From an optimization exercise on the open Yosys and OpenROAD flow, aimed at small area and a short achievable clock period; shortcuts taken in it are not production practice. Where RTL was checked, it was by simulation tests only, not by an equivalence proof against the original. Some runs may be left out. An edit can pass the tests and still lose a function that they never use. Function not checked in runs 2 to 6: the RTL went through the layout flow alone.

==> flow/design.v <==
`timescale 1ns / 1ps
module neuron #(
    parameter DATA_WIDTH = 16,
    parameter signed [DATA_WIDTH-1:0] BIAS = 0    
)(
    input clk,
    input rst,
    input [DATA_WIDTH-1:0] data_in,       
    input [DATA_WIDTH-1:0] weight_in,     
    input data_in_valid,
    input data_in_last,                   
    output reg [DATA_WIDTH-1:0] neuron_out,
    output reg neuron_out_valid
);
    localparam SW = 2*DATA_WIDTH;
    function [SW-1:0] sat_add;
        input [SW-1:0] a;
        input [SW-1:0] b;
        reg [SW-1:0] s;
        begin
            s = a + b;
            if (!a[SW-1] && !b[SW-1] && s[SW-1])
                sat_add = {1'b0, {(SW-1){1'b1}}};
            else if (a[SW-1] && b[SW-1] && !s[SW-1])
                sat_add = {1'b1, {(SW-1){1'b0}}};
            else
                sat_add = s;
        end
    endfunction
    reg [SW-1:0] mul;
    reg mul_valid, mul_last;
    reg [SW-1:0] sum;
    reg [SW-1:0] total;
    reg total_valid;
    wire [SW-1:0] sum_next = sat_add(sum, mul);
    wire [SW-1:0] bias_q = {{2{BIAS[DATA_WIDTH-1]}}, BIAS, {(DATA_WIDTH-2){1'b0}}};
    wire [SW-1:0] biased = sat_add(total, bias_q);
    always @(posedge clk) begin
        mul <= $signed(data_in) * $signed(weight_in);
        if (rst) begin
            mul_valid <= 0;
            mul_last <= 0;
            sum <= 0;
            total <= 0;
            total_valid <= 0;
            neuron_out <= 0;
            neuron_out_valid <= 0;
        end else begin
            mul_valid <= data_in_valid;
            mul_last <= data_in_valid && data_in_last;
            total_valid <= 0;
            if (mul_valid) begin
                if (mul_last) begin
                    sum <= 0;
                    total <= sum_next;
                    total_valid <= 1;
                end else begin
                    sum <= sum_next;
                end
            end
            neuron_out_valid <= total_valid;
            if (total_valid) begin
                if (biased[SW-1:SW-3] == 3'b000 || biased[SW-1:SW-3] == 3'b111)
                    neuron_out <= biased[SW-3:DATA_WIDTH-2];
                else if (biased[SW-1])
                    neuron_out <= {1'b1, {(DATA_WIDTH-1){1'b0}}};
                else
                    neuron_out <= {1'b0, {(DATA_WIDTH-1){1'b1}}};
            end
        end
    end
endmodule
`timescale 1ns / 1ps
module Softmax #(
    parameter dataWidth = 16,         
    parameter numInputs = 4          
)(
    input clk,
    input rst,
    input [dataWidth*numInputs-1:0] in,    
    input in_valid,                        
    output reg [dataWidth*numInputs-1:0] out,  
    output reg valid,                      
    output reg [7:0] led_control           
);
localparam STAGE_IDLE = 2'b00,
           STAGE_EXP = 2'b01,
           STAGE_SUM = 2'b10,
           STAGE_NORM = 2'b11;
reg [1:0] state;
reg [dataWidth-1:0] input_array [0:numInputs-1];
reg [dataWidth-1:0] exp_values [0:numInputs-1];  
reg [dataWidth+2-1:0] sum_exp;  
reg [dataWidth-1:0] softmax_output [0:numInputs-1];
reg [1:0] max_class;
reg [4:0] shift_amt;
function [dataWidth-1:0] exp_lut;
    input [3:0] idx;
    begin
        case (idx)
            4'd0:  exp_lut = 16'h0800;  
            4'd1:  exp_lut = 16'h09D0;  
            4'd2:  exp_lut = 16'h0C20;  
            4'd3:  exp_lut = 16'h0F80;  
            4'd4:  exp_lut = 16'h1480;  
            4'd5:  exp_lut = 16'h1C80;  
            4'd6:  exp_lut = 16'h2A00;  
            4'd7:  exp_lut = 16'h4000;  
            4'd8:  exp_lut = 16'h6800;  
            4'd9:  exp_lut = 16'hAC00;  
            4'd10: exp_lut = 16'h1280;  
            4'd11: exp_lut = 16'h1F80;  
            4'd12: exp_lut = 16'h2C00;  
            4'd13: exp_lut = 16'h4C00;  
            4'd14: exp_lut = 16'h8000;  
            default: exp_lut = 16'hD800;  
        endcase
    end
endfunction
function [dataWidth-1:0] exp_function;
    input [dataWidth-1:0] x;
    reg [3:0] lut_idx;
    begin
        lut_idx = x[15:12] + 4'd8;  
        exp_function = exp_lut(lut_idx);
    end
endfunction
function [4:0] get_shift_amount;
    input [dataWidth+2-1:0] sum;
    reg [4:0] shift;
    begin
        shift = 0;
        if (sum[17:14] == 4'b0000) shift = 4;  
        else if (sum[17:15] == 3'b001) shift = 3;  
        else if (sum[17:16] == 2'b01) shift = 2;  
        else if (sum[17] == 1'b1) shift = 1;  
        else shift = 0;  
        get_shift_amount = shift;
    end
endfunction
always @(posedge clk) begin
    if (rst) begin
        state <= STAGE_IDLE;
        out <= 0;
        valid <= 0;
        led_control <= 8'b0;
        sum_exp <= 0;
        for (integer i = 0; i < numInputs; i = i + 1) begin
            input_array[i] <= 0;
            exp_values[i] <= 0;
        end
    end else begin
        valid <= 0;
        case (state)
            STAGE_IDLE: begin
                if (in_valid) begin
                    input_array[0] <= in[15:0];
                    input_array[1] <= in[31:16];
                    input_array[2] <= in[47:32];
                    input_array[3] <= in[63:48];
                    state <= STAGE_EXP;
                end
            end
            STAGE_EXP: begin
                exp_values[0] <= exp_function(input_array[0]);
                exp_values[1] <= exp_function(input_array[1]);
                exp_values[2] <= exp_function(input_array[2]);
                exp_values[3] <= exp_function(input_array[3]);
                state <= STAGE_SUM;
            end
            STAGE_SUM: begin
                sum_exp <= exp_values[0] + exp_values[1] + exp_values[2] + exp_values[3];
                state <= STAGE_NORM;
            end
            STAGE_NORM: begin
                shift_amt = get_shift_amount(sum_exp);
                softmax_output[0] = exp_values[0] >> shift_amt;
                softmax_output[1] = exp_values[1] >> shift_amt;
                softmax_output[2] = exp_values[2] >> shift_amt;
                softmax_output[3] = exp_values[3] >> shift_amt;
                out <= {softmax_output[3], softmax_output[2], softmax_output[1], softmax_output[0]};
                max_class = 0;
                if (softmax_output[1] > softmax_output[max_class]) max_class = 1;
                if (softmax_output[2] > softmax_output[max_class]) max_class = 2;
                if (softmax_output[3] > softmax_output[max_class]) max_class = 3;
                case (max_class)
                    2'b00: led_control <= 8'b00000001;  
                    2'b01: led_control <= 8'b00000010;  
                    2'b10: led_control <= 8'b00000100;  
                    2'b11: led_control <= 8'b00001000;  
                    default: led_control <= 8'b00000000;
                endcase
                valid <= 1;
                state <= STAGE_IDLE;
            end
        endcase
    end
end
endmodule
`timescale 1ns / 1ps
module fc_head #(
    parameter DATA_WIDTH = 16,
    parameter NUM_INPUTS = 1024,
    parameter NUM_OUTPUTS = 4
)(
    input clk,
    input rst,
    input [DATA_WIDTH-1:0] myinput,
    input [DATA_WIDTH*NUM_OUTPUTS-1:0] myweights,
    input myinputValid,
    output [DATA_WIDTH*NUM_OUTPUTS-1:0] softmax_out,
    output softmax_valid,
    output [7:0] led_control,
    output [DATA_WIDTH*NUM_OUTPUTS-1:0] logits
);
    reg [$clog2(NUM_INPUTS)-1:0] input_count;
    reg [DATA_WIDTH-1:0] input_d;
    reg input_valid_d, input_last_d;
    reg [DATA_WIDTH*NUM_OUTPUTS-1:0] weights;
    always @(posedge clk) begin
        input_d <= myinput;
        weights <= myweights;
        if (rst) begin
            input_count <= 0;
            input_valid_d <= 0;
            input_last_d <= 0;
        end else begin
            input_valid_d <= myinputValid;
            input_last_d <= myinputValid && (input_count == NUM_INPUTS-1);
            if (myinputValid)
                input_count <= input_count + 1;
        end
    end
    wire [NUM_OUTPUTS-1:0] neuron_valid;
    localparam [DATA_WIDTH*NUM_OUTPUTS-1:0] BIASES = {16'h003C, 16'h0001, 16'hFFD1, 16'h0006};
    genvar i;
    generate
        for (i = 0; i < NUM_OUTPUTS; i = i + 1) begin : output_layer
            neuron #(
                .DATA_WIDTH(DATA_WIDTH),
                .BIAS(BIASES[(i+1)*DATA_WIDTH-1 -: DATA_WIDTH])
            ) neuron_output (
                .clk(clk),
                .rst(rst),
                .data_in(input_d),
                .weight_in(weights[(i+1)*DATA_WIDTH-1 -: DATA_WIDTH]),
                .data_in_valid(input_valid_d),
                .data_in_last(input_last_d),
                .neuron_out(logits[(i+1)*DATA_WIDTH-1 -: DATA_WIDTH]),
                .neuron_out_valid(neuron_valid[i])
            );
        end
    endgenerate
    Softmax #(
        .dataWidth(DATA_WIDTH),
        .numInputs(NUM_OUTPUTS)
    ) softmax_inst (
        .clk(clk),
        .rst(rst),
        .in(logits),
        .in_valid(neuron_valid[0]),
        .out(softmax_out),
        .valid(softmax_valid),
        .led_control(led_control)
    );
endmodule
==> flow/run.sh <==
#!/bin/bash
# synth_recipe.tcl (not shown) runs the flow's synth.tcl, then flattens the netlist and writes it again
# the make line also repeats each setting of config.mk as NAME=value (left out here)
make -C /OpenROAD-flow-scripts/flow DESIGN_CONFIG=/design/flow/config.mk WORK_HOME=/design/flow/orfs CLKGATE_MAP_FILE= SYNTH_SCRIPT=/design/flow/synth_recipe.tcl finish
==> flow/config.mk <==
export PLATFORM = sky130hd
export DESIGN_NAME = fc_head
export DESIGN_NICKNAME = fc_head
export VERILOG_FILES = /design/flow/design.v
export SDC_FILE = /design/flow/constraint.sdc
export NUM_CORES = 4
export LEC_CHECK = 0
export CAP_MARGIN = 20
export CORE_MARGIN = 2
export CORE_UTILIZATION = 40
export SLEW_MARGIN = 20
==> flow/constraint.sdc <==
create_clock -name core_clock -period 8.0 [get_ports {clk}]
set_input_delay 1.6000 -clock core_clock [delete_from_list [all_inputs] [get_ports {clk}]]
set_output_delay 1.6000 -clock core_clock [all_outputs]
set_load 0.01 [all_outputs]
Figure 1. Floorplan with the power grid (run 1).
Drawn at 1 px/um. Pins as bars on the die edge. Tap cells in gray.
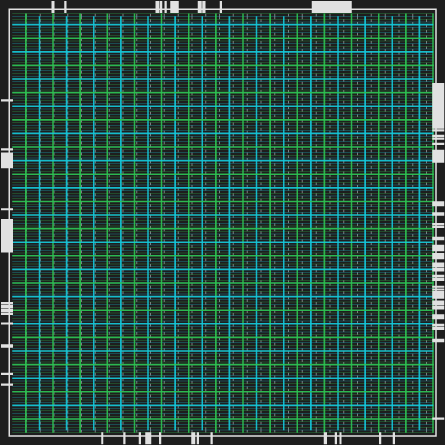
[VSS] green
[VDD] cyan
tap cells: 2,340
met4 straps: 31
signal pins: 220

Figure 2. Cell classes on the final placement (run 1).
Drawn at 1 px/um. Fill, decap, tap and diode cells in gray.
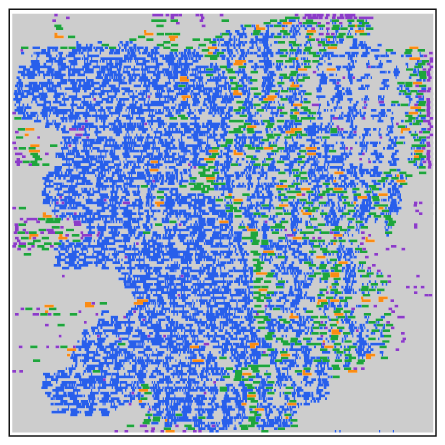
[flops] green | cells: 623 | share of their area: 17%
[other buffers and delay cells] purple | cells: 317 | share of their area: 4.0%
[clock drivers and dummy loads] orange | cells: 148 | share of their area: 3.8%
[all other logic] blue | cells: 7,075 | share of their area: 76%

==> flow_metrics.tcl, run 1 <==
set metrics [dict create \
    cts_resized 0 \
    grt_use_met3_pct 3.21 \
    core_sq_um 176000 \
    crit_path_end_kind "flip-flop" \
    avgSynthCellArea_sq_um 8.79 \
    seq_share_pct 15.9 \
    finalMaxSlewViolations 0 \
    synth_area_sq_um 71000 \
    ys_ff_latch 623 \
    r2r_end "softmax_inst.led_control[3]" \
    fin_crit_ns 7.50 \
    rows 154 \
    hold_viol_final 0 \
    period_share_pct 93.8 \
    multi_input_area_sq_um 52300 \
    setup_viol 0 \
    multi_input_area_share_pct 66.6 \
    cp-start-kind "flip-flop" \
    synthArstFlopShare_pct 0 \
    cap_violations 0 \
    slowest_stage "o21ba_1" \
    hp-start "input_last_d" \
    cts_max_path_buffers 3 \
    gp_congestion 0.917 \
    wirelength_mm 197 \
    buffers 317 \
    grt_use_met2_pct 35.8 \
    numCtsBuffers 81 \
    worstHoldPathType "reg -> reg" \
    drt_iter0_drc 3437 \
    met1_length_mm 91.8 \
    cp.arrival_ns 8.06 \
    clkTransAtPathRegs_ns 0.06 \
    nFlopsAndLatches 623 \
    slew_headroom_pct 22.8 \
    synth_edf_count 0 \
    antenna_found_initial 8 \
    dr.pass1.iters 6 \
    grt-ovfl-total 0 \
    ys_seq_area_share_pct 17.6 \
    inverters_excl_clock 1292 \
    worst_pin_slew_ns 1.16 \
    wl_met2_mm 89.5 \
    dp_hpwl_mm 156 \
    rr_startpoint "softmax_inst.sum_exp[17]" \
    cts_setup_buffers 0 \
    final_util_pct 44.5 \
    grt_use_total_pct 22.0 \
    synthCells 8076 \
    route.met3.wl_mm 10.9 \
    maxUsedRoutingLayer "met5" \
    slowest_delay_ns 0.82 \
    area_dominant_class "multi-input combinational cells" \
    n_clock_buffer 107 \
    dr_total_vias 54500 \
    drive_above_1_share_pct 4.13 \
    register_area_sq_um 12500 \
    layout_common_cells "inv_1 (1,290), fa_1 (1,068), nand2_1 (987)" \
    cts_tree "built" \
    dieHeight_um 425 \
    clock_cell_area_share_pct 3.63 \
    port-buffer-count 215 \
    whs_path_depth 1 \
    n_fill_cell 17200 \
    multi_input_cells 5783 \
    grt.busiest_layer "met2" \
    setup_tns_ns 0 \
    layout_commonest_cell "inv_1" \
    cts_root_buffer "clkbuf_16" \
    grtUsageMet1_pct 30.7 \
    rr_worst_depth 31 \
    hold_path_end "output_layer[0].neuron_output.mul_last" \
    worstPathMaxFanout 22 \
    syn2layout_area_growth_pct 10.4 \
    status "complete, no violations" \
    ant_nets 0 \
    htree_levels 3 \
    rsz0062_at_grt "no" \
    grt_pass1_wl_mm 317 \
    die-area_sq_um 181000 \
    grt_max_degree 166 \
    synthDistinctLibCells 95 \
    fmax_mhz 133 \
    hold_buffers 0 \
]
Figure 3. Clock wires, drivers and flops (run 1).
Drawn at 2 px/um.
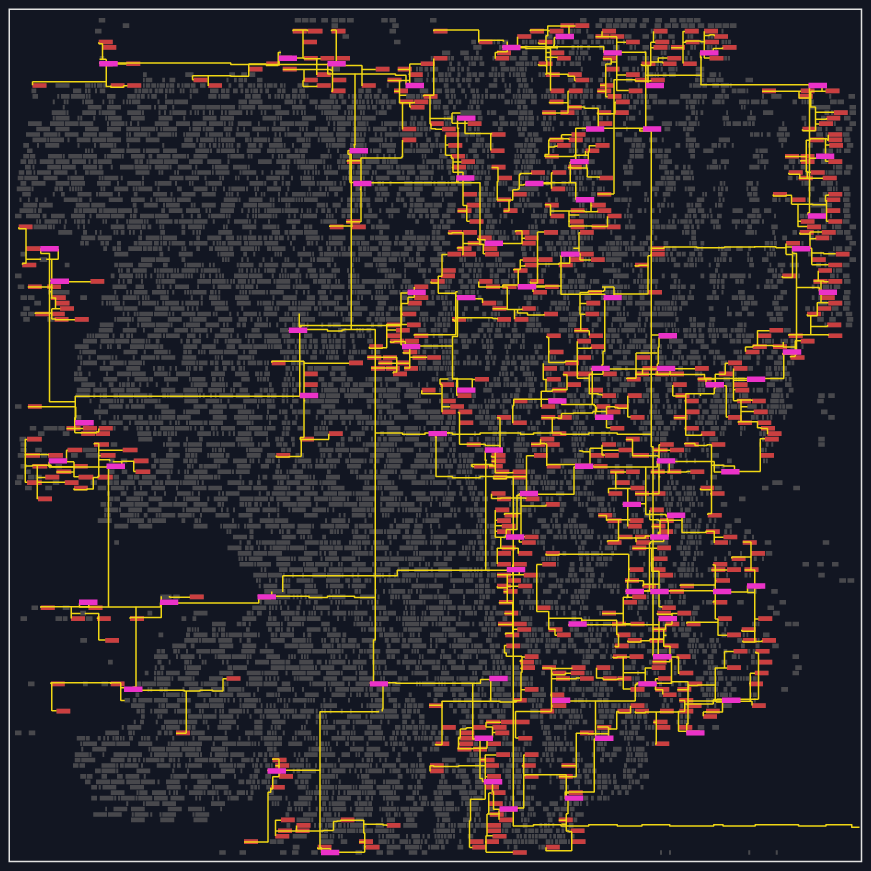
[flip-flops] red | count: 623
[cells driving clock nets] magenta | count: 81
[clock wires] yellow | length: 10,700 um
routed clock nets: 82

Figure 4. Wiring by layer (run 1).
Drawn at 1.5 px/um. Two of the layers only.
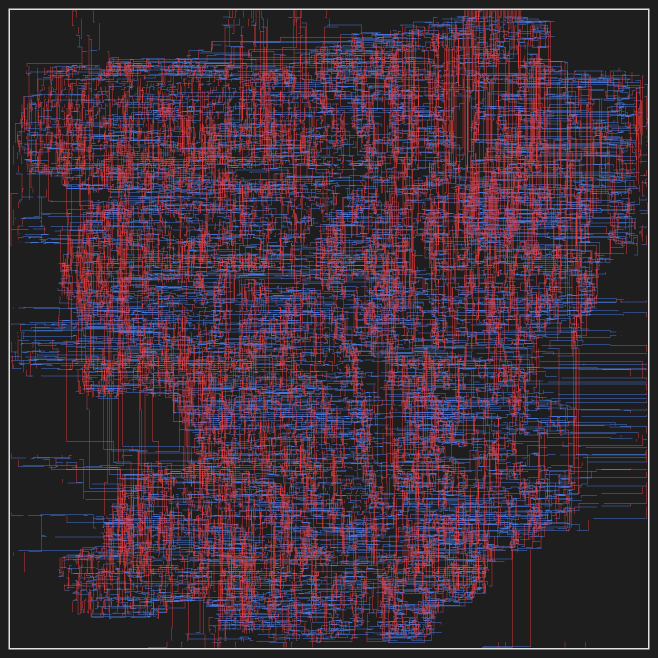
[met2] red | wire length: 89.5 mm
[met1] blue | wire length: 91.8 mm

[run 1: worst max path at each step]
| stage | startpoint | endpoint | slack (ns) |
|---|---|---|---|
| after global routing | softmax_inst.sum_exp[17] | softmax_inst.led_control[0] | 0.07 |
| after global placement | softmax_inst.sum_exp[17] | softmax_inst.led_control[3] | 0.58 |
| final | softmax_inst.sum_exp[17] | softmax_inst.led_control[3] | 0.50 |
| after CTS | softmax_inst.sum_exp[17] | softmax_inst.led_control[3] | 0.52 |
| after floorplan | softmax_inst.sum_exp[16] | softmax_inst.led_control[0] | 1.19 |
| after detailed placement | softmax_inst.sum_exp[17] | softmax_inst.led_control[3] | 0.53 |
[run 1: stage by stage]
stage | hold slack (ns) | setup WS [ns] | std cells | area [sq um]
6_report | 0.445 | 0.496 | 10500 | 78400
5_1_grt | 0.469 | 0.0653 | 10500 | 78400
4_1_cts | 0.456 | 0.518 | 10500 | 78400
3_5_place_dp | 0.432 | 0.528 | 10400 | 75600
3_3_place_gp | 0.422 | 0.578 | 10400 | 75600
2_1_floorplan | 0.406 | 1.19 | 8079 | 71000
[run 1: synthesized netlist by cell type, types with 118 or more instances]
cell type     n  share of area [%]
inv_1      1291                6.8
fa_1       1068                 30
nand2_1     987                5.2
dfxtp_1     623                 18
ha_1        565                 10
nor2_1      465                2.5
and2_1      421                3.7
a21oi_1     398                2.8
clkbuf_1    348                1.8
o21ai_0     295                2.1
xnor2_1     193                2.4
mux2i_1     121                1.7
a211oi_1    118                1.2
[run 1: critical path: cells and delay by family (launching register included)]
kind	cells	cell delay, ns
AOI/OAI and AO/OA	16	3.70
muxes	3	0.93
adders and majority gates	3	0.88
DFF	1	0.33
buffers and inverters	3	0.66
and+or+nand+nor	6	0.83
[run 1: kinds of logic (layout without fill, tap and decap cells)]
kind of cell,count (synthesis),count (layout),synth area share (%)
XOR/XNOR,279,279,3.44
other,1,4,0.00528
buffers and inverters,1673,1757,8.92
adder cells (fa/ha/maj),1634,1634,40.1
multiplexers,155,155,2.43
AO/OA/AOI/OAI,1345,1345,12.0
AND/OR/NAND/NOR,2366,2366,15.5
flip-flops,623,623,17.6
==> run 2: a larger rewrite; changed files in full <==
==> flow/design.v <==
`timescale 1ns / 1ps
module neuron #(
    parameter signed [15:0] BIAS = 0    
)(
    input clk,
    input [7:0] one,         
    input [7:0] two,         
    input [7:0] neg,         
    input x_nz,              
    input x_sign,            
    input [15:0] weight,     
    input clr,               
    input fin,               
    output reg [15:0] logit
);
    wire [31:0] ts, tc;
    mul_tree tree (.one(one), .two(two), .neg(neg), .w(weight), .ps(ts), .pc(tc));
    reg [31:0] ps, pc;
    reg psg;
    always @(posedge clk) begin
        ps <= ts;
        pc <= tc;
        psg <= x_nz && (|weight) && (x_sign ^ weight[15]);
    end
    reg [31:0] acc;
    wire [31:0] a = clr ? 32'd0 : acc;
    wire [31:0] x3 = a ^ ps ^ pc;
    wire [31:0] c3 = (a & ps) | (a & pc) | (ps & pc);
    wire [31:0] s = x3 + {c3[30:0], 1'b0};
    wire ovf = (a[31] == psg) && (s[31] != a[31]);
    always @(posedge clk)
        acc <= ovf ? {a[31], {31{~a[31]}}} : s;
    wire [18:0] u = {acc[31], acc[31:14]} + {{3{BIAS[15]}}, BIAS};
    always @(posedge clk)
        if (fin)
            logit <= (u[18:15] == 4'b0000 || u[18:15] == 4'b1111) ? u[15:0] :
                     u[18] ? 16'h8000 : 16'h7FFF;
endmodule
module mul_tree (
    input  [7:0] one,
    input  [7:0] two,
    input  [7:0] neg,
    input  [15:0] w,
    output [31:0] ps,
    output [31:0] pc
);
    wire pp0_0 = ((one[0] & w[0]) | (two[0] & 1'b0)) ^ neg[0];
    wire pp0_1 = ((one[0] & w[1]) | (two[0] & w[0])) ^ neg[0];
    wire pp0_2 = ((one[0] & w[2]) | (two[0] & w[1])) ^ neg[0];
    wire pp0_3 = ((one[0] & w[3]) | (two[0] & w[2])) ^ neg[0];
    wire pp0_4 = ((one[0] & w[4]) | (two[0] & w[3])) ^ neg[0];
    wire pp0_5 = ((one[0] & w[5]) | (two[0] & w[4])) ^ neg[0];
    wire pp0_6 = ((one[0] & w[6]) | (two[0] & w[5])) ^ neg[0];
    wire pp0_7 = ((one[0] & w[7]) | (two[0] & w[6])) ^ neg[0];
    wire pp0_8 = ((one[0] & w[8]) | (two[0] & w[7])) ^ neg[0];
    wire pp0_9 = ((one[0] & w[9]) | (two[0] & w[8])) ^ neg[0];
    wire pp0_10 = ((one[0] & w[10]) | (two[0] & w[9])) ^ neg[0];
    wire pp0_11 = ((one[0] & w[11]) | (two[0] & w[10])) ^ neg[0];
    wire pp0_12 = ((one[0] & w[12]) | (two[0] & w[11])) ^ neg[0];
    wire pp0_13 = ((one[0] & w[13]) | (two[0] & w[12])) ^ neg[0];
    wire pp0_14 = ((one[0] & w[14]) | (two[0] & w[13])) ^ neg[0];
    wire pp0_15 = ((one[0] & w[15]) | (two[0] & w[14])) ^ neg[0];
    wire pp0_16 = ~(((one[0] | two[0]) & w[15]) ^ neg[0]);
    wire pp1_0 = ((one[1] & w[0]) | (two[1] & 1'b0)) ^ neg[1];
    wire pp1_1 = ((one[1] & w[1]) | (two[1] & w[0])) ^ neg[1];
    wire pp1_2 = ((one[1] & w[2]) | (two[1] & w[1])) ^ neg[1];
    wire pp1_3 = ((one[1] & w[3]) | (two[1] & w[2])) ^ neg[1];
    wire pp1_4 = ((one[1] & w[4]) | (two[1] & w[3])) ^ neg[1];
    wire pp1_5 = ((one[1] & w[5]) | (two[1] & w[4])) ^ neg[1];
    wire pp1_6 = ((one[1] & w[6]) | (two[1] & w[5])) ^ neg[1];
    wire pp1_7 = ((one[1] & w[7]) | (two[1] & w[6])) ^ neg[1];
    wire pp1_8 = ((one[1] & w[8]) | (two[1] & w[7])) ^ neg[1];
    wire pp1_9 = ((one[1] & w[9]) | (two[1] & w[8])) ^ neg[1];
    wire pp1_10 = ((one[1] & w[10]) | (two[1] & w[9])) ^ neg[1];
    wire pp1_11 = ((one[1] & w[11]) | (two[1] & w[10])) ^ neg[1];
    wire pp1_12 = ((one[1] & w[12]) | (two[1] & w[11])) ^ neg[1];
    wire pp1_13 = ((one[1] & w[13]) | (two[1] & w[12])) ^ neg[1];
    wire pp1_14 = ((one[1] & w[14]) | (two[1] & w[13])) ^ neg[1];
    wire pp1_15 = ((one[1] & w[15]) | (two[1] & w[14])) ^ neg[1];
    wire pp1_16 = ~(((one[1] | two[1]) & w[15]) ^ neg[1]);
    wire pp2_0 = ((one[2] & w[0]) | (two[2] & 1'b0)) ^ neg[2];
    wire pp2_1 = ((one[2] & w[1]) | (two[2] & w[0])) ^ neg[2];
    wire pp2_2 = ((one[2] & w[2]) | (two[2] & w[1])) ^ neg[2];
    wire pp2_3 = ((one[2] & w[3]) | (two[2] & w[2])) ^ neg[2];
    wire pp2_4 = ((one[2] & w[4]) | (two[2] & w[3])) ^ neg[2];
    wire pp2_5 = ((one[2] & w[5]) | (two[2] & w[4])) ^ neg[2];
    wire pp2_6 = ((one[2] & w[6]) | (two[2] & w[5])) ^ neg[2];
    wire pp2_7 = ((one[2] & w[7]) | (two[2] & w[6])) ^ neg[2];
    wire pp2_8 = ((one[2] & w[8]) | (two[2] & w[7])) ^ neg[2];
    wire pp2_9 = ((one[2] & w[9]) | (two[2] & w[8])) ^ neg[2];
    wire pp2_10 = ((one[2] & w[10]) | (two[2] & w[9])) ^ neg[2];
    wire pp2_11 = ((one[2] & w[11]) | (two[2] & w[10])) ^ neg[2];
    wire pp2_12 = ((one[2] & w[12]) | (two[2] & w[11])) ^ neg[2];
    wire pp2_13 = ((one[2] & w[13]) | (two[2] & w[12])) ^ neg[2];
    wire pp2_14 = ((one[2] & w[14]) | (two[2] & w[13])) ^ neg[2];
    wire pp2_15 = ((one[2] & w[15]) | (two[2] & w[14])) ^ neg[2];
    wire pp2_16 = ~(((one[2] | two[2]) & w[15]) ^ neg[2]);
    wire pp3_0 = ((one[3] & w[0]) | (two[3] & 1'b0)) ^ neg[3];
    wire pp3_1 = ((one[3] & w[1]) | (two[3] & w[0])) ^ neg[3];
    wire pp3_2 = ((one[3] & w[2]) | (two[3] & w[1])) ^ neg[3];
    wire pp3_3 = ((one[3] & w[3]) | (two[3] & w[2])) ^ neg[3];
    wire pp3_4 = ((one[3] & w[4]) | (two[3] & w[3])) ^ neg[3];
    wire pp3_5 = ((one[3] & w[5]) | (two[3] & w[4])) ^ neg[3];
    wire pp3_6 = ((one[3] & w[6]) | (two[3] & w[5])) ^ neg[3];
    wire pp3_7 = ((one[3] & w[7]) | (two[3] & w[6])) ^ neg[3];
    wire pp3_8 = ((one[3] & w[8]) | (two[3] & w[7])) ^ neg[3];
    wire pp3_9 = ((one[3] & w[9]) | (two[3] & w[8])) ^ neg[3];
    wire pp3_10 = ((one[3] & w[10]) | (two[3] & w[9])) ^ neg[3];
    wire pp3_11 = ((one[3] & w[11]) | (two[3] & w[10])) ^ neg[3];
    wire pp3_12 = ((one[3] & w[12]) | (two[3] & w[11])) ^ neg[3];
    wire pp3_13 = ((one[3] & w[13]) | (two[3] & w[12])) ^ neg[3];
    wire pp3_14 = ((one[3] & w[14]) | (two[3] & w[13])) ^ neg[3];
    wire pp3_15 = ((one[3] & w[15]) | (two[3] & w[14])) ^ neg[3];
    wire pp3_16 = ~(((one[3] | two[3]) & w[15]) ^ neg[3]);
    wire pp4_0 = ((one[4] & w[0]) | (two[4] & 1'b0)) ^ neg[4];
    wire pp4_1 = ((one[4] & w[1]) | (two[4] & w[0])) ^ neg[4];
    wire pp4_2 = ((one[4] & w[2]) | (two[4] & w[1])) ^ neg[4];
    wire pp4_3 = ((one[4] & w[3]) | (two[4] & w[2])) ^ neg[4];
    wire pp4_4 = ((one[4] & w[4]) | (two[4] & w[3])) ^ neg[4];
    wire pp4_5 = ((one[4] & w[5]) | (two[4] & w[4])) ^ neg[4];
    wire pp4_6 = ((one[4] & w[6]) | (two[4] & w[5])) ^ neg[4];
    wire pp4_7 = ((one[4] & w[7]) | (two[4] & w[6])) ^ neg[4];
    wire pp4_8 = ((one[4] & w[8]) | (two[4] & w[7])) ^ neg[4];
    wire pp4_9 = ((one[4] & w[9]) | (two[4] & w[8])) ^ neg[4];
    wire pp4_10 = ((one[4] & w[10]) | (two[4] & w[9])) ^ neg[4];
    wire pp4_11 = ((one[4] & w[11]) | (two[4] & w[10])) ^ neg[4];
    wire pp4_12 = ((one[4] & w[12]) | (two[4] & w[11])) ^ neg[4];
    wire pp4_13 = ((one[4] & w[13]) | (two[4] & w[12])) ^ neg[4];
    wire pp4_14 = ((one[4] & w[14]) | (two[4] & w[13])) ^ neg[4];
    wire pp4_15 = ((one[4] & w[15]) | (two[4] & w[14])) ^ neg[4];
    wire pp4_16 = ~(((one[4] | two[4]) & w[15]) ^ neg[4]);
    wire pp5_0 = ((one[5] & w[0]) | (two[5] & 1'b0)) ^ neg[5];
    wire pp5_1 = ((one[5] & w[1]) | (two[5] & w[0])) ^ neg[5];
    wire pp5_2 = ((one[5] & w[2]) | (two[5] & w[1])) ^ neg[5];
    wire pp5_3 = ((one[5] & w[3]) | (two[5] & w[2])) ^ neg[5];
    wire pp5_4 = ((one[5] & w[4]) | (two[5] & w[3])) ^ neg[5];
    wire pp5_5 = ((one[5] & w[5]) | (two[5] & w[4])) ^ neg[5];
    wire pp5_6 = ((one[5] & w[6]) | (two[5] & w[5])) ^ neg[5];
    wire pp5_7 = ((one[5] & w[7]) | (two[5] & w[6])) ^ neg[5];
    wire pp5_8 = ((one[5] & w[8]) | (two[5] & w[7])) ^ neg[5];
    wire pp5_9 = ((one[5] & w[9]) | (two[5] & w[8])) ^ neg[5];
    wire pp5_10 = ((one[5] & w[10]) | (two[5] & w[9])) ^ neg[5];
    wire pp5_11 = ((one[5] & w[11]) | (two[5] & w[10])) ^ neg[5];
    wire pp5_12 = ((one[5] & w[12]) | (two[5] & w[11])) ^ neg[5];
    wire pp5_13 = ((one[5] & w[13]) | (two[5] & w[12])) ^ neg[5];
    wire pp5_14 = ((one[5] & w[14]) | (two[5] & w[13])) ^ neg[5];
    wire pp5_15 = ((one[5] & w[15]) | (two[5] & w[14])) ^ neg[5];
    wire pp5_16 = ~(((one[5] | two[5]) & w[15]) ^ neg[5]);
    wire pp6_0 = ((one[6] & w[0]) | (two[6] & 1'b0)) ^ neg[6];
    wire pp6_1 = ((one[6] & w[1]) | (two[6] & w[0])) ^ neg[6];
    wire pp6_2 = ((one[6] & w[2]) | (two[6] & w[1])) ^ neg[6];
    wire pp6_3 = ((one[6] & w[3]) | (two[6] & w[2])) ^ neg[6];
    wire pp6_4 = ((one[6] & w[4]) | (two[6] & w[3])) ^ neg[6];
    wire pp6_5 = ((one[6] & w[5]) | (two[6] & w[4])) ^ neg[6];
    wire pp6_6 = ((one[6] & w[6]) | (two[6] & w[5])) ^ neg[6];
    wire pp6_7 = ((one[6] & w[7]) | (two[6] & w[6])) ^ neg[6];
    wire pp6_8 = ((one[6] & w[8]) | (two[6] & w[7])) ^ neg[6];
    wire pp6_9 = ((one[6] & w[9]) | (two[6] & w[8])) ^ neg[6];
    wire pp6_10 = ((one[6] & w[10]) | (two[6] & w[9])) ^ neg[6];
    wire pp6_11 = ((one[6] & w[11]) | (two[6] & w[10])) ^ neg[6];
    wire pp6_12 = ((one[6] & w[12]) | (two[6] & w[11])) ^ neg[6];
    wire pp6_13 = ((one[6] & w[13]) | (two[6] & w[12])) ^ neg[6];
    wire pp6_14 = ((one[6] & w[14]) | (two[6] & w[13])) ^ neg[6];
    wire pp6_15 = ((one[6] & w[15]) | (two[6] & w[14])) ^ neg[6];
    wire pp6_16 = ~(((one[6] | two[6]) & w[15]) ^ neg[6]);
    wire pp7_0 = ((one[7] & w[0]) | (two[7] & 1'b0)) ^ neg[7];
    wire pp7_1 = ((one[7] & w[1]) | (two[7] & w[0])) ^ neg[7];
    wire pp7_2 = ((one[7] & w[2]) | (two[7] & w[1])) ^ neg[7];
    wire pp7_3 = ((one[7] & w[3]) | (two[7] & w[2])) ^ neg[7];
    wire pp7_4 = ((one[7] & w[4]) | (two[7] & w[3])) ^ neg[7];
    wire pp7_5 = ((one[7] & w[5]) | (two[7] & w[4])) ^ neg[7];
    wire pp7_6 = ((one[7] & w[6]) | (two[7] & w[5])) ^ neg[7];
    wire pp7_7 = ((one[7] & w[7]) | (two[7] & w[6])) ^ neg[7];
    wire pp7_8 = ((one[7] & w[8]) | (two[7] & w[7])) ^ neg[7];
    wire pp7_9 = ((one[7] & w[9]) | (two[7] & w[8])) ^ neg[7];
    wire pp7_10 = ((one[7] & w[10]) | (two[7] & w[9])) ^ neg[7];
    wire pp7_11 = ((one[7] & w[11]) | (two[7] & w[10])) ^ neg[7];
    wire pp7_12 = ((one[7] & w[12]) | (two[7] & w[11])) ^ neg[7];
    wire pp7_13 = ((one[7] & w[13]) | (two[7] & w[12])) ^ neg[7];
    wire pp7_14 = ((one[7] & w[14]) | (two[7] & w[13])) ^ neg[7];
    wire pp7_15 = ((one[7] & w[15]) | (two[7] & w[14])) ^ neg[7];
    wire pp7_16 = ~(((one[7] | two[7]) & w[15]) ^ neg[7]);
    wire hs0 = neg[5] ^ pp0_10;
    wire hc0 = neg[5] & pp0_10;
    wire hs1 = pp0_11 ^ pp1_9;
    wire hc1 = pp0_11 & pp1_9;
    wire fs0 = neg[6] ^ pp0_12 ^ pp1_10;
    wire fc0 = (neg[6] & pp0_12) | (neg[6] & pp1_10) | (pp0_12 & pp1_10);
    wire hs2 = pp2_8 ^ pp3_6;
    wire hc2 = pp2_8 & pp3_6;
    wire fs1 = pp0_13 ^ pp1_11 ^ pp2_9;
    wire fc1 = (pp0_13 & pp1_11) | (pp0_13 & pp2_9) | (pp1_11 & pp2_9);
    wire hs3 = pp3_7 ^ pp4_5;
    wire hc3 = pp3_7 & pp4_5;
    wire fs2 = neg[7] ^ pp0_14 ^ pp1_12;
    wire fc2 = (neg[7] & pp0_14) | (neg[7] & pp1_12) | (pp0_14 & pp1_12);
    wire fs3 = pp2_10 ^ pp3_8 ^ pp4_6;
    wire fc3 = (pp2_10 & pp3_8) | (pp2_10 & pp4_6) | (pp3_8 & pp4_6);
    wire hs4 = pp5_4 ^ pp6_2;
    wire hc4 = pp5_4 & pp6_2;
    wire fs4 = pp0_15 ^ pp1_13 ^ pp2_11;
    wire fc4 = (pp0_15 & pp1_13) | (pp0_15 & pp2_11) | (pp1_13 & pp2_11);
    wire fs5 = pp3_9 ^ pp4_7 ^ pp5_5;
    wire fc5 = (pp3_9 & pp4_7) | (pp3_9 & pp5_5) | (pp4_7 & pp5_5);
    wire hs5 = pp6_3 ^ pp7_1;
    wire hc5 = pp6_3 & pp7_1;
    wire fs6 = 1'b1 ^ pp0_16 ^ pp1_14;
    wire fc6 = (1'b1 & pp0_16) | (1'b1 & pp1_14) | (pp0_16 & pp1_14);
    wire fs7 = pp2_12 ^ pp3_10 ^ pp4_8;
    wire fc7 = (pp2_12 & pp3_10) | (pp2_12 & pp4_8) | (pp3_10 & pp4_8);
    wire fs8 = pp5_6 ^ pp6_4 ^ pp7_2;
    wire fc8 = (pp5_6 & pp6_4) | (pp5_6 & pp7_2) | (pp6_4 & pp7_2);
    wire fs9 = 1'b1 ^ pp1_15 ^ pp2_13;
    wire fc9 = (1'b1 & pp1_15) | (1'b1 & pp2_13) | (pp1_15 & pp2_13);
    wire fs10 = pp3_11 ^ pp4_9 ^ pp5_7;
    wire fc10 = (pp3_11 & pp4_9) | (pp3_11 & pp5_7) | (pp4_9 & pp5_7);
    wire hs6 = pp6_5 ^ pp7_3;
    wire hc6 = pp6_5 & pp7_3;
    wire fs11 = pp1_16 ^ pp2_14 ^ pp3_12;
    wire fc11 = (pp1_16 & pp2_14) | (pp1_16 & pp3_12) | (pp2_14 & pp3_12);
    wire fs12 = pp4_10 ^ pp5_8 ^ pp6_6;
    wire fc12 = (pp4_10 & pp5_8) | (pp4_10 & pp6_6) | (pp5_8 & pp6_6);
    wire fs13 = 1'b1 ^ pp2_15 ^ pp3_13;
    wire fc13 = (1'b1 & pp2_15) | (1'b1 & pp3_13) | (pp2_15 & pp3_13);
    wire hs7 = pp4_11 ^ pp5_9;
    wire hc7 = pp4_11 & pp5_9;
    wire fs14 = pp2_16 ^ pp3_14 ^ pp4_12;
    wire fc14 = (pp2_16 & pp3_14) | (pp2_16 & pp4_12) | (pp3_14 & pp4_12);
    wire hs8 = 1'b1 ^ pp3_15;
    wire hc8 = 1'b1 & pp3_15;
    wire hs9 = neg[3] ^ pp0_6;
    wire hc9 = neg[3] & pp0_6;
    wire hs10 = pp0_7 ^ pp1_5;
    wire hc10 = pp0_7 & pp1_5;
    wire fs15 = neg[4] ^ pp0_8 ^ pp1_6;
    wire fc15 = (neg[4] & pp0_8) | (neg[4] & pp1_6) | (pp0_8 & pp1_6);
    wire hs11 = pp2_4 ^ pp3_2;
    wire hc11 = pp2_4 & pp3_2;
    wire fs16 = pp0_9 ^ pp1_7 ^ pp2_5;
    wire fc16 = (pp0_9 & pp1_7) | (pp0_9 & pp2_5) | (pp1_7 & pp2_5);
    wire hs12 = pp3_3 ^ pp4_1;
    wire hc12 = pp3_3 & pp4_1;
    wire fs17 = pp1_8 ^ pp2_6 ^ pp3_4;
    wire fc17 = (pp1_8 & pp2_6) | (pp1_8 & pp3_4) | (pp2_6 & pp3_4);
    wire fs18 = pp4_2 ^ pp5_0 ^ hs0;
    wire fc18 = (pp4_2 & pp5_0) | (pp4_2 & hs0) | (pp5_0 & hs0);
    wire fs19 = pp2_7 ^ pp3_5 ^ pp4_3;
    wire fc19 = (pp2_7 & pp3_5) | (pp2_7 & pp4_3) | (pp3_5 & pp4_3);
    wire fs20 = pp5_1 ^ hc0 ^ hs1;
    wire fc20 = (pp5_1 & hc0) | (pp5_1 & hs1) | (hc0 & hs1);
    wire fs21 = pp4_4 ^ pp5_2 ^ pp6_0;
    wire fc21 = (pp4_4 & pp5_2) | (pp4_4 & pp6_0) | (pp5_2 & pp6_0);
    wire fs22 = hc1 ^ hs2 ^ fs0;
    wire fc22 = (hc1 & hs2) | (hc1 & fs0) | (hs2 & fs0);
    wire fs23 = pp5_3 ^ pp6_1 ^ hc2;
    wire fc23 = (pp5_3 & pp6_1) | (pp5_3 & hc2) | (pp6_1 & hc2);
    wire fs24 = hs3 ^ fc0 ^ fs1;
    wire fc24 = (hs3 & fc0) | (hs3 & fs1) | (fc0 & fs1);
    wire fs25 = pp7_0 ^ hc3 ^ hs4;
    wire fc25 = (pp7_0 & hc3) | (pp7_0 & hs4) | (hc3 & hs4);
    wire fs26 = fc1 ^ fs2 ^ fs3;
    wire fc26 = (fc1 & fs2) | (fc1 & fs3) | (fs2 & fs3);
    wire fs27 = hc4 ^ hs5 ^ fc2;
    wire fc27 = (hc4 & hs5) | (hc4 & fc2) | (hs5 & fc2);
    wire fs28 = fc3 ^ fs4 ^ fs5;
    wire fc28 = (fc3 & fs4) | (fc3 & fs5) | (fs4 & fs5);
    wire fs29 = hc5 ^ fc4 ^ fc5;
    wire fc29 = (hc5 & fc4) | (hc5 & fc5) | (fc4 & fc5);
    wire fs30 = fs6 ^ fs7 ^ fs8;
    wire fc30 = (fs6 & fs7) | (fs6 & fs8) | (fs7 & fs8);
    wire fs31 = hs6 ^ fc6 ^ fc7;
    wire fc31 = (hs6 & fc6) | (hs6 & fc7) | (fc6 & fc7);
    wire fs32 = fc8 ^ fs10 ^ fs9;
    wire fc32 = (fc8 & fs10) | (fc8 & fs9) | (fs10 & fs9);
    wire fs33 = pp7_4 ^ hc6 ^ fc10;
    wire fc33 = (pp7_4 & hc6) | (pp7_4 & fc10) | (hc6 & fc10);
    wire fs34 = fc9 ^ fs11 ^ fs12;
    wire fc34 = (fc9 & fs11) | (fc9 & fs12) | (fs11 & fs12);
    wire fs35 = pp6_7 ^ pp7_5 ^ hs7;
    wire fc35 = (pp6_7 & pp7_5) | (pp6_7 & hs7) | (pp7_5 & hs7);
    wire fs36 = fc11 ^ fc12 ^ fs13;
    wire fc36 = (fc11 & fc12) | (fc11 & fs13) | (fc12 & fs13);
    wire fs37 = pp5_10 ^ pp6_8 ^ pp7_6;
    wire fc37 = (pp5_10 & pp6_8) | (pp5_10 & pp7_6) | (pp6_8 & pp7_6);
    wire fs38 = hc7 ^ fc13 ^ fs14;
    wire fc38 = (hc7 & fc13) | (hc7 & fs14) | (fc13 & fs14);
    wire fs39 = pp4_13 ^ pp5_11 ^ pp6_9;
    wire fc39 = (pp4_13 & pp5_11) | (pp4_13 & pp6_9) | (pp5_11 & pp6_9);
    wire fs40 = pp7_7 ^ hs8 ^ fc14;
    wire fc40 = (pp7_7 & hs8) | (pp7_7 & fc14) | (hs8 & fc14);
    wire fs41 = pp3_16 ^ pp4_14 ^ pp5_12;
    wire fc41 = (pp3_16 & pp4_14) | (pp3_16 & pp5_12) | (pp4_14 & pp5_12);
    wire fs42 = pp6_10 ^ pp7_8 ^ hc8;
    wire fc42 = (pp6_10 & pp7_8) | (pp6_10 & hc8) | (pp7_8 & hc8);
    wire fs43 = 1'b1 ^ pp4_15 ^ pp5_13;
    wire fc43 = (1'b1 & pp4_15) | (1'b1 & pp5_13) | (pp4_15 & pp5_13);
    wire hs13 = pp6_11 ^ pp7_9;
    wire hc13 = pp6_11 & pp7_9;
    wire fs44 = pp4_16 ^ pp5_14 ^ pp6_12;
    wire fc44 = (pp4_16 & pp5_14) | (pp4_16 & pp6_12) | (pp5_14 & pp6_12);
    wire hs14 = 1'b1 ^ pp5_15;
    wire hc14 = 1'b1 & pp5_15;
    wire hs15 = neg[2] ^ pp0_4;
    wire hc15 = neg[2] & pp0_4;
    wire hs16 = pp0_5 ^ pp1_3;
    wire hc16 = pp0_5 & pp1_3;
    wire fs45 = pp1_4 ^ pp2_2 ^ pp3_0;
    wire fc45 = (pp1_4 & pp2_2) | (pp1_4 & pp3_0) | (pp2_2 & pp3_0);
    wire fs46 = pp2_3 ^ pp3_1 ^ hc9;
    wire fc46 = (pp2_3 & pp3_1) | (pp2_3 & hc9) | (pp3_1 & hc9);
    wire fs47 = pp4_0 ^ hc10 ^ hs11;
    wire fc47 = (pp4_0 & hc10) | (pp4_0 & hs11) | (hc10 & hs11);
    wire fs48 = hc11 ^ hs12 ^ fc15;
    wire fc48 = (hc11 & hs12) | (hc11 & fc15) | (hs12 & fc15);
    wire fs49 = hc12 ^ fc16 ^ fs17;
    wire fc49 = (hc12 & fc16) | (hc12 & fs17) | (fc16 & fs17);
    wire fs50 = fc17 ^ fs19 ^ fc18;
    wire fc50 = (fc17 & fs19) | (fc17 & fc18) | (fs19 & fc18);
    wire fs51 = fc19 ^ fs21 ^ fc20;
    wire fc51 = (fc19 & fs21) | (fc19 & fc20) | (fs21 & fc20);
    wire fs52 = fc21 ^ fs23 ^ fc22;
    wire fc52 = (fc21 & fs23) | (fc21 & fc22) | (fs23 & fc22);
    wire fs53 = fc23 ^ fs25 ^ fc24;
    wire fc53 = (fc23 & fs25) | (fc23 & fc24) | (fs25 & fc24);
    wire fs54 = fc25 ^ fc26 ^ fs27;
    wire fc54 = (fc25 & fc26) | (fc25 & fs27) | (fc26 & fs27);
    wire fs55 = fc27 ^ fc28 ^ fs29;
    wire fc55 = (fc27 & fc28) | (fc27 & fs29) | (fc28 & fs29);
    wire fs56 = fc29 ^ fc30 ^ fs31;
    wire fc56 = (fc29 & fc30) | (fc29 & fs31) | (fc30 & fs31);
    wire fs57 = fc31 ^ fc32 ^ fs33;
    wire fc57 = (fc31 & fc32) | (fc31 & fs33) | (fc32 & fs33);
    wire fs58 = fs35 ^ fc33 ^ fc34;
    wire fc58 = (fs35 & fc33) | (fs35 & fc34) | (fc33 & fc34);
    wire fs59 = fs37 ^ fc35 ^ fc36;
    wire fc59 = (fs37 & fc35) | (fs37 & fc36) | (fc35 & fc36);
    wire fs60 = fc37 ^ fs39 ^ fc38;
    wire fc60 = (fc37 & fs39) | (fc37 & fc38) | (fs39 & fc38);
    wire fs61 = fc39 ^ fs41 ^ fs42;
    wire fc61 = (fc39 & fs41) | (fc39 & fs42) | (fs41 & fs42);
    wire fs62 = hs13 ^ fc41 ^ fs43;
    wire fc62 = (hs13 & fc41) | (hs13 & fs43) | (fc41 & fs43);
    wire fs63 = pp7_10 ^ hc13 ^ fc43;
    wire fc63 = (pp7_10 & hc13) | (pp7_10 & fc43) | (hc13 & fc43);
    wire fs64 = pp6_13 ^ pp7_11 ^ hs14;
    wire fc64 = (pp6_13 & pp7_11) | (pp6_13 & hs14) | (pp7_11 & hs14);
    wire fs65 = pp5_16 ^ pp6_14 ^ pp7_12;
    wire fc65 = (pp5_16 & pp6_14) | (pp5_16 & pp7_12) | (pp6_14 & pp7_12);
    wire hs17 = 1'b1 ^ pp6_15;
    wire hc17 = 1'b1 & pp6_15;
    wire hs18 = neg[1] ^ pp0_2;
    wire hc18 = neg[1] & pp0_2;
    wire hs19 = pp0_3 ^ pp1_1;
    wire hc19 = pp0_3 & pp1_1;
    wire fs66 = pp1_2 ^ pp2_0 ^ hs15;
    wire fc66 = (pp1_2 & pp2_0) | (pp1_2 & hs15) | (pp2_0 & hs15);
    wire fs67 = pp2_1 ^ hc15 ^ hs16;
    wire fc67 = (pp2_1 & hc15) | (pp2_1 & hs16) | (hc15 & hs16);
    wire fs68 = hc16 ^ hs9 ^ fs45;
    wire fc68 = (hc16 & hs9) | (hc16 & fs45) | (hs9 & fs45);
    wire fs69 = hs10 ^ fc45 ^ fs46;
    wire fc69 = (hs10 & fc45) | (hs10 & fs46) | (fc45 & fs46);
    wire fs70 = fs15 ^ fc46 ^ fs47;
    wire fc70 = (fs15 & fc46) | (fs15 & fs47) | (fc46 & fs47);
    wire fs71 = fs16 ^ fc47 ^ fs48;
    wire fc71 = (fs16 & fc47) | (fs16 & fs48) | (fc47 & fs48);
    wire fs72 = fs18 ^ fc48 ^ fs49;
    wire fc72 = (fs18 & fc48) | (fs18 & fs49) | (fc48 & fs49);
    wire fs73 = fs20 ^ fc49 ^ fs50;
    wire fc73 = (fs20 & fc49) | (fs20 & fs50) | (fc49 & fs50);
    wire fs74 = fs22 ^ fc50 ^ fs51;
    wire fc74 = (fs22 & fc50) | (fs22 & fs51) | (fc50 & fs51);
    wire fs75 = fs24 ^ fc51 ^ fs52;
    wire fc75 = (fs24 & fc51) | (fs24 & fs52) | (fc51 & fs52);
    wire fs76 = fs26 ^ fc52 ^ fs53;
    wire fc76 = (fs26 & fc52) | (fs26 & fs53) | (fc52 & fs53);
    wire fs77 = fs28 ^ fc53 ^ fs54;
    wire fc77 = (fs28 & fc53) | (fs28 & fs54) | (fc53 & fs54);
    wire fs78 = fs30 ^ fc54 ^ fs55;
    wire fc78 = (fs30 & fc54) | (fs30 & fs55) | (fc54 & fs55);
    wire fs79 = fs32 ^ fc55 ^ fs56;
    wire fc79 = (fs32 & fc55) | (fs32 & fs56) | (fc55 & fs56);
    wire fs80 = fs34 ^ fc56 ^ fs57;
    wire fc80 = (fs34 & fc56) | (fs34 & fs57) | (fc56 & fs57);
    wire fs81 = fs36 ^ fc57 ^ fs58;
    wire fc81 = (fs36 & fc57) | (fs36 & fs58) | (fc57 & fs58);
    wire fs82 = fs38 ^ fc58 ^ fs59;
    wire fc82 = (fs38 & fc58) | (fs38 & fs59) | (fc58 & fs59);
    wire fs83 = fs40 ^ fc59 ^ fs60;
    wire fc83 = (fs40 & fc59) | (fs40 & fs60) | (fc59 & fs60);
    wire fs84 = fc40 ^ fs61 ^ fc60;
    wire fc84 = (fc40 & fs61) | (fc40 & fc60) | (fs61 & fc60);
    wire fs85 = fc42 ^ fs62 ^ fc61;
    wire fc85 = (fc42 & fs62) | (fc42 & fc61) | (fs62 & fc61);
    wire fs86 = fs44 ^ fc62 ^ fs63;
    wire fc86 = (fs44 & fc62) | (fs44 & fs63) | (fc62 & fs63);
    wire fs87 = fc44 ^ fs64 ^ fc63;
    wire fc87 = (fc44 & fs64) | (fc44 & fc63) | (fs64 & fc63);
    wire fs88 = hc14 ^ fs65 ^ fc64;
    wire fc88 = (hc14 & fs65) | (hc14 & fc64) | (fs65 & fc64);
    wire fs89 = pp7_13 ^ hs17 ^ fc65;
    wire fc89 = (pp7_13 & hs17) | (pp7_13 & fc65) | (hs17 & fc65);
    wire fs90 = pp6_16 ^ pp7_14 ^ hc17;
    wire fc90 = (pp6_16 & pp7_14) | (pp6_16 & hc17) | (pp7_14 & hc17);
    wire hs20 = 1'b1 ^ pp7_15;
    wire hc20 = 1'b1 & pp7_15;
    assign ps[0] = neg[0];
    assign pc[0] = pp0_0;
    assign ps[1] = pp0_1;
    assign pc[1] = 1'b0;
    assign ps[2] = pp1_0;
    assign pc[2] = hs18;
    assign ps[3] = hc18;
    assign pc[3] = hs19;
    assign ps[4] = hc19;
    assign pc[4] = fs66;
    assign ps[5] = fc66;
    assign pc[5] = fs67;
    assign ps[6] = fc67;
    assign pc[6] = fs68;
    assign ps[7] = fc68;
    assign pc[7] = fs69;
    assign ps[8] = fc69;
    assign pc[8] = fs70;
    assign ps[9] = fc70;
    assign pc[9] = fs71;
    assign ps[10] = fc71;
    assign pc[10] = fs72;
    assign ps[11] = fc72;
    assign pc[11] = fs73;
    assign ps[12] = fc73;
    assign pc[12] = fs74;
    assign ps[13] = fc74;
    assign pc[13] = fs75;
    assign ps[14] = fc75;
    assign pc[14] = fs76;
    assign ps[15] = fc76;
    assign pc[15] = fs77;
    assign ps[16] = fc77;
    assign pc[16] = fs78;
    assign ps[17] = fc78;
    assign pc[17] = fs79;
    assign ps[18] = fc79;
    assign pc[18] = fs80;
    assign ps[19] = fc80;
    assign pc[19] = fs81;
    assign ps[20] = fc81;
    assign pc[20] = fs82;
    assign ps[21] = fc82;
    assign pc[21] = fs83;
    assign ps[22] = fc83;
    assign pc[22] = fs84;
    assign ps[23] = fs85;
    assign pc[23] = fc84;
    assign ps[24] = fs86;
    assign pc[24] = fc85;
    assign ps[25] = fc86;
    assign pc[25] = fs87;
    assign ps[26] = fs88;
    assign pc[26] = fc87;
    assign ps[27] = fs89;
    assign pc[27] = fc88;
    assign ps[28] = fs90;
    assign pc[28] = fc89;
    assign ps[29] = hs20;
    assign pc[29] = fc90;
    assign ps[30] = pp7_16;
    assign pc[30] = hc20;
    assign ps[31] = 1'b1;
    assign pc[31] = 1'b0;
endmodule
`timescale 1ns / 1ps
module Softmax (
    input clk,
    input rst,
    input [63:0] in,           
    input in_valid,            
    output reg [63:0] out,
    output reg valid,
    output [7:0] led_control
);
    function [15:0] exp_lut;
        input [3:0] idx;
        begin
            case (idx)
                4'd0:  exp_lut = 16'h0800;
                4'd1:  exp_lut = 16'h09D0;
                4'd2:  exp_lut = 16'h0C20;
                4'd3:  exp_lut = 16'h0F80;
                4'd4:  exp_lut = 16'h1480;
                4'd5:  exp_lut = 16'h1C80;
                4'd6:  exp_lut = 16'h2A00;
                4'd7:  exp_lut = 16'h4000;
                4'd8:  exp_lut = 16'h6800;
                4'd9:  exp_lut = 16'hAC00;
                4'd10: exp_lut = 16'h1280;
                4'd11: exp_lut = 16'h1F80;
                4'd12: exp_lut = 16'h2C00;
                4'd13: exp_lut = 16'h4C00;
                4'd14: exp_lut = 16'h8000;
                default: exp_lut = 16'hD800;
            endcase
        end
    endfunction
    function [3:0] rank;
        input [3:0] idx;
        begin
            case (idx)
                4'd0:  rank = 4'd0;
                4'd1:  rank = 4'd1;
                4'd2:  rank = 4'd2;
                4'd3:  rank = 4'd3;
                4'd4:  rank = 4'd5;
                4'd5:  rank = 4'd6;
                4'd6:  rank = 4'd8;
                4'd7:  rank = 4'd10;
                4'd8:  rank = 4'd12;
                4'd9:  rank = 4'd14;
                4'd10: rank = 4'd4;
                4'd11: rank = 4'd7;
                4'd12: rank = 4'd9;
                4'd13: rank = 4'd11;
                4'd14: rank = 4'd13;
                default: rank = 4'd15;
            endcase
        end
    endfunction
    wire [3:0] i0 = {~in[15], in[14:12]};
    wire [3:0] i1 = {~in[31], in[30:28]};
    wire [3:0] i2 = {~in[47], in[46:44]};
    wire [3:0] i3 = {~in[63], in[62:60]};
    wire [15:0] e0 = exp_lut(i0);
    wire [15:0] e1 = exp_lut(i1);
    wire [15:0] e2 = exp_lut(i2);
    wire [15:0] e3 = exp_lut(i3);
    reg [12:0] p01, p23;
    wire [13:0] sum = p01 + p23;
    wire [3:0] s = sum[13:10];
    wire [2:0] sh = (s == 4'b0000) ? 3'd4 :
                    (s[3:1] == 3'b001) ? 3'd3 :
                    (s[3:2] == 2'b01) ? 3'd2 :
                    s[3] ? 3'd1 : 3'd0;
    wire [3:0] r0 = rank(i0);
    wire [3:0] r1 = rank(i1);
    wire [3:0] r2 = rank(i2);
    wire [3:0] r3 = rank(i3);
    wire [3:0] m01 = (r1 > r0) ? r1 : r0;
    wire c01 = r1 > r0;
    wire [3:0] m23 = (r3 > r2) ? r3 : r2;
    wire c23 = r3 > r2;
    wire hi = m23 > m01;     
    wire [1:0] cls = hi ? {1'b1, c23} : {1'b0, c01};
    reg [3:0] led;
    assign led_control = {4'b0000, led};
    reg valid_d;
    wire [15:0] n0 = e0 >> sh;
    wire [15:0] n1 = e1 >> sh;
    wire [15:0] n2 = e2 >> sh;
    wire [15:0] n3 = e3 >> sh;
    always @(posedge clk) begin
        p01 <= e0[15:4] + e1[15:4];
        p23 <= e2[15:4] + e3[15:4];
        valid_d <= !rst && in_valid;
        out <= {1'b0, n3[14:0], 1'b0, n2[14:0], 1'b0, n1[14:0], 1'b0, n0[14:0]};
        led <= 4'b0001 << cls;
        valid <= !rst && valid_d;
    end
endmodule
`timescale 1ns / 1ps
module fc_head #(
    parameter DATA_WIDTH = 16,
    parameter NUM_INPUTS = 1024,
    parameter NUM_OUTPUTS = 4
)(
    input clk,
    input rst,
    input [DATA_WIDTH-1:0] myinput,
    input [DATA_WIDTH*NUM_OUTPUTS-1:0] myweights,
    input myinputValid,
    output [DATA_WIDTH*NUM_OUTPUTS-1:0] softmax_out,
    output softmax_valid,
    output [7:0] led_control,
    output [DATA_WIDTH*NUM_OUTPUTS-1:0] logits
);
    reg [9:0] input_count;
    reg [63:0] weights;
    reg last0, last1, fin, rst_d, clr, logit_valid;
    reg [7:0] b_one, b_two, b_neg;
    reg x_nz, x_sign;
    wire take = myinputValid && !rst;
    wire [16:0] xe = {myinput, 1'b0};
    wire [7:0] e_one, e_two, e_neg;
    genvar i;
    generate
        for (i = 0; i < 8; i = i + 1) begin : booth
            assign e_one[i] = xe[2*i+1] ^ xe[2*i];
            assign e_two[i] = (xe[2*i+2] & ~xe[2*i+1] & ~xe[2*i]) | (~xe[2*i+2] & xe[2*i+1] & xe[2*i]);
            assign e_neg[i] = xe[2*i+2];
        end
    endgenerate
    always @(posedge clk) begin
        b_one <= take ? e_one : 8'd0;
        b_two <= take ? e_two : 8'd0;
        b_neg <= take ? e_neg : 8'd0;
        x_nz <= take && (|myinput);
        x_sign <= myinput[15];
        weights <= myweights;
        rst_d <= rst;
        clr <= rst || rst_d || last1;
        if (rst) begin
            input_count <= 0;
            last0 <= 0;
            last1 <= 0;
            fin <= 0;
            logit_valid <= 0;
        end else begin
            if (myinputValid)
                input_count <= input_count + 1;
            last0 <= myinputValid && (input_count == NUM_INPUTS-1);
            last1 <= last0;
            fin <= last1;
            logit_valid <= fin;
        end
    end
    localparam [63:0] BIASES = {16'h003C, 16'h0001, 16'hFFD1, 16'h0006};
    generate
        for (i = 0; i < NUM_OUTPUTS; i = i + 1) begin : output_layer
            neuron #(
                .BIAS(BIASES[(i+1)*DATA_WIDTH-1 -: DATA_WIDTH])
            ) neuron_output (
                .clk(clk),
                .one(b_one),
                .two(b_two),
                .neg(b_neg),
                .x_nz(x_nz),
                .x_sign(x_sign),
                .weight(weights[(i+1)*DATA_WIDTH-1 -: DATA_WIDTH]),
                .clr(clr),
                .fin(fin),
                .logit(logits[(i+1)*DATA_WIDTH-1 -: DATA_WIDTH])
            );
        end
    endgenerate
    Softmax softmax_inst (
        .clk(clk),
        .rst(rst),
        .in(logits),
        .in_valid(logit_valid),
        .out(softmax_out),
        .valid(softmax_valid),
        .led_control(led_control)
    );
endmodule
==> flow/config.mk <==
export PLATFORM = sky130hd
export DESIGN_NAME = fc_head
export DESIGN_NICKNAME = fc_head
export VERILOG_FILES = /design/flow/design.v
export SDC_FILE = /design/flow/constraint.sdc
export NUM_CORES = 4
export LEC_CHECK = 0
export ABC_CLOCK_PERIOD_IN_PS = 1500
export CAP_MARGIN = 20
export CORE_MARGIN = 2
export CORE_UTILIZATION = 40
export SETUP_SLACK_MARGIN = 5
export SLEW_MARGIN = 20
==> flow_metrics.tcl, run 2 <==
set metrics [dict create \
    slew_headroom_pct 44.0 \
    yosysMostFrequentCell "inv_1" \
    crit_buf_inv 9 \
    synth_area_sq_um 51700 \
    grt.busiest_layer "met2" \
    status "complete, no violations" \
    met1_length_mm 71.5 \
    grtUsageMet1_pct 33.0 \
    fin_crit_ns 3.99 \
    worst_pin_slew_ns 0.838 \
    ys_seq_area_share_pct 25.8 \
    antenna_found_initial 5 \
    slowest_stage "fa_1" \
    synth_edf_count 64 \
    die-area_sq_um 132000 \
    cts_max_path_buffers 3 \
    dr_total_vias 44000 \
    wirelength_mm 181 \
    rows 131 \
    synthArstFlopShare_pct 0 \
    n_fill_cell 11300 \
    cts_root_buffer "clkbuf_16" \
    grt_use_total_pct 26.4 \
    dp_slack_ns 2.80 \
    hold_buffers 0 \
    dp_hpwl_mm 102 \
    instances_no_fill 7799 \
    cp.arrival_ns 4.56 \
    fmax_mhz 251 \
    whs_path_depth 1 \
    rr_worst_depth 21 \
    dieHeight_um 364 \
    ys_ff_latch 635 \
    cts_tree "built" \
    route.met3.wl_mm 18.5 \
    rr_startpoint "clr" \
    layout_commonest_cell "inv_1" \
    crit_path_end_kind "flip-flop" \
    gp_congestion 0.901 \
    grt-ovfl-total 0 \
    synthDistinctLibCells 84 \
    maxUsedRoutingLayer "met5" \
    synthTopCellsByArea "dfxtp_1 (22%), fa_1 (18%), xnor2_1 (7.7%), a22oi_1 (7.1%), ha_1 (7.0%)" \
    hold_path_end "clr" \
    worstHoldPathType "reg -> reg" \
    hold_viol_final 0 \
    r2r_end "output_layer[3].neuron_output.acc[28]" \
]
==> run 2: changes by cell type after synthesis, moves of 64 or more <==
cell and change:
inv_1 -410, edfxtp_1 +64, a21oi_1 -150, nand2_1 -791, xor2_1 +178, nor2_1 -257, fa_1 -594, ha_1 -277
xnor2_1 +262, mux2i_1 -79, a211oi_1 -85, a22oi_1 +470, and2_1 -396
==> run 2: final cells by class <==
cell class	instances	area [sq um]	share of cell area [%]
repair inverters	1	8.76	0.0130
repair buffers	722	8850	13.1
clock inverters	48	586	0.867
well taps	1662	2080	3.08
clock buffers	95	2150	3.18
flip-flops and latches	635	13600	20.2
inverters	882	3350	4.96
multi-input cells	3751	36900	54.6
diodes	3	7.51	0.0111
==> run 2: through the flow <==
stage / utilization, % / cell area, sq um
5_1_grt: 52.8 / 67600
3_3_place_gp: 43.1 / 55000
3_5_place_dp: 43.1 / 55000
4_1_cts: 50.6 / 64700
2_1_floorplan: - / 52900
6_report: 52.9 / 67600
==> run 2: cells by family (layout without fill, tap and decap cells) <==
group           count (synthesis)  count (layout)  share of synthesized area (%)
xor+xnor                      719             719                           12.2
simple gates                  838             844                           8.15
flops                         635             635                           25.8
fa+ha+maj                     762             762                           25.3
mux                            55              55                           1.10
other cells                     1              11                        0.00725
buf+inv                      1312            1748                           9.71
compound gates               1363            1363                           17.7
==> run 2: what timing repair did <==
item,4_1_cts,5_1_grt
pin swaps,234,303
gates cloned,61,7
setup buffers,291,109
setup endpoints to repair,532,342
gates resized for setup,985,482
==> run 2: worst max path at each step <==
stage	slack, ns	to	cells after the start	start
2_1_floorplan	4.31	output_layer[1].neuron_output.acc[30]	17	clr
3_3_place_gp	2.89	output_layer[2].neuron_output.acc[10]	15	clr
3_5_place_dp	2.80	output_layer[2].neuron_output.acc[21]	15	clr
4_1_cts	4.02	output_layer[1].neuron_output.acc[13]	18	clr
5_1_grt	3.83	output_layer[3].neuron_output.acc[22]	21	clr
6_report	4.01	output_layer[3].neuron_output.acc[28]	21	clr
Figure 5. Cell classes on the final placement (run 2).
Drawn at 1 px/um. Fill, decap, tap and diode cells in gray.
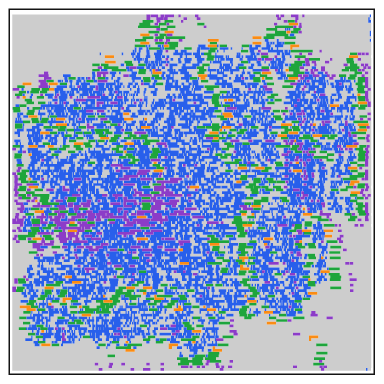
[other buffers and delay cells] purple | cells: 722 | share of their area: 14%
[all other logic] blue | cells: 4,634 | share of their area: 61%
[clock drivers and dummy loads] orange | cells: 143 | share of their area: 4.2%
[flops] green | cells: 635 | share of their area: 21%

Figure 6. Wiring by layer (run 2).
Drawn at 2 px/um. Two of the layers only.
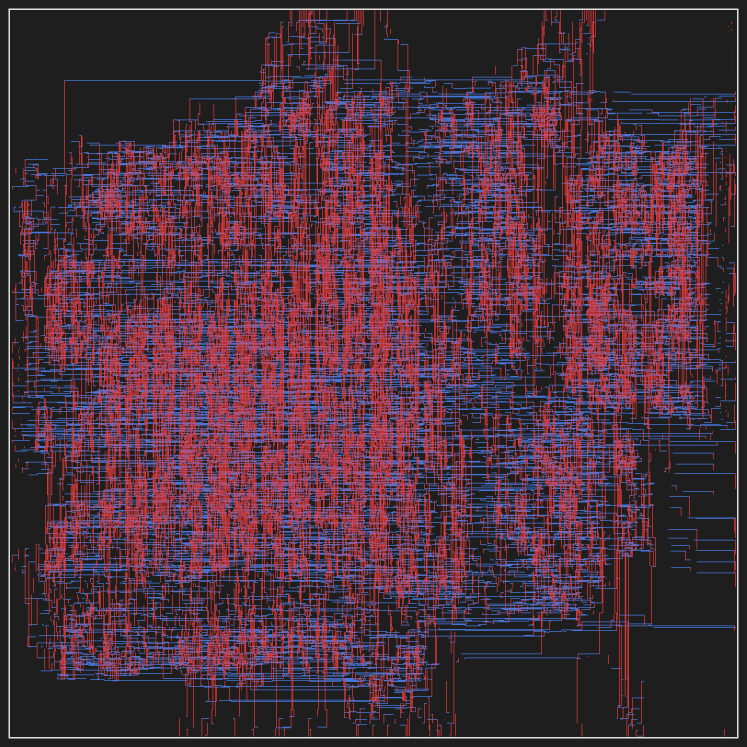
[met2] red | wire length: 79.8 mm
[met1] blue | wire length: 71.5 mm

## Run 3: what changed since run 2
--- a/flow/design.v
+++ b/flow/design.v
@@ -533,10 +533,9 @@
     wire [15:0] e1 = exp_lut(i1);
     wire [15:0] e2 = exp_lut(i2);
     wire [15:0] e3 = exp_lut(i3);
-    reg [12:0] p01, p23;
-    wire [13:0] sum = p01 + p23;
+    wire [13:0] sum = e0[15:4] + e1[15:4] + e2[15:4] + e3[15:4];
     wire [3:0] s = sum[13:10];
-    wire [2:0] sh = (s == 4'b0000) ? 3'd4 :
+    wire [2:0] sh_next = (s == 4'b0000) ? 3'd4 :
                     (s[3:1] == 3'b001) ? 3'd3 :
                     (s[3:2] == 2'b01) ? 3'd2 :
                     s[3] ? 3'd1 : 3'd0;
@@ -552,14 +551,14 @@
     wire [1:0] cls = hi ? {1'b1, c23} : {1'b0, c01};
     reg [3:0] led;
     assign led_control = {4'b0000, led};
+    reg [2:0] sh;
     reg valid_d;
     wire [15:0] n0 = e0 >> sh;
     wire [15:0] n1 = e1 >> sh;
     wire [15:0] n2 = e2 >> sh;
     wire [15:0] n3 = e3 >> sh;
     always @(posedge clk) begin
-        p01 <= e0[15:4] + e1[15:4];
-        p23 <= e2[15:4] + e3[15:4];
+        sh <= sh_next;
         valid_d <= !rst && in_valid;
         out <= {1'b0, n3[14:0], 1'b0, n2[14:0], 1'b0, n1[14:0], 1'b0, n0[14:0]};
         led <= 4'b0001 << cls;
--- a/flow/config.mk
+++ b/flow/config.mk
@@ -5,7 +5,7 @@
 export SDC_FILE = /design/flow/constraint.sdc
 export NUM_CORES = 4
 export LEC_CHECK = 0
-export ABC_CLOCK_PERIOD_IN_PS = 1500
+export ABC_CLOCK_PERIOD_IN_PS = 3000
 export CAP_MARGIN = 20
 export CORE_MARGIN = 2
 export CORE_UTILIZATION = 40
==> flow_metrics.tcl, run 3 <==
set metrics [dict create \
    instances_no_fill 7239 \
    slew_headroom_pct 43.3 \
    synthDistinctLibCells 85 \
    yosysMostFrequentCell "dfxtp_1" \
    slowest_stage "fa_1" \
    rows 128 \
    cp_top_family "adder cells" \
    worstHoldPathType "reg -> reg" \
    whs_path_depth 1 \
    grt_use_total_pct 27.2 \
    slowest_delay_ns 0.48 \
    n_clock_buffer 108 \
    antenna_found_initial 7 \
    multi_input_cells 3724 \
    grt_max_degree 76 \
    ys.flop_type "dfxtp_1" \
    ant_nets 0 \
    rr_worst_depth 19 \
    dr.pass1.iters 7 \
    layout_commonest_cell "dfxtp_1" \
    dp_hpwl_mm 97.9 \
    synth_edf_count 64 \
    avgSynthCellArea_sq_um 9.48 \
    cts_max_path_buffers 3 \
    dr_total_vias 42100 \
    synthTopCellsByArea "dfxtp_1 (22%), fa_1 (20%), xnor2_1 (8.2%), a22oi_1 (7.4%), ha_1 (7.0%)" \
    ys_ff_latch 612 \
    rsz0062_at_grt "yes" \
    dp.cells 6634 \
    status "complete, no violations" \
    core_sq_um 122000 \
    fmax_mhz 236 \
    drt_iter0_drc 4352 \
    finalMaxSlewViolations 0 \
    synth_top_area_share_pct 22.3 \
    synthCells 5184 \
    gp_congestion 0.907 \
    cp.arrival_ns 4.80 \
    multi_input_area_share_pct 57.0 \
    cp-start-kind "flip-flop" \
    clock_cell_area_share_pct 3.96 \
    port-buffer-count 211 \
    cts_root_buffer "clkbuf_16" \
    synth_area_sq_um 49200 \
    multi_input_area_sq_um 37400 \
    cap_violations 0 \
    setup_viol 0 \
    cts_tree "built" \
    tapCellCount 1625 \
    area_dominant_class "multi-input combinational cells" \
    synth_top_cells_by_count "dfxtp_1 (548), a22oi_1 (485), fa_1 (484)" \
    worst_pin_slew_ns 0.839 \
    rr_startpoint "output_layer[0].neuron_output.logit[12]" \
    nFlopsAndLatches 612 \
    fin_crit_ns 4.23 \
    wirelength_mm 181 \
    ys_seq_area_share_pct 26.2 \
    numCtsBuffers 77 \
    dieHeight_um 355 \
    clkTransAtPathRegs_ns 0.06 \
    n_fill_cell 10300 \
    antenna_cells 3 \
    syn2layout_area_growth_pct 33.4 \
    setup_tns_ns 0 \
    inverters_excl_clock 432 \
    synthArstFlopShare_pct 0 \
    seq_share_pct 20.1 \
    register_area_sq_um 13100 \
    hp-start "rst_d" \
    worstPathMaxFanout 5 \
    grt_pass1_wl_mm 263 \
    final_cell_area_sq_um 65600 \
    final_util_pct 53.8 \
    die-area_sq_um 126000 \
    drive_above_1_share_pct 29.4 \
    buf_share_pct 13.3 \
    layout_common_cells "dfxtp_1 (470), xnor2_1 (420), fa_1 (351)" \
    dpl_cell_area_sq_um 52700 \
]
## run 3: changes by cell type after synthesis, sizes merged, moves of 16 or more
cell    delta
dfxtp     -23
a21o      -55
nor2      -19
o21ai     +37
nand2     +32
a21oi     +16
nand2b   -105
nor2b     +97
inv      -450
## run 3: kinds of logic (layout without fill, tap and decap cells)
family / after synthesis / after routing / synth area share [%]
AO/OA/AOI/OAI: 1303 / 1304 / 17.2
XOR/XNOR: 722 / 722 / 12.9
adder cells (fa/ha/maj): 760 / 760 / 26.7
buffers and inverters: 870 / 1275 / 6.79
flip-flops: 612 / 612 / 26.2
multiplexers: 69 / 69 / 1.45
other: 1 / 11 / 0.00763
AND/OR/NAND/NOR: 847 / 861 / 8.69
## run 3: worst max-delay path by stage
| stage | start | to | slack (ns) | cells after the start |
|---|---|---|---|---|
| global placement | clr | output_layer[0].neuron_output.acc[25] | 2.73 | 14 |
| global route | output_layer[0].neuron_output.logit[12] | softmax_inst.sh[0] | 3.60 | 22 |
| CTS | output_layer[0].neuron_output.logit[13] | softmax_inst.sh[0] | 3.87 | 19 |
| detailed placement | clr | output_layer[0].neuron_output.acc[25] | 2.66 | 14 |
| finish | output_layer[0].neuron_output.logit[12] | softmax_inst.sh[0] | 3.77 | 19 |
| floorplan | output_layer[0].neuron_output.logit[13] | softmax_inst.sh[0] | 3.85 | 20 |
## run 3: through the flow
step	setup slack (ns)	hold WS, ns
4_1_cts	3.87	0.416
6_report	3.77	0.414
3_3_place_gp	2.73	0.392
5_1_grt	3.60	0.430
3_5_place_dp	2.66	0.404
2_1_floorplan	3.85	0.329
## run 3: routing by layer
metal	wire length [um]	global-route usage [%]
met1	68900	34.2
met5	196	0
met3	20800	8.43
met4	11700	14.7
met2	79300	41.7
## run 3: what timing repair did
item,CTS,global route
hold buffers,0,0
hold endpoints to repair,0,0
endpoints found under the setup margin,441,287
gates cloned,75,9
setup buffers,279,99
resized for setup,967,501
pin swaps,317,372
Figure 7. Wiring by layer (run 3).
Drawn at 2 px/um. Two of the layers only.
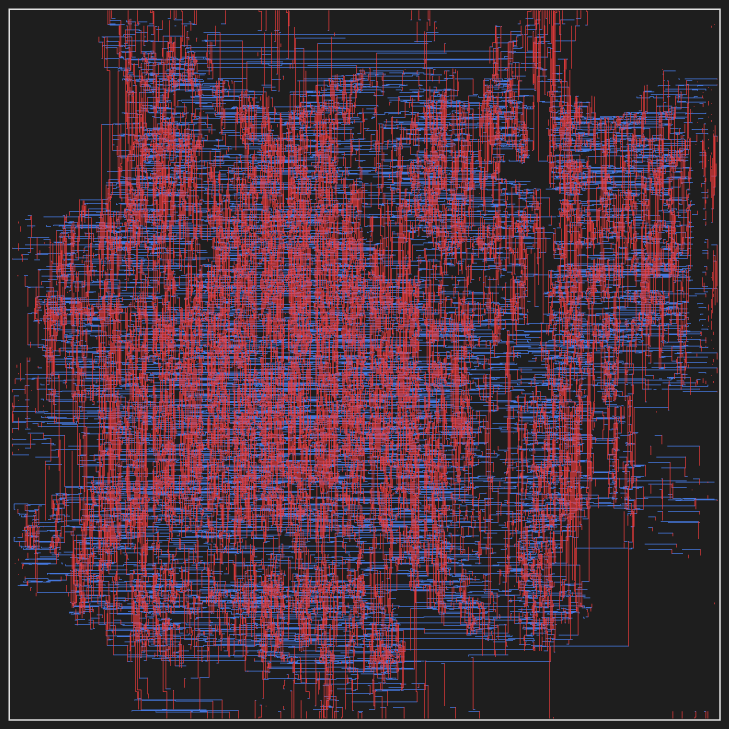
[met2] red | wire length: 79.3 mm
[met1] blue | wire length: 68.9 mm

Figure 8. Floorplan with the power grid (run 3).
Drawn at 1 px/um. Pins as bars on the die edge. Tap cells in gray.
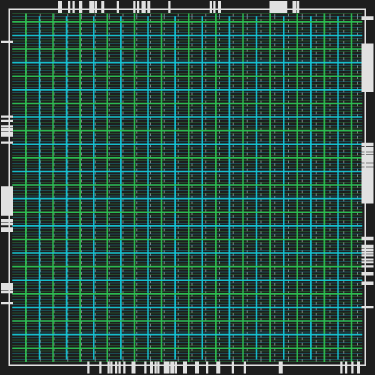
[VSS] green
[VDD] cyan
met4 straps: 25
signal pins: 220
rows: 128

## Run 4: what changed since run 3
--- a/flow/design.v
+++ b/flow/design.v
@@ -26,7 +26,26 @@
     wire [31:0] a = clr ? 32'd0 : acc;
     wire [31:0] x3 = a ^ ps ^ pc;
     wire [31:0] c3 = (a & ps) | (a & pc) | (ps & pc);
-    wire [31:0] s = x3 + {c3[30:0], 1'b0};
+    wire [31:0] y3 = {c3[30:0], 1'b0};
+    wire [32*6-1:0] G, P;
+    assign G[31:0] = x3 & y3;
+    assign P[31:0] = x3 ^ y3;
+    genvar l, b;
+    generate
+        for (l = 0; l < 5; l = l + 1) begin : pfx
+            for (b = 0; b < 32; b = b + 1) begin : bt
+                if ((b >> l) & 1) begin : merge
+                    localparam integer J = ((b >> l) << l) - 1;
+                    assign G[32*(l+1)+b] = G[32*l+b] | (P[32*l+b] & G[32*l+J]);
+                    assign P[32*(l+1)+b] = P[32*l+b] & P[32*l+J];
+                end else begin : pass
+                    assign G[32*(l+1)+b] = G[32*l+b];
+                    assign P[32*(l+1)+b] = P[32*l+b];
+                end
+            end
+        end
+    endgenerate
+    wire [31:0] s = P[31:0] ^ {G[32*5+30:32*5], 1'b0};
     wire ovf = (a[31] == psg) && (s[31] != a[31]);
     always @(posedge clk)
         acc <= ovf ? {a[31], {31{~a[31]}}} : s;
@@ -533,9 +552,10 @@
     wire [15:0] e1 = exp_lut(i1);
     wire [15:0] e2 = exp_lut(i2);
     wire [15:0] e3 = exp_lut(i3);
-    wire [13:0] sum = e0[15:4] + e1[15:4] + e2[15:4] + e3[15:4];
+    reg [12:0] p01, p23;
+    wire [13:0] sum = p01 + p23;
     wire [3:0] s = sum[13:10];
-    wire [2:0] sh_next = (s == 4'b0000) ? 3'd4 :
+    wire [2:0] sh = (s == 4'b0000) ? 3'd4 :
                     (s[3:1] == 3'b001) ? 3'd3 :
                     (s[3:2] == 2'b01) ? 3'd2 :
                     s[3] ? 3'd1 : 3'd0;
@@ -551,14 +571,14 @@
     wire [1:0] cls = hi ? {1'b1, c23} : {1'b0, c01};
     reg [3:0] led;
     assign led_control = {4'b0000, led};
-    reg [2:0] sh;
     reg valid_d;
     wire [15:0] n0 = e0 >> sh;
     wire [15:0] n1 = e1 >> sh;
     wire [15:0] n2 = e2 >> sh;
     wire [15:0] n3 = e3 >> sh;
     always @(posedge clk) begin
-        sh <= sh_next;
+        p01 <= e0[15:4] + e1[15:4];
+        p23 <= e2[15:4] + e3[15:4];
         valid_d <= !rst && in_valid;
         out <= {1'b0, n3[14:0], 1'b0, n2[14:0], 1'b0, n1[14:0], 1'b0, n0[14:0]};
         led <= 4'b0001 << cls;
--- a/flow/config.mk
+++ b/flow/config.mk
@@ -5,7 +5,7 @@
 export SDC_FILE = /design/flow/constraint.sdc
 export NUM_CORES = 4
 export LEC_CHECK = 0
-export ABC_CLOCK_PERIOD_IN_PS = 3000
+export ABC_CLOCK_PERIOD_IN_PS = 1500
 export CAP_MARGIN = 20
 export CORE_MARGIN = 2
 export CORE_UTILIZATION = 40
Figure 9. The worst timing path (run 4).
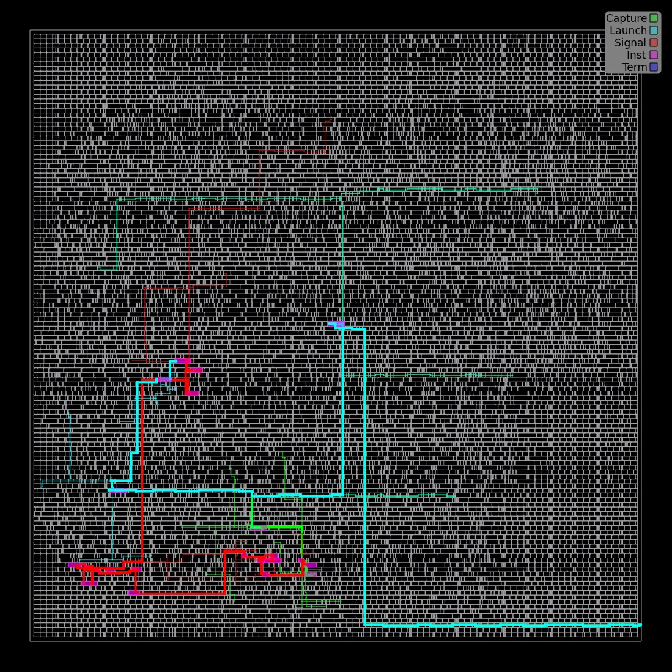
setup TNS: 0 ns
worst setup margin: 4.16 ns
Core Util, Final: 51.1%

Figure 10. Floorplan with the power grid (run 4).
Drawn at 1 px/um. Pins as bars on the die edge. Tap cells in gray.
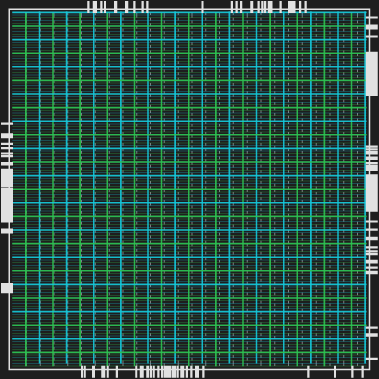
[VDD] cyan
[VSS] green
met1 rails: 131
signal pins: 220
met5 straps: 26

==> flow_metrics.tcl, run 4 <==
set metrics [dict create \
    ff2ff_setup_slack_ns 4.16 \
    avgSynthCellArea_sq_um 9.46 \
    gp_congestion 0.860 \
    cp.required_ns 8.61 \
    critical_path.cell_chain "buf_12, buf_12, nand2b_4, fa_1, inv_1, ha_4, o21a_1, o2111ai_2, a31o_4, a31o_1, a311o_2, xnor2_4, or3_4, buf_6, o31ai_1" \
    ant_nets 0 \
    drive_above_1_share_pct 22.7 \
    dieHeight_um 359 \
    grt_use_met3_pct 6.82 \
    synth_top_cells_by_count "inv_1 (786), dfxtp_1 (571), a22oi_1 (487)" \
    crit_path_end_kind "flip-flop" \
    slew_headroom_pct 32.0 \
    grt-ovfl-total 0 \
    synthDistinctLibCells 94 \
    crit_top_cell "buf_12" \
    cts_resized 795 \
    grt_use_met2_pct 40.1 \
    antenna_found_initial 15 \
    ys_seq_area_share_pct 26.5 \
    yosysMostFrequentCell "inv_1" \
    via_per_inst 5.59 \
    core_sq_um 125000 \
    drt_iter0_drc 4256 \
    dr.pass1.iters 8 \
    synthCells 5320 \
    fin_crit_ns 3.84 \
    fmax_mhz 260 \
    cts_setup_buffers 235 \
    numCtsBuffers 78 \
    synth_top_area_cell "dfxtp_1" \
    grt.busiest_layer "met2" \
    grtUsageMet1_pct 31.4 \
    setup_viol 0 \
    wirelength_mm 172 \
    hold_viol_final 0 \
    ys_ff_latch 635 \
    nets 6480 \
    die-area_sq_um 129000 \
    dr_total_vias 41100 \
    dp_hpwl_mm 94.1 \
    worstHoldPathType "reg -> reg" \
    synth_top_area_share_pct 22.7 \
    whs_path_depth 1 \
    dieWidth_um 359 \
    rr_worst_depth 15 \
    synthArstFlopShare_pct 0 \
    cp-start-kind "flip-flop" \
    rsz0062_at_grt "yes" \
    grt_use_total_pct 25.2 \
    grt_pass1_wl_mm 248 \
    port-buffer-count 211 \
    clkTransAtPathRegs_ns 0.06 \
    synth_edf_count 64 \
    cts_sinks 635 \
    route.detailed.drc 0 \
    layout_commonest_cell "inv_1" \
    rows 130 \
    hold_buffers 0 \
    worstPathMaxFanout 7 \
    hp-start "last0" \
    io-pin-count 220 \
    wl_per_cell_um 23.4 \
    synth_area_sq_um 50300 \
    top_regs "output_layer.neuron_output.acc (128), output_layer.neuron_output.ps (121), output_layer.neuron_output.pc (120)" \
    grt_pass1_vias 41600 \
    cts_root_buffer "clkbuf_16" \
    crit_buf_inv 4 \
    syn2layout_area_growth_pct 27.3 \
    fin_worst_skew_ns 0.0369 \
    ys.flop_type "dfxtp_1" \
    slowest_stage "fa_1" \
    finalMaxSlewViolations 0 \
    yosys_warnings 6 \
    worst_pin_slew_ns 1.02 \
    cp.arrival_ns 4.45 \
    largest_reg_flops 128 \
    cp_top_family "compound AO/OA/AOI/OAI gates" \
    top_register "output_layer.neuron_output.acc" \
    hold_path_end "last1" \
    htree_levels 3 \
    slowest_delay_ns 0.47 \
    cap_violations 0 \
    grt_max_degree 65 \
    rr_startpoint "clr" \
    r2r_end "output_layer[0].neuron_output.acc[29]" \
    status "complete, no violations" \
    layout_common_cells "inv_1 (727), dfxtp_1 (485), xnor2_1 (444)" \
    initial_core_util_pct 40.2 \
    path_class "reg -> reg" \
    cts_max_path_buffers 3 \
    cts_tree "built" \
    period_share_pct 48.0 \
    synthTopCellsByArea "dfxtp_1 (23%), fa_1 (19%), xnor2_1 (8.1%), a22oi_1 (7.3%), ha_1 (7.1%)" \
    clk_latency_ns 0.71 \
]
-- run 4: changes by cell type after synthesis, moves of 21 or more --
cell,delta
clkbuf_1,-32
o21ai_0,-110
dfxtp_1,+23
nand2_1,-57
mux2i_1,+21
nor2b_1,-77
nor2_1,-26
nand2b_1,+71
inv_1,+356
a21oi_1,-69
a21o_1,+27
-- run 4: through the flow --
stage | instance area [sq um] | cells | hold slack, ns | setup WS, ns
after global routing | 64100 | 7342 | 0.484 | 4.08
after global placement | 53400 | 6807 | 0.393 | 3.07
after detailed placement | 53500 | 6808 | 0.399 | 3.21
after floorplan | 51200 | 5327 | 0.329 | 4.31
after CTS | 61500 | 7232 | 0.413 | 4.24
final | 64100 | 7344 | 0.446 | 4.16
-- run 4: logic make-up (layout without fill, tap and decap cells) --
kind of cell    count (synthesis)  in the layout  share of synthesized area, %
buf+inv                      1209           1557                          9.26
simple gates                  740            754                          7.59
other cells                     1             13                       0.00745
flops                         635            635                          26.5
mux                            95             95                          1.94
xor+xnor                      710            710                          12.4
compound gates               1158           1158                          15.8
fa+ha+maj                     772            772                          26.4
-- run 4: cell type report --
type                            instances  area (sq um)
Sequential cell                       635         13600
Tap cell                             1650          2060
Multi-Input combinational cell       3497         35100
Inverter                              787          2970
Antenna cell                            5          12.5
Clock buffer                          107          2290
Clock inverter                         37           546
Timing Repair Buffer                  626          7420
Fill cell                           11200         61200
-- run 4: routing by layer --
| layer | routed length [um] | vias up |
|---|---|---|
| met5 | 32 | - |
| met4 | 11000 | 6 |
| met2 | 76000 | 2276 |
| met1 | 66000 | 20000 |
| li1 | - | 18200 |
| met3 | 18600 | 676 |
-- run 4: worst max-delay path by stage --
stage | cells after the start | slack [ns] | endpoint | from
global placement | 13 | 3.07 | output_layer[1].neuron_output.acc[30] | clr
finish | 15 | 4.16 | output_layer[0].neuron_output.acc[29] | clr
detailed placement | 12 | 3.21 | output_layer[2].neuron_output.acc[6] | clr
CTS | 16 | 4.24 | output_layer[1].neuron_output.acc[25] | clr
floorplan | 16 | 4.31 | output_layer[0].neuron_output.acc[26] | clr
global route | 16 | 4.08 | output_layer[1].neuron_output.acc[25] | clr
## Run 5: what changed since run 4
--- a/flow/design.v
+++ b/flow/design.v
@@ -26,26 +26,7 @@
     wire [31:0] a = clr ? 32'd0 : acc;
     wire [31:0] x3 = a ^ ps ^ pc;
     wire [31:0] c3 = (a & ps) | (a & pc) | (ps & pc);
-    wire [31:0] y3 = {c3[30:0], 1'b0};
-    wire [32*6-1:0] G, P;
-    assign G[31:0] = x3 & y3;
-    assign P[31:0] = x3 ^ y3;
-    genvar l, b;
-    generate
-        for (l = 0; l < 5; l = l + 1) begin : pfx
-            for (b = 0; b < 32; b = b + 1) begin : bt
-                if ((b >> l) & 1) begin : merge
-                    localparam integer J = ((b >> l) << l) - 1;
-                    assign G[32*(l+1)+b] = G[32*l+b] | (P[32*l+b] & G[32*l+J]);
-                    assign P[32*(l+1)+b] = P[32*l+b] & P[32*l+J];
-                end else begin : pass
-                    assign G[32*(l+1)+b] = G[32*l+b];
-                    assign P[32*(l+1)+b] = P[32*l+b];
-                end
-            end
-        end
-    endgenerate
-    wire [31:0] s = P[31:0] ^ {G[32*5+30:32*5], 1'b0};
+    wire [31:0] s = x3 + {c3[30:0], 1'b0};
     wire ovf = (a[31] == psg) && (s[31] != a[31]);
     always @(posedge clk)
         acc <= ovf ? {a[31], {31{~a[31]}}} : s;
@@ -552,8 +533,7 @@
     wire [15:0] e1 = exp_lut(i1);
     wire [15:0] e2 = exp_lut(i2);
     wire [15:0] e3 = exp_lut(i3);
-    reg [12:0] p01, p23;
-    wire [13:0] sum = p01 + p23;
+    wire [13:0] sum = e0[15:4] + e1[15:4] + e2[15:4] + e3[15:4];
     wire [3:0] s = sum[13:10];
     wire [2:0] sh = (s == 4'b0000) ? 3'd4 :
                     (s[3:1] == 3'b001) ? 3'd3 :
@@ -571,18 +551,14 @@
     wire [1:0] cls = hi ? {1'b1, c23} : {1'b0, c01};
     reg [3:0] led;
     assign led_control = {4'b0000, led};
-    reg valid_d;
     wire [15:0] n0 = e0 >> sh;
     wire [15:0] n1 = e1 >> sh;
     wire [15:0] n2 = e2 >> sh;
     wire [15:0] n3 = e3 >> sh;
     always @(posedge clk) begin
-        p01 <= e0[15:4] + e1[15:4];
-        p23 <= e2[15:4] + e3[15:4];
-        valid_d <= !rst && in_valid;
         out <= {1'b0, n3[14:0], 1'b0, n2[14:0], 1'b0, n1[14:0], 1'b0, n0[14:0]};
         led <= 4'b0001 << cls;
-        valid <= !rst && valid_d;
+        valid <= !rst && in_valid;
     end
 endmodule
 `timescale 1ns / 1ps
@@ -602,27 +578,12 @@
     output [DATA_WIDTH*NUM_OUTPUTS-1:0] logits
 );
     reg [9:0] input_count;
+    reg [15:0] x;            
     reg [63:0] weights;
     reg last0, last1, fin, rst_d, clr, logit_valid;
-    reg [7:0] b_one, b_two, b_neg;
-    reg x_nz, x_sign;
     wire take = myinputValid && !rst;
-    wire [16:0] xe = {myinput, 1'b0};
-    wire [7:0] e_one, e_two, e_neg;
-    genvar i;
-    generate
-        for (i = 0; i < 8; i = i + 1) begin : booth
-            assign e_one[i] = xe[2*i+1] ^ xe[2*i];
-            assign e_two[i] = (xe[2*i+2] & ~xe[2*i+1] & ~xe[2*i]) | (~xe[2*i+2] & xe[2*i+1] & xe[2*i]);
-            assign e_neg[i] = xe[2*i+2];
-        end
-    endgenerate
     always @(posedge clk) begin
-        b_one <= take ? e_one : 8'd0;
-        b_two <= take ? e_two : 8'd0;
-        b_neg <= take ? e_neg : 8'd0;
-        x_nz <= take && (|myinput);
-        x_sign <= myinput[15];
+        x <= take ? myinput : 16'd0;
         weights <= myweights;
         rst_d <= rst;
         clr <= rst || rst_d || last1;
@@ -641,6 +602,17 @@
             logit_valid <= fin;
         end
     end
+    wire [16:0] xe = {x, 1'b0};
+    wire [7:0] b_one, b_two, b_neg;
+    genvar i;
+    generate
+        for (i = 0; i < 8; i = i + 1) begin : booth
+            assign b_one[i] = xe[2*i+1] ^ xe[2*i];
+            assign b_two[i] = (xe[2*i+2] & ~xe[2*i+1] & ~xe[2*i]) | (~xe[2*i+2] & xe[2*i+1] & xe[2*i]);
+            assign b_neg[i] = xe[2*i+2];
+        end
+    endgenerate
+    wire x_nz = |x;
     localparam [63:0] BIASES = {16'h003C, 16'h0001, 16'hFFD1, 16'h0006};
     generate
         for (i = 0; i < NUM_OUTPUTS; i = i + 1) begin : output_layer
@@ -652,7 +624,7 @@
                 .two(b_two),
                 .neg(b_neg),
                 .x_nz(x_nz),
-                .x_sign(x_sign),
+                .x_sign(x[15]),
                 .weight(weights[(i+1)*DATA_WIDTH-1 -: DATA_WIDTH]),
                 .clr(clr),
                 .fin(fin),
==> flow/config.mk (replaced) <==
export PLATFORM = sky130hd
export DESIGN_NAME = fc_head
export DESIGN_NICKNAME = fc_head
export VERILOG_FILES = /design/flow/design.v
export SDC_FILE = /design/flow/constraint.sdc
export NUM_CORES = 4
export LEC_CHECK = 0
export ABC_AREA = 1
export CAP_MARGIN = 20
export CORE_MARGIN = 2
export CORE_UTILIZATION = 40
export SLEW_MARGIN = 20
==> flow_metrics.tcl, run 5 <==
set metrics [dict create \
    status "complete, no violations" \
    rsz0062_at_grt "no" \
    yosys_warnings 6 \
    synth_area_sq_um 49700 \
    syn2layout_area_growth_pct 12.1 \
    synthCells 5946 \
    worstPathMaxFanout 51 \
    multi_input_area_sq_um 32700 \
    largest_reg_flops 128 \
    cp.required_ns 8.54 \
    cts_max_path_buffers 3 \
    grt_pass1_vias 41800 \
    synthArstFlopShare_pct 0 \
    die-area_sq_um 127000 \
    cts_root_buffer "clkbuf_16" \
    cts_tree "built" \
    layout_common_cells "nand2_1 (943), inv_1 (746), xor2_1 (663)" \
    dieHeight_um 357 \
    via_per_inst 5.34 \
    slowest_stage "clkinv_2" \
    drt_iter0_drc 3626 \
    ys_seq_area_share_pct 25.4 \
    hold_buffers 0 \
    numCtsBuffers 72 \
    dr.pass1.iters 8 \
    n_fill_cell 12200 \
    wirelength_mm 154 \
    avgSynthCellArea_sq_um 8.36 \
    cts_setup_buffers 0 \
    top_register "output_layer.neuron_output.acc" \
    slowest_delay_ns 0.74 \
    dp_hpwl_mm 111 \
    fin_crit_ns 6.82 \
    ant_nets 0 \
    worstHoldPathType "reg -> reg" \
    crit_path_end_kind "flip-flop" \
    worst_pin_slew_ns 1.05 \
    gp_congestion 0.890 \
    top_regs "output_layer.neuron_output.acc (128), output_layer.neuron_output.ps (121), output_layer.neuron_output.pc (120)" \
    dieWidth_um 357 \
    synth_edf_count 64 \
    grt-ovfl-total 0 \
    route.detailed.drc 0 \
    dr_total_vias 41000 \
    rows 129 \
    hold_viol_final 0 \
    drive_above_1_share_pct 4.94 \
    htree_levels 3 \
    antenna_found_initial 4 \
    ys.flop_type "dfxtp_1" \
    final_cell_area_sq_um 55700 \
    yosysMostFrequentCell "nand2_1" \
    synthTopCellsByArea "dfxtp_1 (22%), fa_1 (19%), xor2_1 (12%), nand2_1 (7.2%), ha_1 (7.0%)" \
    synth_top_area_cell "dfxtp_1" \
    rr_startpoint "output_layer[1].neuron_output.logit[13]" \
    critPathLaunch "output_layer[1].neuron_output.logit[13]" \
    path_class "reg -> reg" \
    grt_pass1_wl_mm 240 \
    hp-start "rst_d" \
    nets 6818 \
    whs_path_depth 2 \
    port-buffer-count 211 \
    crit_top_cell "nand2_1" \
    rr_worst_depth 30 \
    fin_worst_skew_ns 0.0327 \
    cp.arrival_ns 7.35 \
    clk_latency_ns 0.67 \
    ys_ff_latch 598 \
    core_sq_um 123000 \
    cts_resized 0 \
    slew_headroom_pct 29.6 \
    period_share_pct 85.2 \
    synth_top_area_share_pct 21.5 \
    dpl_cell_area_sq_um 53000 \
    clkTransAtPathRegs_ns 0.06 \
    fin_hold_ws_ns 0.406 \
    io-pin-count 220 \
    finalMaxSlewViolations 0 \
    fmax_mhz 147 \
]
## run 5: final cells by class
type	instances	area share, %
inverter	827	5.58
clock buffer	98	3.78
tap	1637	3.68
timing repair buffer	269	4.59
clock inverter	35	1.04
sequential	598	22.7
antenna	2	0.00898
multi-input combinational	4206	58.6
## run 5: path summary, 6_finish.rpt
path / endpoint / slack (ns)
max: softmax_inst.out[5] / 1.18
min: clr / 0.41
max reg2reg: softmax_inst.out[5] / 1.18
min reg2reg: clr / 0.41
## run 5: cell families after synthesis
family / count (synthesis) / synth area share (%)
AOI/OAI and AO/OA: 942 / 11.3
xor gates and xnor gates: 706 / 12.4
adders and majority gates: 761 / 26.5
buffers and inverters: 1149 / 9.15
DFF: 598 / 25.4
other: 1 / 0.00754
and+or+nand+nor: 1789 / 15.3
## run 5: worst max-delay path, delay by kind of cell, from the launching register on
kind	cells	cell delay, ns
compound gates	5	1.13
xor+xnor	1	0.13
fa+ha+maj	5	1.66
buf+inv	6	1.26
flops	1	0.54
simple gates	13	1.97
## run 5: metal layers
metal	part of all wire (%)	GRT usage, %	up-vias
li1	-	-	19200
met1	42	31.3	19500
met2	46	39.4	1821
met3	8.6	5.13	389
met4	3.9	9.30	4
met5	0.016	0	-
## run 5: per-stage QoR
step                      worst slack (ns)  utilization [%]
after global routing                 0.503             45.1
after floorplan                       3.02                -
after CTS                             1.19             45.1
after detailed placement              1.22             42.9
final                                 1.18             45.1
after global placement                1.32             42.9
Figure 11. Cell classes on the final placement (run 5).
Drawn at 1 px/um. Fill, decap, tap and diode cells in gray.
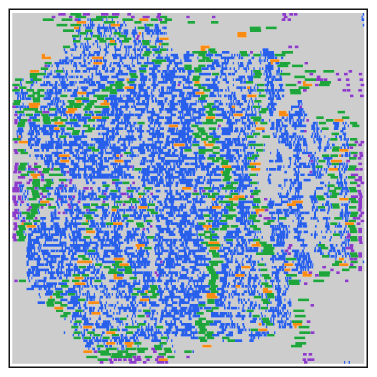
[all other logic] blue | cells: 5,033 | share of their area: 67%
[other buffers and delay cells] purple | cells: 269 | share of their area: 4.8%
[clock drivers and dummy loads] orange | cells: 133 | share of their area: 5.0%
[flops] green | cells: 598 | share of their area: 24%

Figure 12. Floorplan with the power grid (run 5).
Drawn at 1 px/um. Pins as bars on the die edge. Tap cells in gray.
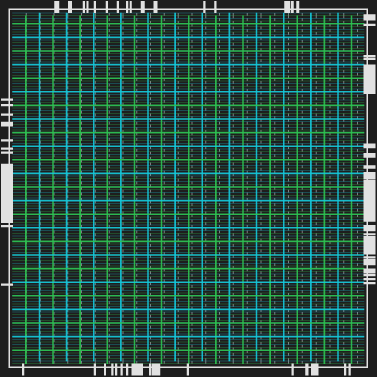
[VDD] cyan
[VSS] green
tap cells: 1,637
met5 straps: 25
rows: 129

## Run 6: what changed since run 5
--- a/flow/config.mk
+++ b/flow/config.mk
@@ -5,7 +5,6 @@
 export SDC_FILE = /design/flow/constraint.sdc
 export NUM_CORES = 4
 export LEC_CHECK = 0
-export ABC_AREA = 1
 export CAP_MARGIN = 20
 export CORE_MARGIN = 2
 export CORE_UTILIZATION = 40
Figure 13. The worst timing path (run 6).
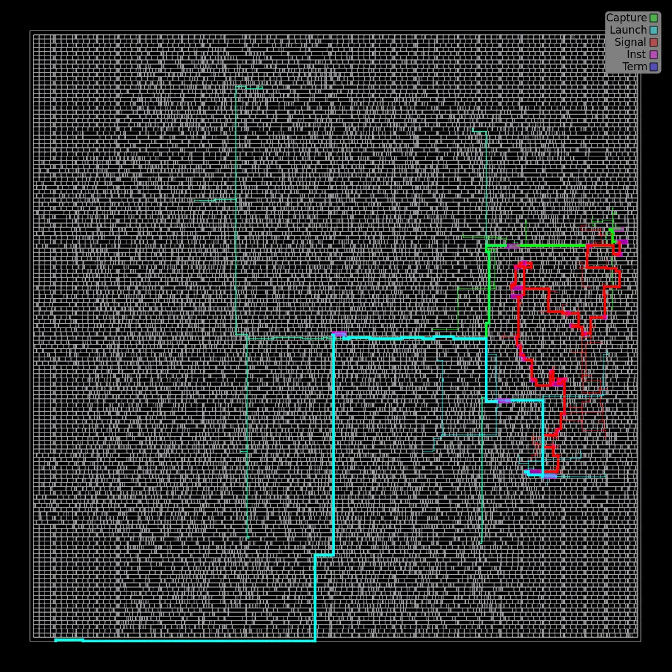
Core Util, Final: 43.9%
Tmin final: 7.32 ns
Finished Layout Cells: 9,309

Figure 14. Wiring by layer (run 6).
Drawn at 1.5 px/um. Two of the layers only.
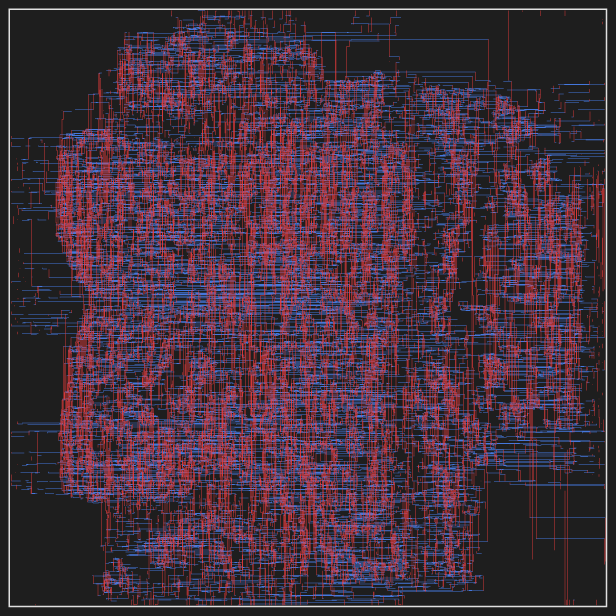
[met1] blue | wire length: 89.1 mm
[met2] red | wire length: 89.7 mm

==> flow_metrics.tcl, run 6 <==
set metrics [dict create \
    status "complete, no violations" \
    antenna_found_initial 5 \
    fin_hold_ws_ns 0.435 \
    die-area_sq_um 158000 \
    synth-simple-area-share_pct 15.1 \
    grt-ovfl-total 0 \
    synthMuxAreaShare_pct 1.42 \
    crit_path_end_kind "flip-flop" \
    syn2layout_area_growth_pct 9.23 \
    grt.busiest_layer "met2" \
    clk_latency_ns 0.71 \
    ys_ff_latch 598 \
    final_cell_area_sq_um 67500 \
    n_fill_cell 15200 \
    cp.arrival_ns 7.87 \
    crit_top_cell "inv_1" \
    synthArstFlopShare_pct 0 \
    drt_iter0_drc 5294 \
    path_class "reg -> reg" \
    cts_max_path_buffers 3 \
    cts_root_buffer "clkbuf_16" \
    maxUsedRoutingLayer "met5" \
    wirelength_mm 201 \
    synthCells 7550 \
    cts_setup_buffers 0 \
    route.detailed.drc 0 \
    cts_resized 0 \
    slowest_delay_ns 0.62 \
    synthDistinctLibCells 86 \
    cp_top_family "compound AO/OA/AOI/OAI gates" \
    cts_tree "built" \
    rsz0062_at_grt "no" \
    top_regs "output_layer.neuron_output.acc (128), output_layer.neuron_output.ps (121), output_layer.neuron_output.pc (120)" \
    dr.pass1.iters 6 \
    gp_congestion 0.896 \
    ys_seq_area_share_pct 20.4 \
    cts_sinks 598 \
    synth_xor_area_share_pct 2.93 \
    worstPathMaxFanout 19 \
    port-buffer-count 211 \
    dp_hpwl_mm 140 \
    grt_use_total_pct 24.9 \
    grt_pass1_wl_mm 312 \
    cp.required_ns 8.55 \
    wl_per_cell_um 21.6 \
    grtUsageMet1_pct 34.0 \
    route.met3.wl_mm 13.3 \
    fin_worst_skew_ns 0.0387 \
    avgSynthCellArea_sq_um 8.19 \
    ys.flop_type "dfxtp_1" \
    numCtsBuffers 75 \
    synth_top_cells_by_count "a21oi_1 (743), nand2_1 (682), clkbuf_1 (635)" \
    slew_headroom_pct 21.0 \
    period_share_pct 91.5 \
    ant_nets 0 \
    yosys_warnings 6 \
]
run 6: metrics by stage:
| step | setup WS, ns | utilization (%) | std cells |
|---|---|---|---|
| 4_1_cts | 0.685 | 43.9 | 9307 |
| 6_report | 0.678 | 43.9 | 9309 |
| 3_5_place_dp | 0.738 | 42.2 | 9173 |
| 2_1_floorplan | 1.82 | - | 7557 |
| 3_3_place_gp | 0.840 | 42.2 | 9173 |
| 5_1_grt | 0.173 | 43.9 | 9307 |
run 6: cell families after synthesis:
kind of cell | after synthesis
compound gates | 2343
flops | 598
xor+xnor | 207
buf+inv | 1247
other cells | 1
mux | 85
simple gates | 1888
fa+ha+maj | 1181
run 6: cell type report:
class	instances	area (sq um)	share of cell area, %
multi-input combinational	5712	44600	66.0
sequential	598	12700	18.8
timing repair buffer	366	3390	5.02
tap	2044	2560	3.79
clock buffer	101	2170	3.21
inverter	453	1700	2.52
clock inverter	33	450	0.667
antenna	2	5.00	0.00741
run 6: final timing paths:
kind                                           startpoint                   end  slack [ns]  depth (start not counted)
hold / removal                                      last0                 last1        0.44                          1
setup reg to reg  output_layer[1].neuron_output.logit[15]  softmax_inst.out[38]        0.68                         27
hold reg to reg                                     last0                 last1        0.44                          1
setup / recovery  output_layer[1].neuron_output.logit[15]  softmax_inst.out[38]        0.68                         27
run 6: worst register-to-register path: stages (launching register included):
cell	delay [ns]
edfxtp_1	0.62
inv_1	0.23
nor2_1	0.25
nand2_1	0.22
inv_1	0.17
ha_1	0.21
inv_1	0.06
fa_1	0.40
nor2b_1	0.13
o21ai_0	0.12
a21boi_0	0.25
o21ai_0	0.13
a21boi_0	0.24
o21a_1	0.17
o21a_1	0.17
nor2_1	0.09
fa_1	0.46
ha_1	0.30
and4_1	0.18
a21oi_1	0.21
nor2b_1	0.29
a31oi_4	0.18
o211ai_1	0.49
o21ai_1	0.35
or2_2	0.53
buf_4	0.27
mux2i_1	0.32
mux2i_1	0.13
## Run 7: what changed since run 6
--- a/flow/design.v
+++ b/flow/design.v
@@ -23,19 +23,51 @@
         psg <= x_nz && (|weight) && (x_sign ^ weight[15]);
     end
     reg [31:0] acc;
-    wire [31:0] a = clr ? 32'd0 : acc;
-    wire [31:0] x3 = a ^ ps ^ pc;
-    wire [31:0] c3 = (a & ps) | (a & pc) | (ps & pc);
-    wire [31:0] s = x3 + {c3[30:0], 1'b0};
-    wire ovf = (a[31] == psg) && (s[31] != a[31]);
-    always @(posedge clk)
-        acc <= ovf ? {a[31], {31{~a[31]}}} : s;
-    wire [18:0] u = {acc[31], acc[31:14]} + {{3{BIAS[15]}}, BIAS};
+    reg [17:0] tot;
+    wire [31:0] x3 = acc ^ ps ^ pc;
+    wire [31:0] c3 = (acc & ps) | (acc & pc) | (ps & pc);
+    wire [32:0] s;
+    add_pfx #(.W(32)) add (.a(x3), .b({c3[30:0], 1'b0}), .s(s));
+    wire ovf = (acc[31] == psg) && (s[31] != acc[31]);
+    wire [31:0] r = ovf ? {acc[31], {31{~acc[31]}}} : s[31:0];
+    always @(posedge clk) begin
+        acc <= clr ? 32'd0 : r;
+        tot <= r[31:14];
+    end
+    wire [18:0] u = {tot[17], tot} + {{3{BIAS[15]}}, BIAS};
     always @(posedge clk)
         if (fin)
             logit <= (u[18:15] == 4'b0000 || u[18:15] == 4'b1111) ? u[15:0] :
                      u[18] ? 16'h8000 : 16'h7FFF;
 endmodule
+module add_pfx #(
+    parameter W = 32
+)(
+    input [W-1:0] a,
+    input [W-1:0] b,
+    output [W:0] s
+);
+    localparam L = $clog2(W);
+    wire [W*(L+1)-1:0] G, P;
+    assign G[W-1:0] = a & b;
+    assign P[W-1:0] = a ^ b;
+    genvar l, i;
+    generate
+        for (l = 0; l < L; l = l + 1) begin : pfx
+            for (i = 0; i < W; i = i + 1) begin : bt
+                if ((i >> l) & 1) begin : merge
+                    localparam integer J = ((i >> l) << l) - 1;
+                    assign G[W*(l+1)+i] = G[W*l+i] | (P[W*l+i] & G[W*l+J]);
+                    assign P[W*(l+1)+i] = P[W*l+i] & P[W*l+J];
+                end else begin : pass
+                    assign G[W*(l+1)+i] = G[W*l+i];
+                    assign P[W*(l+1)+i] = P[W*l+i];
+                end
+            end
+        end
+    endgenerate
+    assign s = {G[W*L+W-1], P[W-1:0] ^ {G[W*L+W-2:W*L], 1'b0}};
+endmodule
 module mul_tree (
     input  [7:0] one,
     input  [7:0] two,
@@ -533,7 +565,12 @@
     wire [15:0] e1 = exp_lut(i1);
     wire [15:0] e2 = exp_lut(i2);
     wire [15:0] e3 = exp_lut(i3);
-    wire [13:0] sum = e0[15:4] + e1[15:4] + e2[15:4] + e3[15:4];
+    reg [12:0] p01, p23;
+    wire [12:0] p01_next, p23_next;
+    wire [13:0] sum;
+    add_pfx #(.W(12)) add01 (.a(e0[15:4]), .b(e1[15:4]), .s(p01_next));
+    add_pfx #(.W(12)) add23 (.a(e2[15:4]), .b(e3[15:4]), .s(p23_next));
+    add_pfx #(.W(13)) add4 (.a(p01), .b(p23), .s(sum));
     wire [3:0] s = sum[13:10];
     wire [2:0] sh = (s == 4'b0000) ? 3'd4 :
                     (s[3:1] == 3'b001) ? 3'd3 :
@@ -551,14 +588,18 @@
     wire [1:0] cls = hi ? {1'b1, c23} : {1'b0, c01};
     reg [3:0] led;
     assign led_control = {4'b0000, led};
+    reg valid_d;
     wire [15:0] n0 = e0 >> sh;
     wire [15:0] n1 = e1 >> sh;
     wire [15:0] n2 = e2 >> sh;
     wire [15:0] n3 = e3 >> sh;
     always @(posedge clk) begin
+        p01 <= p01_next;
+        p23 <= p23_next;
+        valid_d <= !rst && in_valid;
         out <= {1'b0, n3[14:0], 1'b0, n2[14:0], 1'b0, n1[14:0], 1'b0, n0[14:0]};
         led <= 4'b0001 << cls;
-        valid <= !rst && in_valid;
+        valid <= !rst && valid_d;
     end
 endmodule
 `timescale 1ns / 1ps
@@ -578,15 +619,29 @@
     output [DATA_WIDTH*NUM_OUTPUTS-1:0] logits
 );
     reg [9:0] input_count;
-    reg [15:0] x;            
     reg [63:0] weights;
-    reg last0, last1, fin, rst_d, clr, logit_valid;
+    reg last0, last1, fin, clr, logit_valid;
+    reg [7:0] b_one, b_two, b_neg;
+    reg x_nz, x_sign;
     wire take = myinputValid && !rst;
+    wire [16:0] xe = {myinput, 1'b0};
+    wire [7:0] e_one, e_two, e_neg;
+    genvar i;
+    generate
+        for (i = 0; i < 8; i = i + 1) begin : booth
+            assign e_one[i] = xe[2*i+1] ^ xe[2*i];
+            assign e_two[i] = (xe[2*i+2] & ~xe[2*i+1] & ~xe[2*i]) | (~xe[2*i+2] & xe[2*i+1] & xe[2*i]);
+            assign e_neg[i] = xe[2*i+2];
+        end
+    endgenerate
     always @(posedge clk) begin
-        x <= take ? myinput : 16'd0;
+        b_one <= take ? e_one : 8'd0;
+        b_two <= take ? e_two : 8'd0;
+        b_neg <= take ? e_neg : 8'd0;
+        x_nz <= take && (|myinput);
+        x_sign <= myinput[15];
         weights <= myweights;
-        rst_d <= rst;
-        clr <= rst || rst_d || last1;
+        clr <= rst || last0;
         if (rst) begin
             input_count <= 0;
             last0 <= 0;
@@ -602,17 +657,6 @@
             logit_valid <= fin;
         end
     end
-    wire [16:0] xe = {x, 1'b0};
-    wire [7:0] b_one, b_two, b_neg;
-    genvar i;
-    generate
-        for (i = 0; i < 8; i = i + 1) begin : booth
-            assign b_one[i] = xe[2*i+1] ^ xe[2*i];
-            assign b_two[i] = (xe[2*i+2] & ~xe[2*i+1] & ~xe[2*i]) | (~xe[2*i+2] & xe[2*i+1] & xe[2*i]);
-            assign b_neg[i] = xe[2*i+2];
-        end
-    endgenerate
-    wire x_nz = |x;
     localparam [63:0] BIASES = {16'h003C, 16'h0001, 16'hFFD1, 16'h0006};
     generate
         for (i = 0; i < NUM_OUTPUTS; i = i + 1) begin : output_layer
@@ -624,7 +668,7 @@
                 .two(b_two),
                 .neg(b_neg),
                 .x_nz(x_nz),
-                .x_sign(x[15]),
+                .x_sign(x_sign),
                 .weight(weights[(i+1)*DATA_WIDTH-1 -: DATA_WIDTH]),
                 .clr(clr),
                 .fin(fin),
--- a/flow/config.mk
+++ b/flow/config.mk
@@ -5,7 +5,9 @@
 export SDC_FILE = /design/flow/constraint.sdc
 export NUM_CORES = 4
 export LEC_CHECK = 0
+export ABC_CLOCK_PERIOD_IN_PS = 1500
 export CAP_MARGIN = 20
 export CORE_MARGIN = 2
 export CORE_UTILIZATION = 40
+export SETUP_SLACK_MARGIN = 5
 export SLEW_MARGIN = 20
Figure 15. Wiring by layer (run 7).
Drawn at 2 px/um. Two of the layers only.
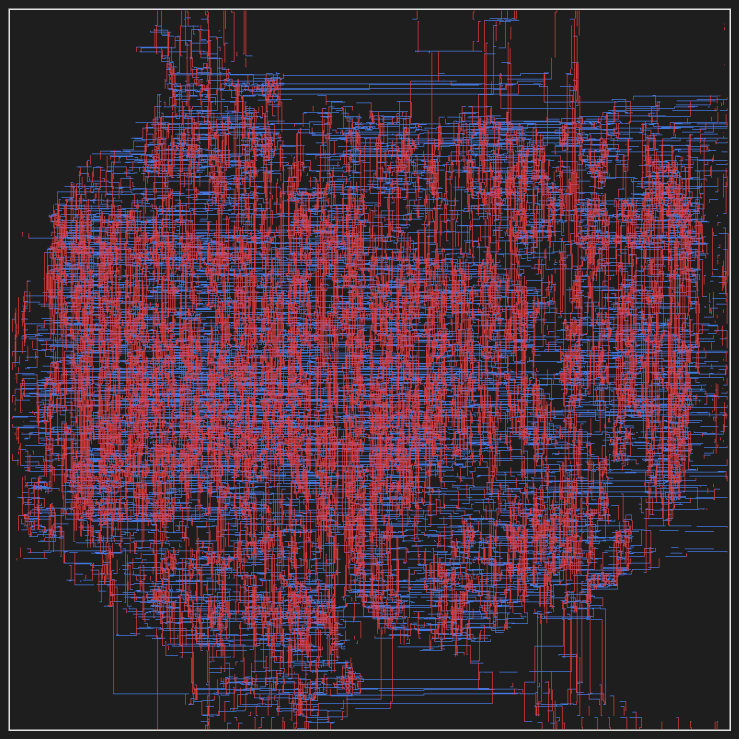
[met2] red | wire length: 77.6 mm
[met1] blue | wire length: 67.0 mm

Figure 16. Floorplan with the power grid (run 7).
Drawn at 1 px/um. Pins as bars on the die edge. Tap cells in gray.
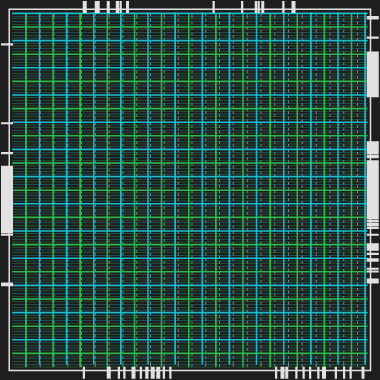
[VSS] green
[VDD] cyan
rows: 130
signal pins: 220
met1 rails: 131
met5 straps: 26

==> flow_metrics.tcl, run 7 <==
set metrics [dict create \
    slew_headroom_pct 36.9 \
    fin_worst_skew_ns 0.0300 \
    worstPathMaxFanout 6 \
    core_sq_um 126000 \
    worstHoldPathType "reg -> reg" \
    cts_root_buffer "clkbuf_16" \
    path_class "reg -> reg" \
    slowest_stage "fa_1" \
    critical_path.cell_chain "inv_2, fa_1, inv_1, ha_2, a21o_1, a21o_1, a2111o_1, a31o_1, or4_4, and2_4, or3_4, clkbuf_16, a21oi_1" \
    cts_tree "built" \
    synthArstFlopShare_pct 0 \
    status "complete, no violations" \
    hold_viol_final 0 \
    drive_above_1_share_pct 25.3 \
    fmax_mhz 276 \
    register_area_sq_um 15100 \
    cp_top_family "compound AO/OA/AOI/OAI gates" \
    final_util_pct 52.7 \
    via_per_inst 5.72 \
    period_share_pct 45.3 \
    ys_seq_area_share_pct 29.2 \
    cts_max_path_buffers 3 \
    ys_ff_latch 706 \
    synth_area_sq_um 50600 \
    ys.flop_type "dfxtp_1" \
    synth_top_cells_by_count "dfxtp_1 (642), inv_1 (561), fa_1 (492)" \
    setup_tns_ns 0 \
    cp.arrival_ns 4.25 \
    port-buffer-count 211 \
    grt_max_degree 74 \
    dieWidth_um 360 \
    grt_use_total_pct 25.4 \
    synthTopCellsByArea "dfxtp_1 (25%), fa_1 (19%), xnor2_1 (7.4%), a22oi_1 (7.2%), ha_1 (7.1%)" \
    numCtsBuffers 85 \
    slowest_delay_ns 0.52 \
    gp_congestion 0.885 \
    synth_top_area_cell "dfxtp_1" \
    dr.pass1.iters 8 \
    crit_top_cell "a21o_1" \
    multi_input_area_sq_um 35800 \
    rsz0062_at_grt "yes" \
    synthCells 5261 \
    ant_nets 0 \
    route.detailed.drc 0 \
    top_register "output_layer.neuron_output.acc" \
    nets 6434 \
    dp.cells 6755 \
    wl_per_cell_um 23.7 \
    cap_violations 0 \
    worst_pin_slew_ns 0.943 \
    syn2layout_area_growth_pct 30.8 \
    clk_latency_ns 0.71 \
    dieHeight_um 360 \
    synth_top_area_share_pct 25.4 \
    finalMaxSlewViolations 0 \
    setup_viol 0 \
    instances_no_fill 7298 \
    fin_crit_ns 3.63 \
    die-area_sq_um 129000 \
    layout_common_cells "dfxtp_1 (548), inv_1 (510), xnor2_1 (397), fa_1 (397), a22oi_1 (346)" \
    cp.required_ns 8.62 \
    grt_pass1_vias 42400 \
    top_regs "output_layer.neuron_output.acc (128), output_layer.neuron_output.ps (121), output_layer.neuron_output.pc (120)" \
    dr_total_vias 41800 \
    htree_levels 3 \
    wirelength_mm 173 \
    synth_edf_count 64 \
    cts_sinks 706 \
    initial_core_util_pct 40.3 \
    dp_hpwl_mm 97.8 \
    fin_hold_ws_ns 0.432 \
    drt_iter0_drc 4642 \
    grt-ovfl-total 0 \
    antenna_found_initial 6 \
    fin_ws_ns 4.37 \
    dp_slack_ns 3.56 \
    rows 130 \
    yosysMostFrequentCell "dfxtp_1" \
    n_fill_cell 10700 \
    crit_path_end_kind "flip-flop" \
    io-pin-count 220 \
    clkTransAtPathRegs_ns 0.06 \
    layout_commonest_cell "dfxtp_1" \
    largest_reg_flops 128 \
    grt_pass1_wl_mm 255 \
    synthDistinctLibCells 75 \
    cp-start-kind "flip-flop" \
    hold_buffers 0 \
    avgSynthCellArea_sq_um 9.62 \
    crit_buf_inv 3 \
    yosys_warnings 6 \
]
[run 7: cell count changes after synthesis, sizes merged, moves of 110 or more]
cell / change
nor2b: -515
o21ai: -110
inv: +115
maj3: -420
a22oi: +480
o311a: -153
xnor2: +328
a211oi: -168
a21oi: -440
nand2: -362
o22ai: -361
xor2: +170
clkbuf: -283
o31ai: -218
[run 7: layer usage]
layer / track usage [%] / vias to the layer above / share of wire, %
met5: 0 / - / 0.0092
li1: - / 18300 / -
met4: 12.8 / 4 / 5.7
met1: 31.7 / 20500 / 39
met3: 7.25 / 639 / 11
met2: 40.2 / 2280 / 45
[run 7: what timing repair did]
| action | in CTS | in global routing |
|---|---|---|
| resized for setup | 918 | 439 |
| pin swaps | 161 | 242 |
| gates cloned | 53 | 14 |
| endpoints found under the setup margin | 599 | 362 |
| buffers inserted | 254 | 58 |
[run 7: cells by family (layout without fill, tap and decap cells)]
group / after synthesis / after routing / synth area share (%)
xor gates and xnor gates: 705 / 705 / 12.2
DFF: 706 / 706 / 29.2
buffers and inverters: 985 / 1349 / 7.41
AOI/OAI and AO/OA: 1252 / 1254 / 16.4
other: 1 / 13 / 0.00741
adders and majority gates: 778 / 778 / 26.5
and+or+nand+nor: 784 / 793 / 7.29
muxes: 50 / 50 / 1.01
[run 7: cell type report]
cell class,count,share of cell area (%)
antenna,5,0.0189
clock buffer,108,3.78
clock inverter,49,1.16
timing repair inverter,1,0.0132
tap,1650,3.12
multi-input combinational,3588,54.0
sequential,706,22.8
timing repair buffer,629,11.9
inverter,562,3.24
[run 7: worst paths after layout]
path / cells past startpoint / slack [ns] / end / start
setup / recovery: 13 / 4.37 / output_layer[2].neuron_output.acc[0] / output_layer[2].neuron_output.pc[24]
hold / removal: 1 / 0.43 / fin / last1
hold reg to reg: 1 / 0.43 / fin / last1
setup reg to reg: 13 / 4.37 / output_layer[2].neuron_output.acc[0] / output_layer[2].neuron_output.pc[24]
[run 7: metrics by stage]
stage               area [sq um]
finish                     66200
global route               66200
CTS                        63600
detailed placement         54100
global placement           54100
floorplan                  51900

## Gallery

Clock wires, drivers and flops.
Drawn at 2 px/um.
shot_01.png
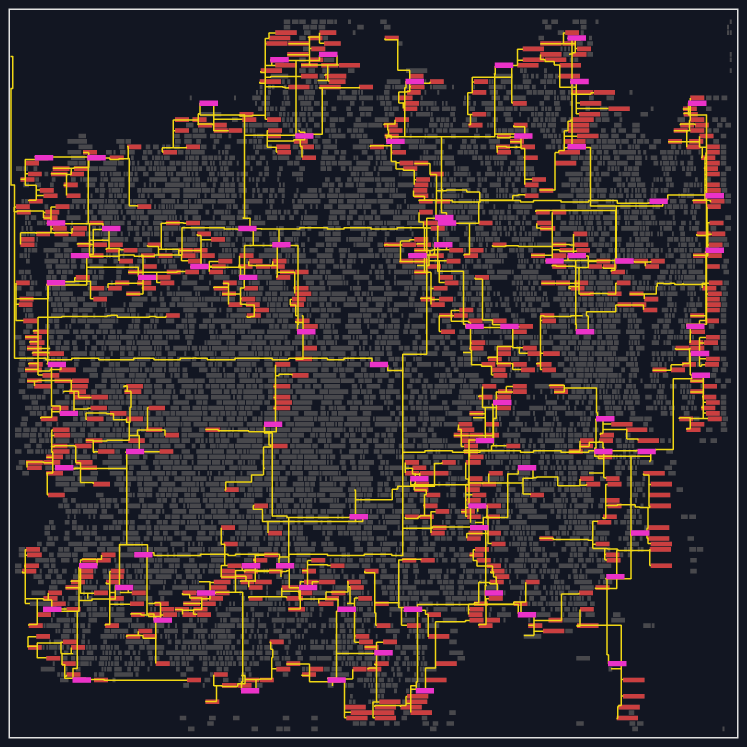
shot_02.png
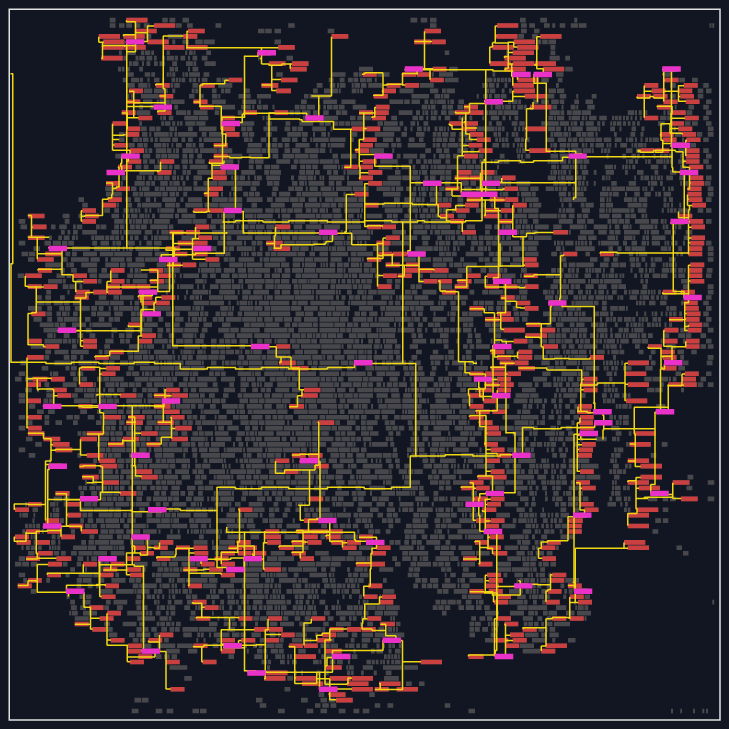
shot_03.png
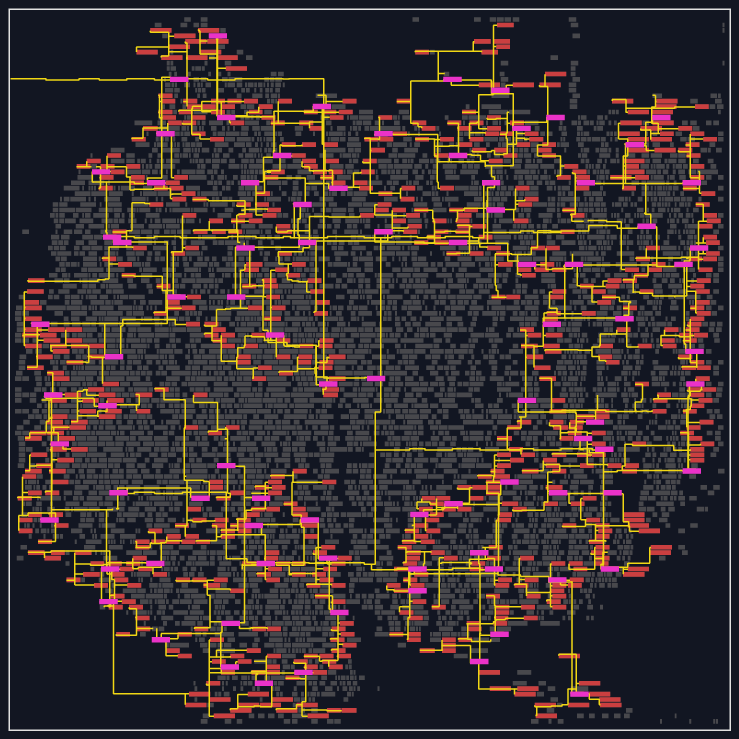
shot_04.png
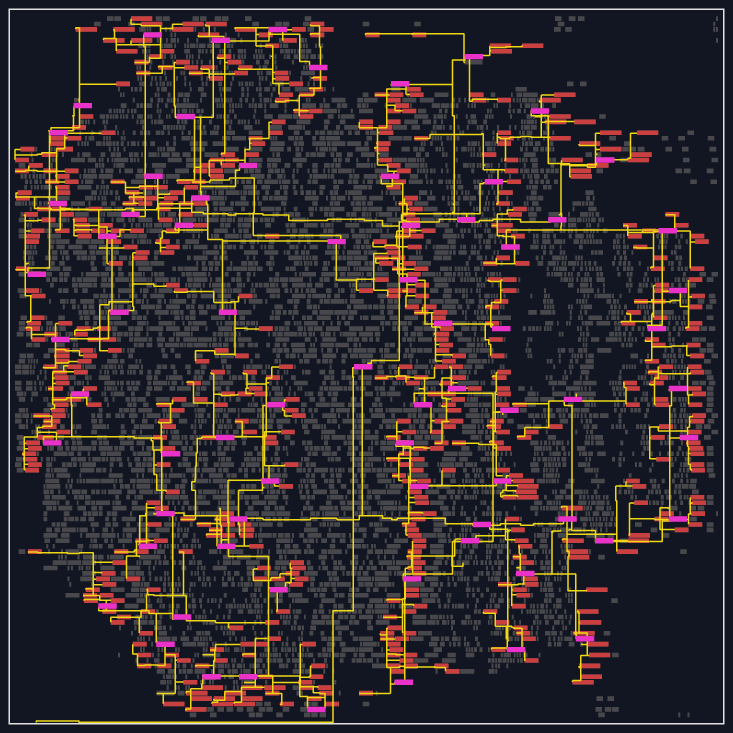
shot_05.png
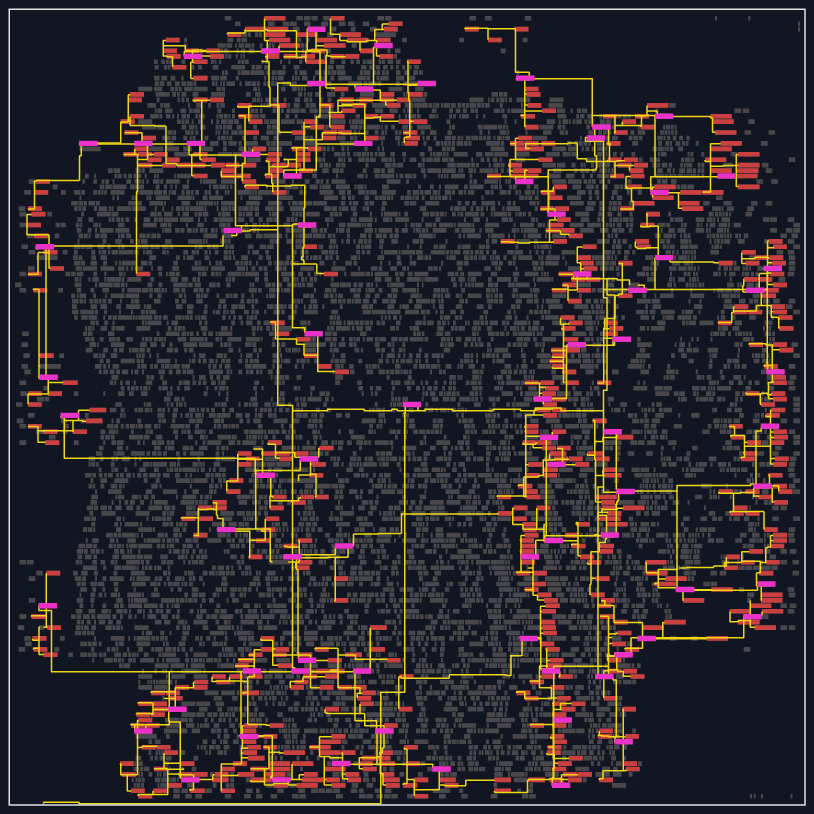
run 7: shot_03.png
run 2: shot_01.png
run 6: shot_05.png
run 3: shot_02.png
run 5: shot_04.png


==> screenshots <==
Cell classes on the final placement.
Drawn at 1 px/um. Fill, decap, tap and diode cells in gray.
Plate I
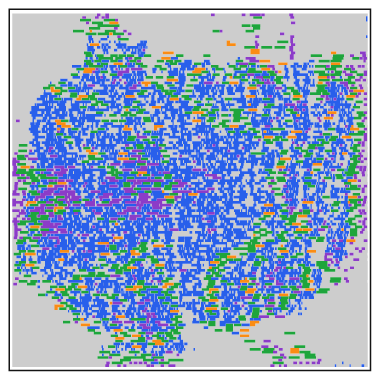
Plate II
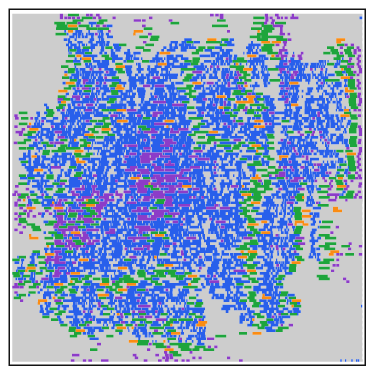
Plate III
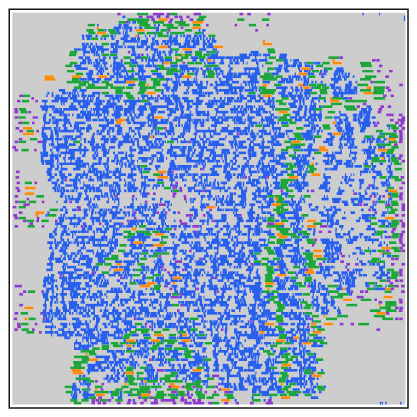
Plate III -> run 6
Plate II -> run 3
Plate I -> run 7

## separate check: timing with driven ports
In the flow no input, the clock included, has a driving cell. The finished layouts below were timed again as built, in two steps.
Step 1 (the two cells are an assumption about what drives the block):
set clk [get_ports {clk}]
set_driving_cell -lib_cell sky130_fd_sc_hd__clkbuf_16 $clk
set_driving_cell -lib_cell sky130_fd_sc_hd__buf_2 [delete_from_list [all_inputs] $clk]
Step 2, shift: input delay + t, output delay - t, t = (earliest + latest rising clock arrival at the registers) / 2. This alone moves slack from input paths to output paths.
Slacks: ideal ports / drivers / drivers and shift; pairs: ideal ports / drivers.
| run | t (ns) | setup WS [ns] | hold WS [ns] | worst setup path after step 2 | worst data-port slew with drivers (ns) |
|---|---|---|---|---|---|
| run 1 | 0.780 | 0.496 / 0.496 / 0.496 | 0.445 / 0.445 / 0.445 | register to register | 0.07 |
| run 2 | 0.770 | 4.011 / 4.011 / 4.011 | 0.403 / 0.403 / 0.403 | register to register | 0.17 |
| run 3 | 0.744 | 3.770 / 3.770 / 3.770 | 0.414 / 0.414 / 0.414 | register to register | 0.10 |
| run 4 | 0.776 | 4.160 / 4.160 / 4.160 | 0.446 / 0.446 / 0.446 | register to register | 0.15 |
| run 5 | 0.730 | 1.182 / 1.182 / 1.182 | 0.406 / 0.406 / 0.406 | register to register | 0.15 |
| run 6 | 0.772 | 0.678 / 0.678 / 0.678 | 0.435 / 0.435 / 0.435 | register to register | 0.10 |
| run 7 | 0.776 | 4.373 / 4.373 / 4.373 | 0.432 / 0.432 / 0.432 | register to register | 0.11 |
After both steps every run listed still meets setup and hold.
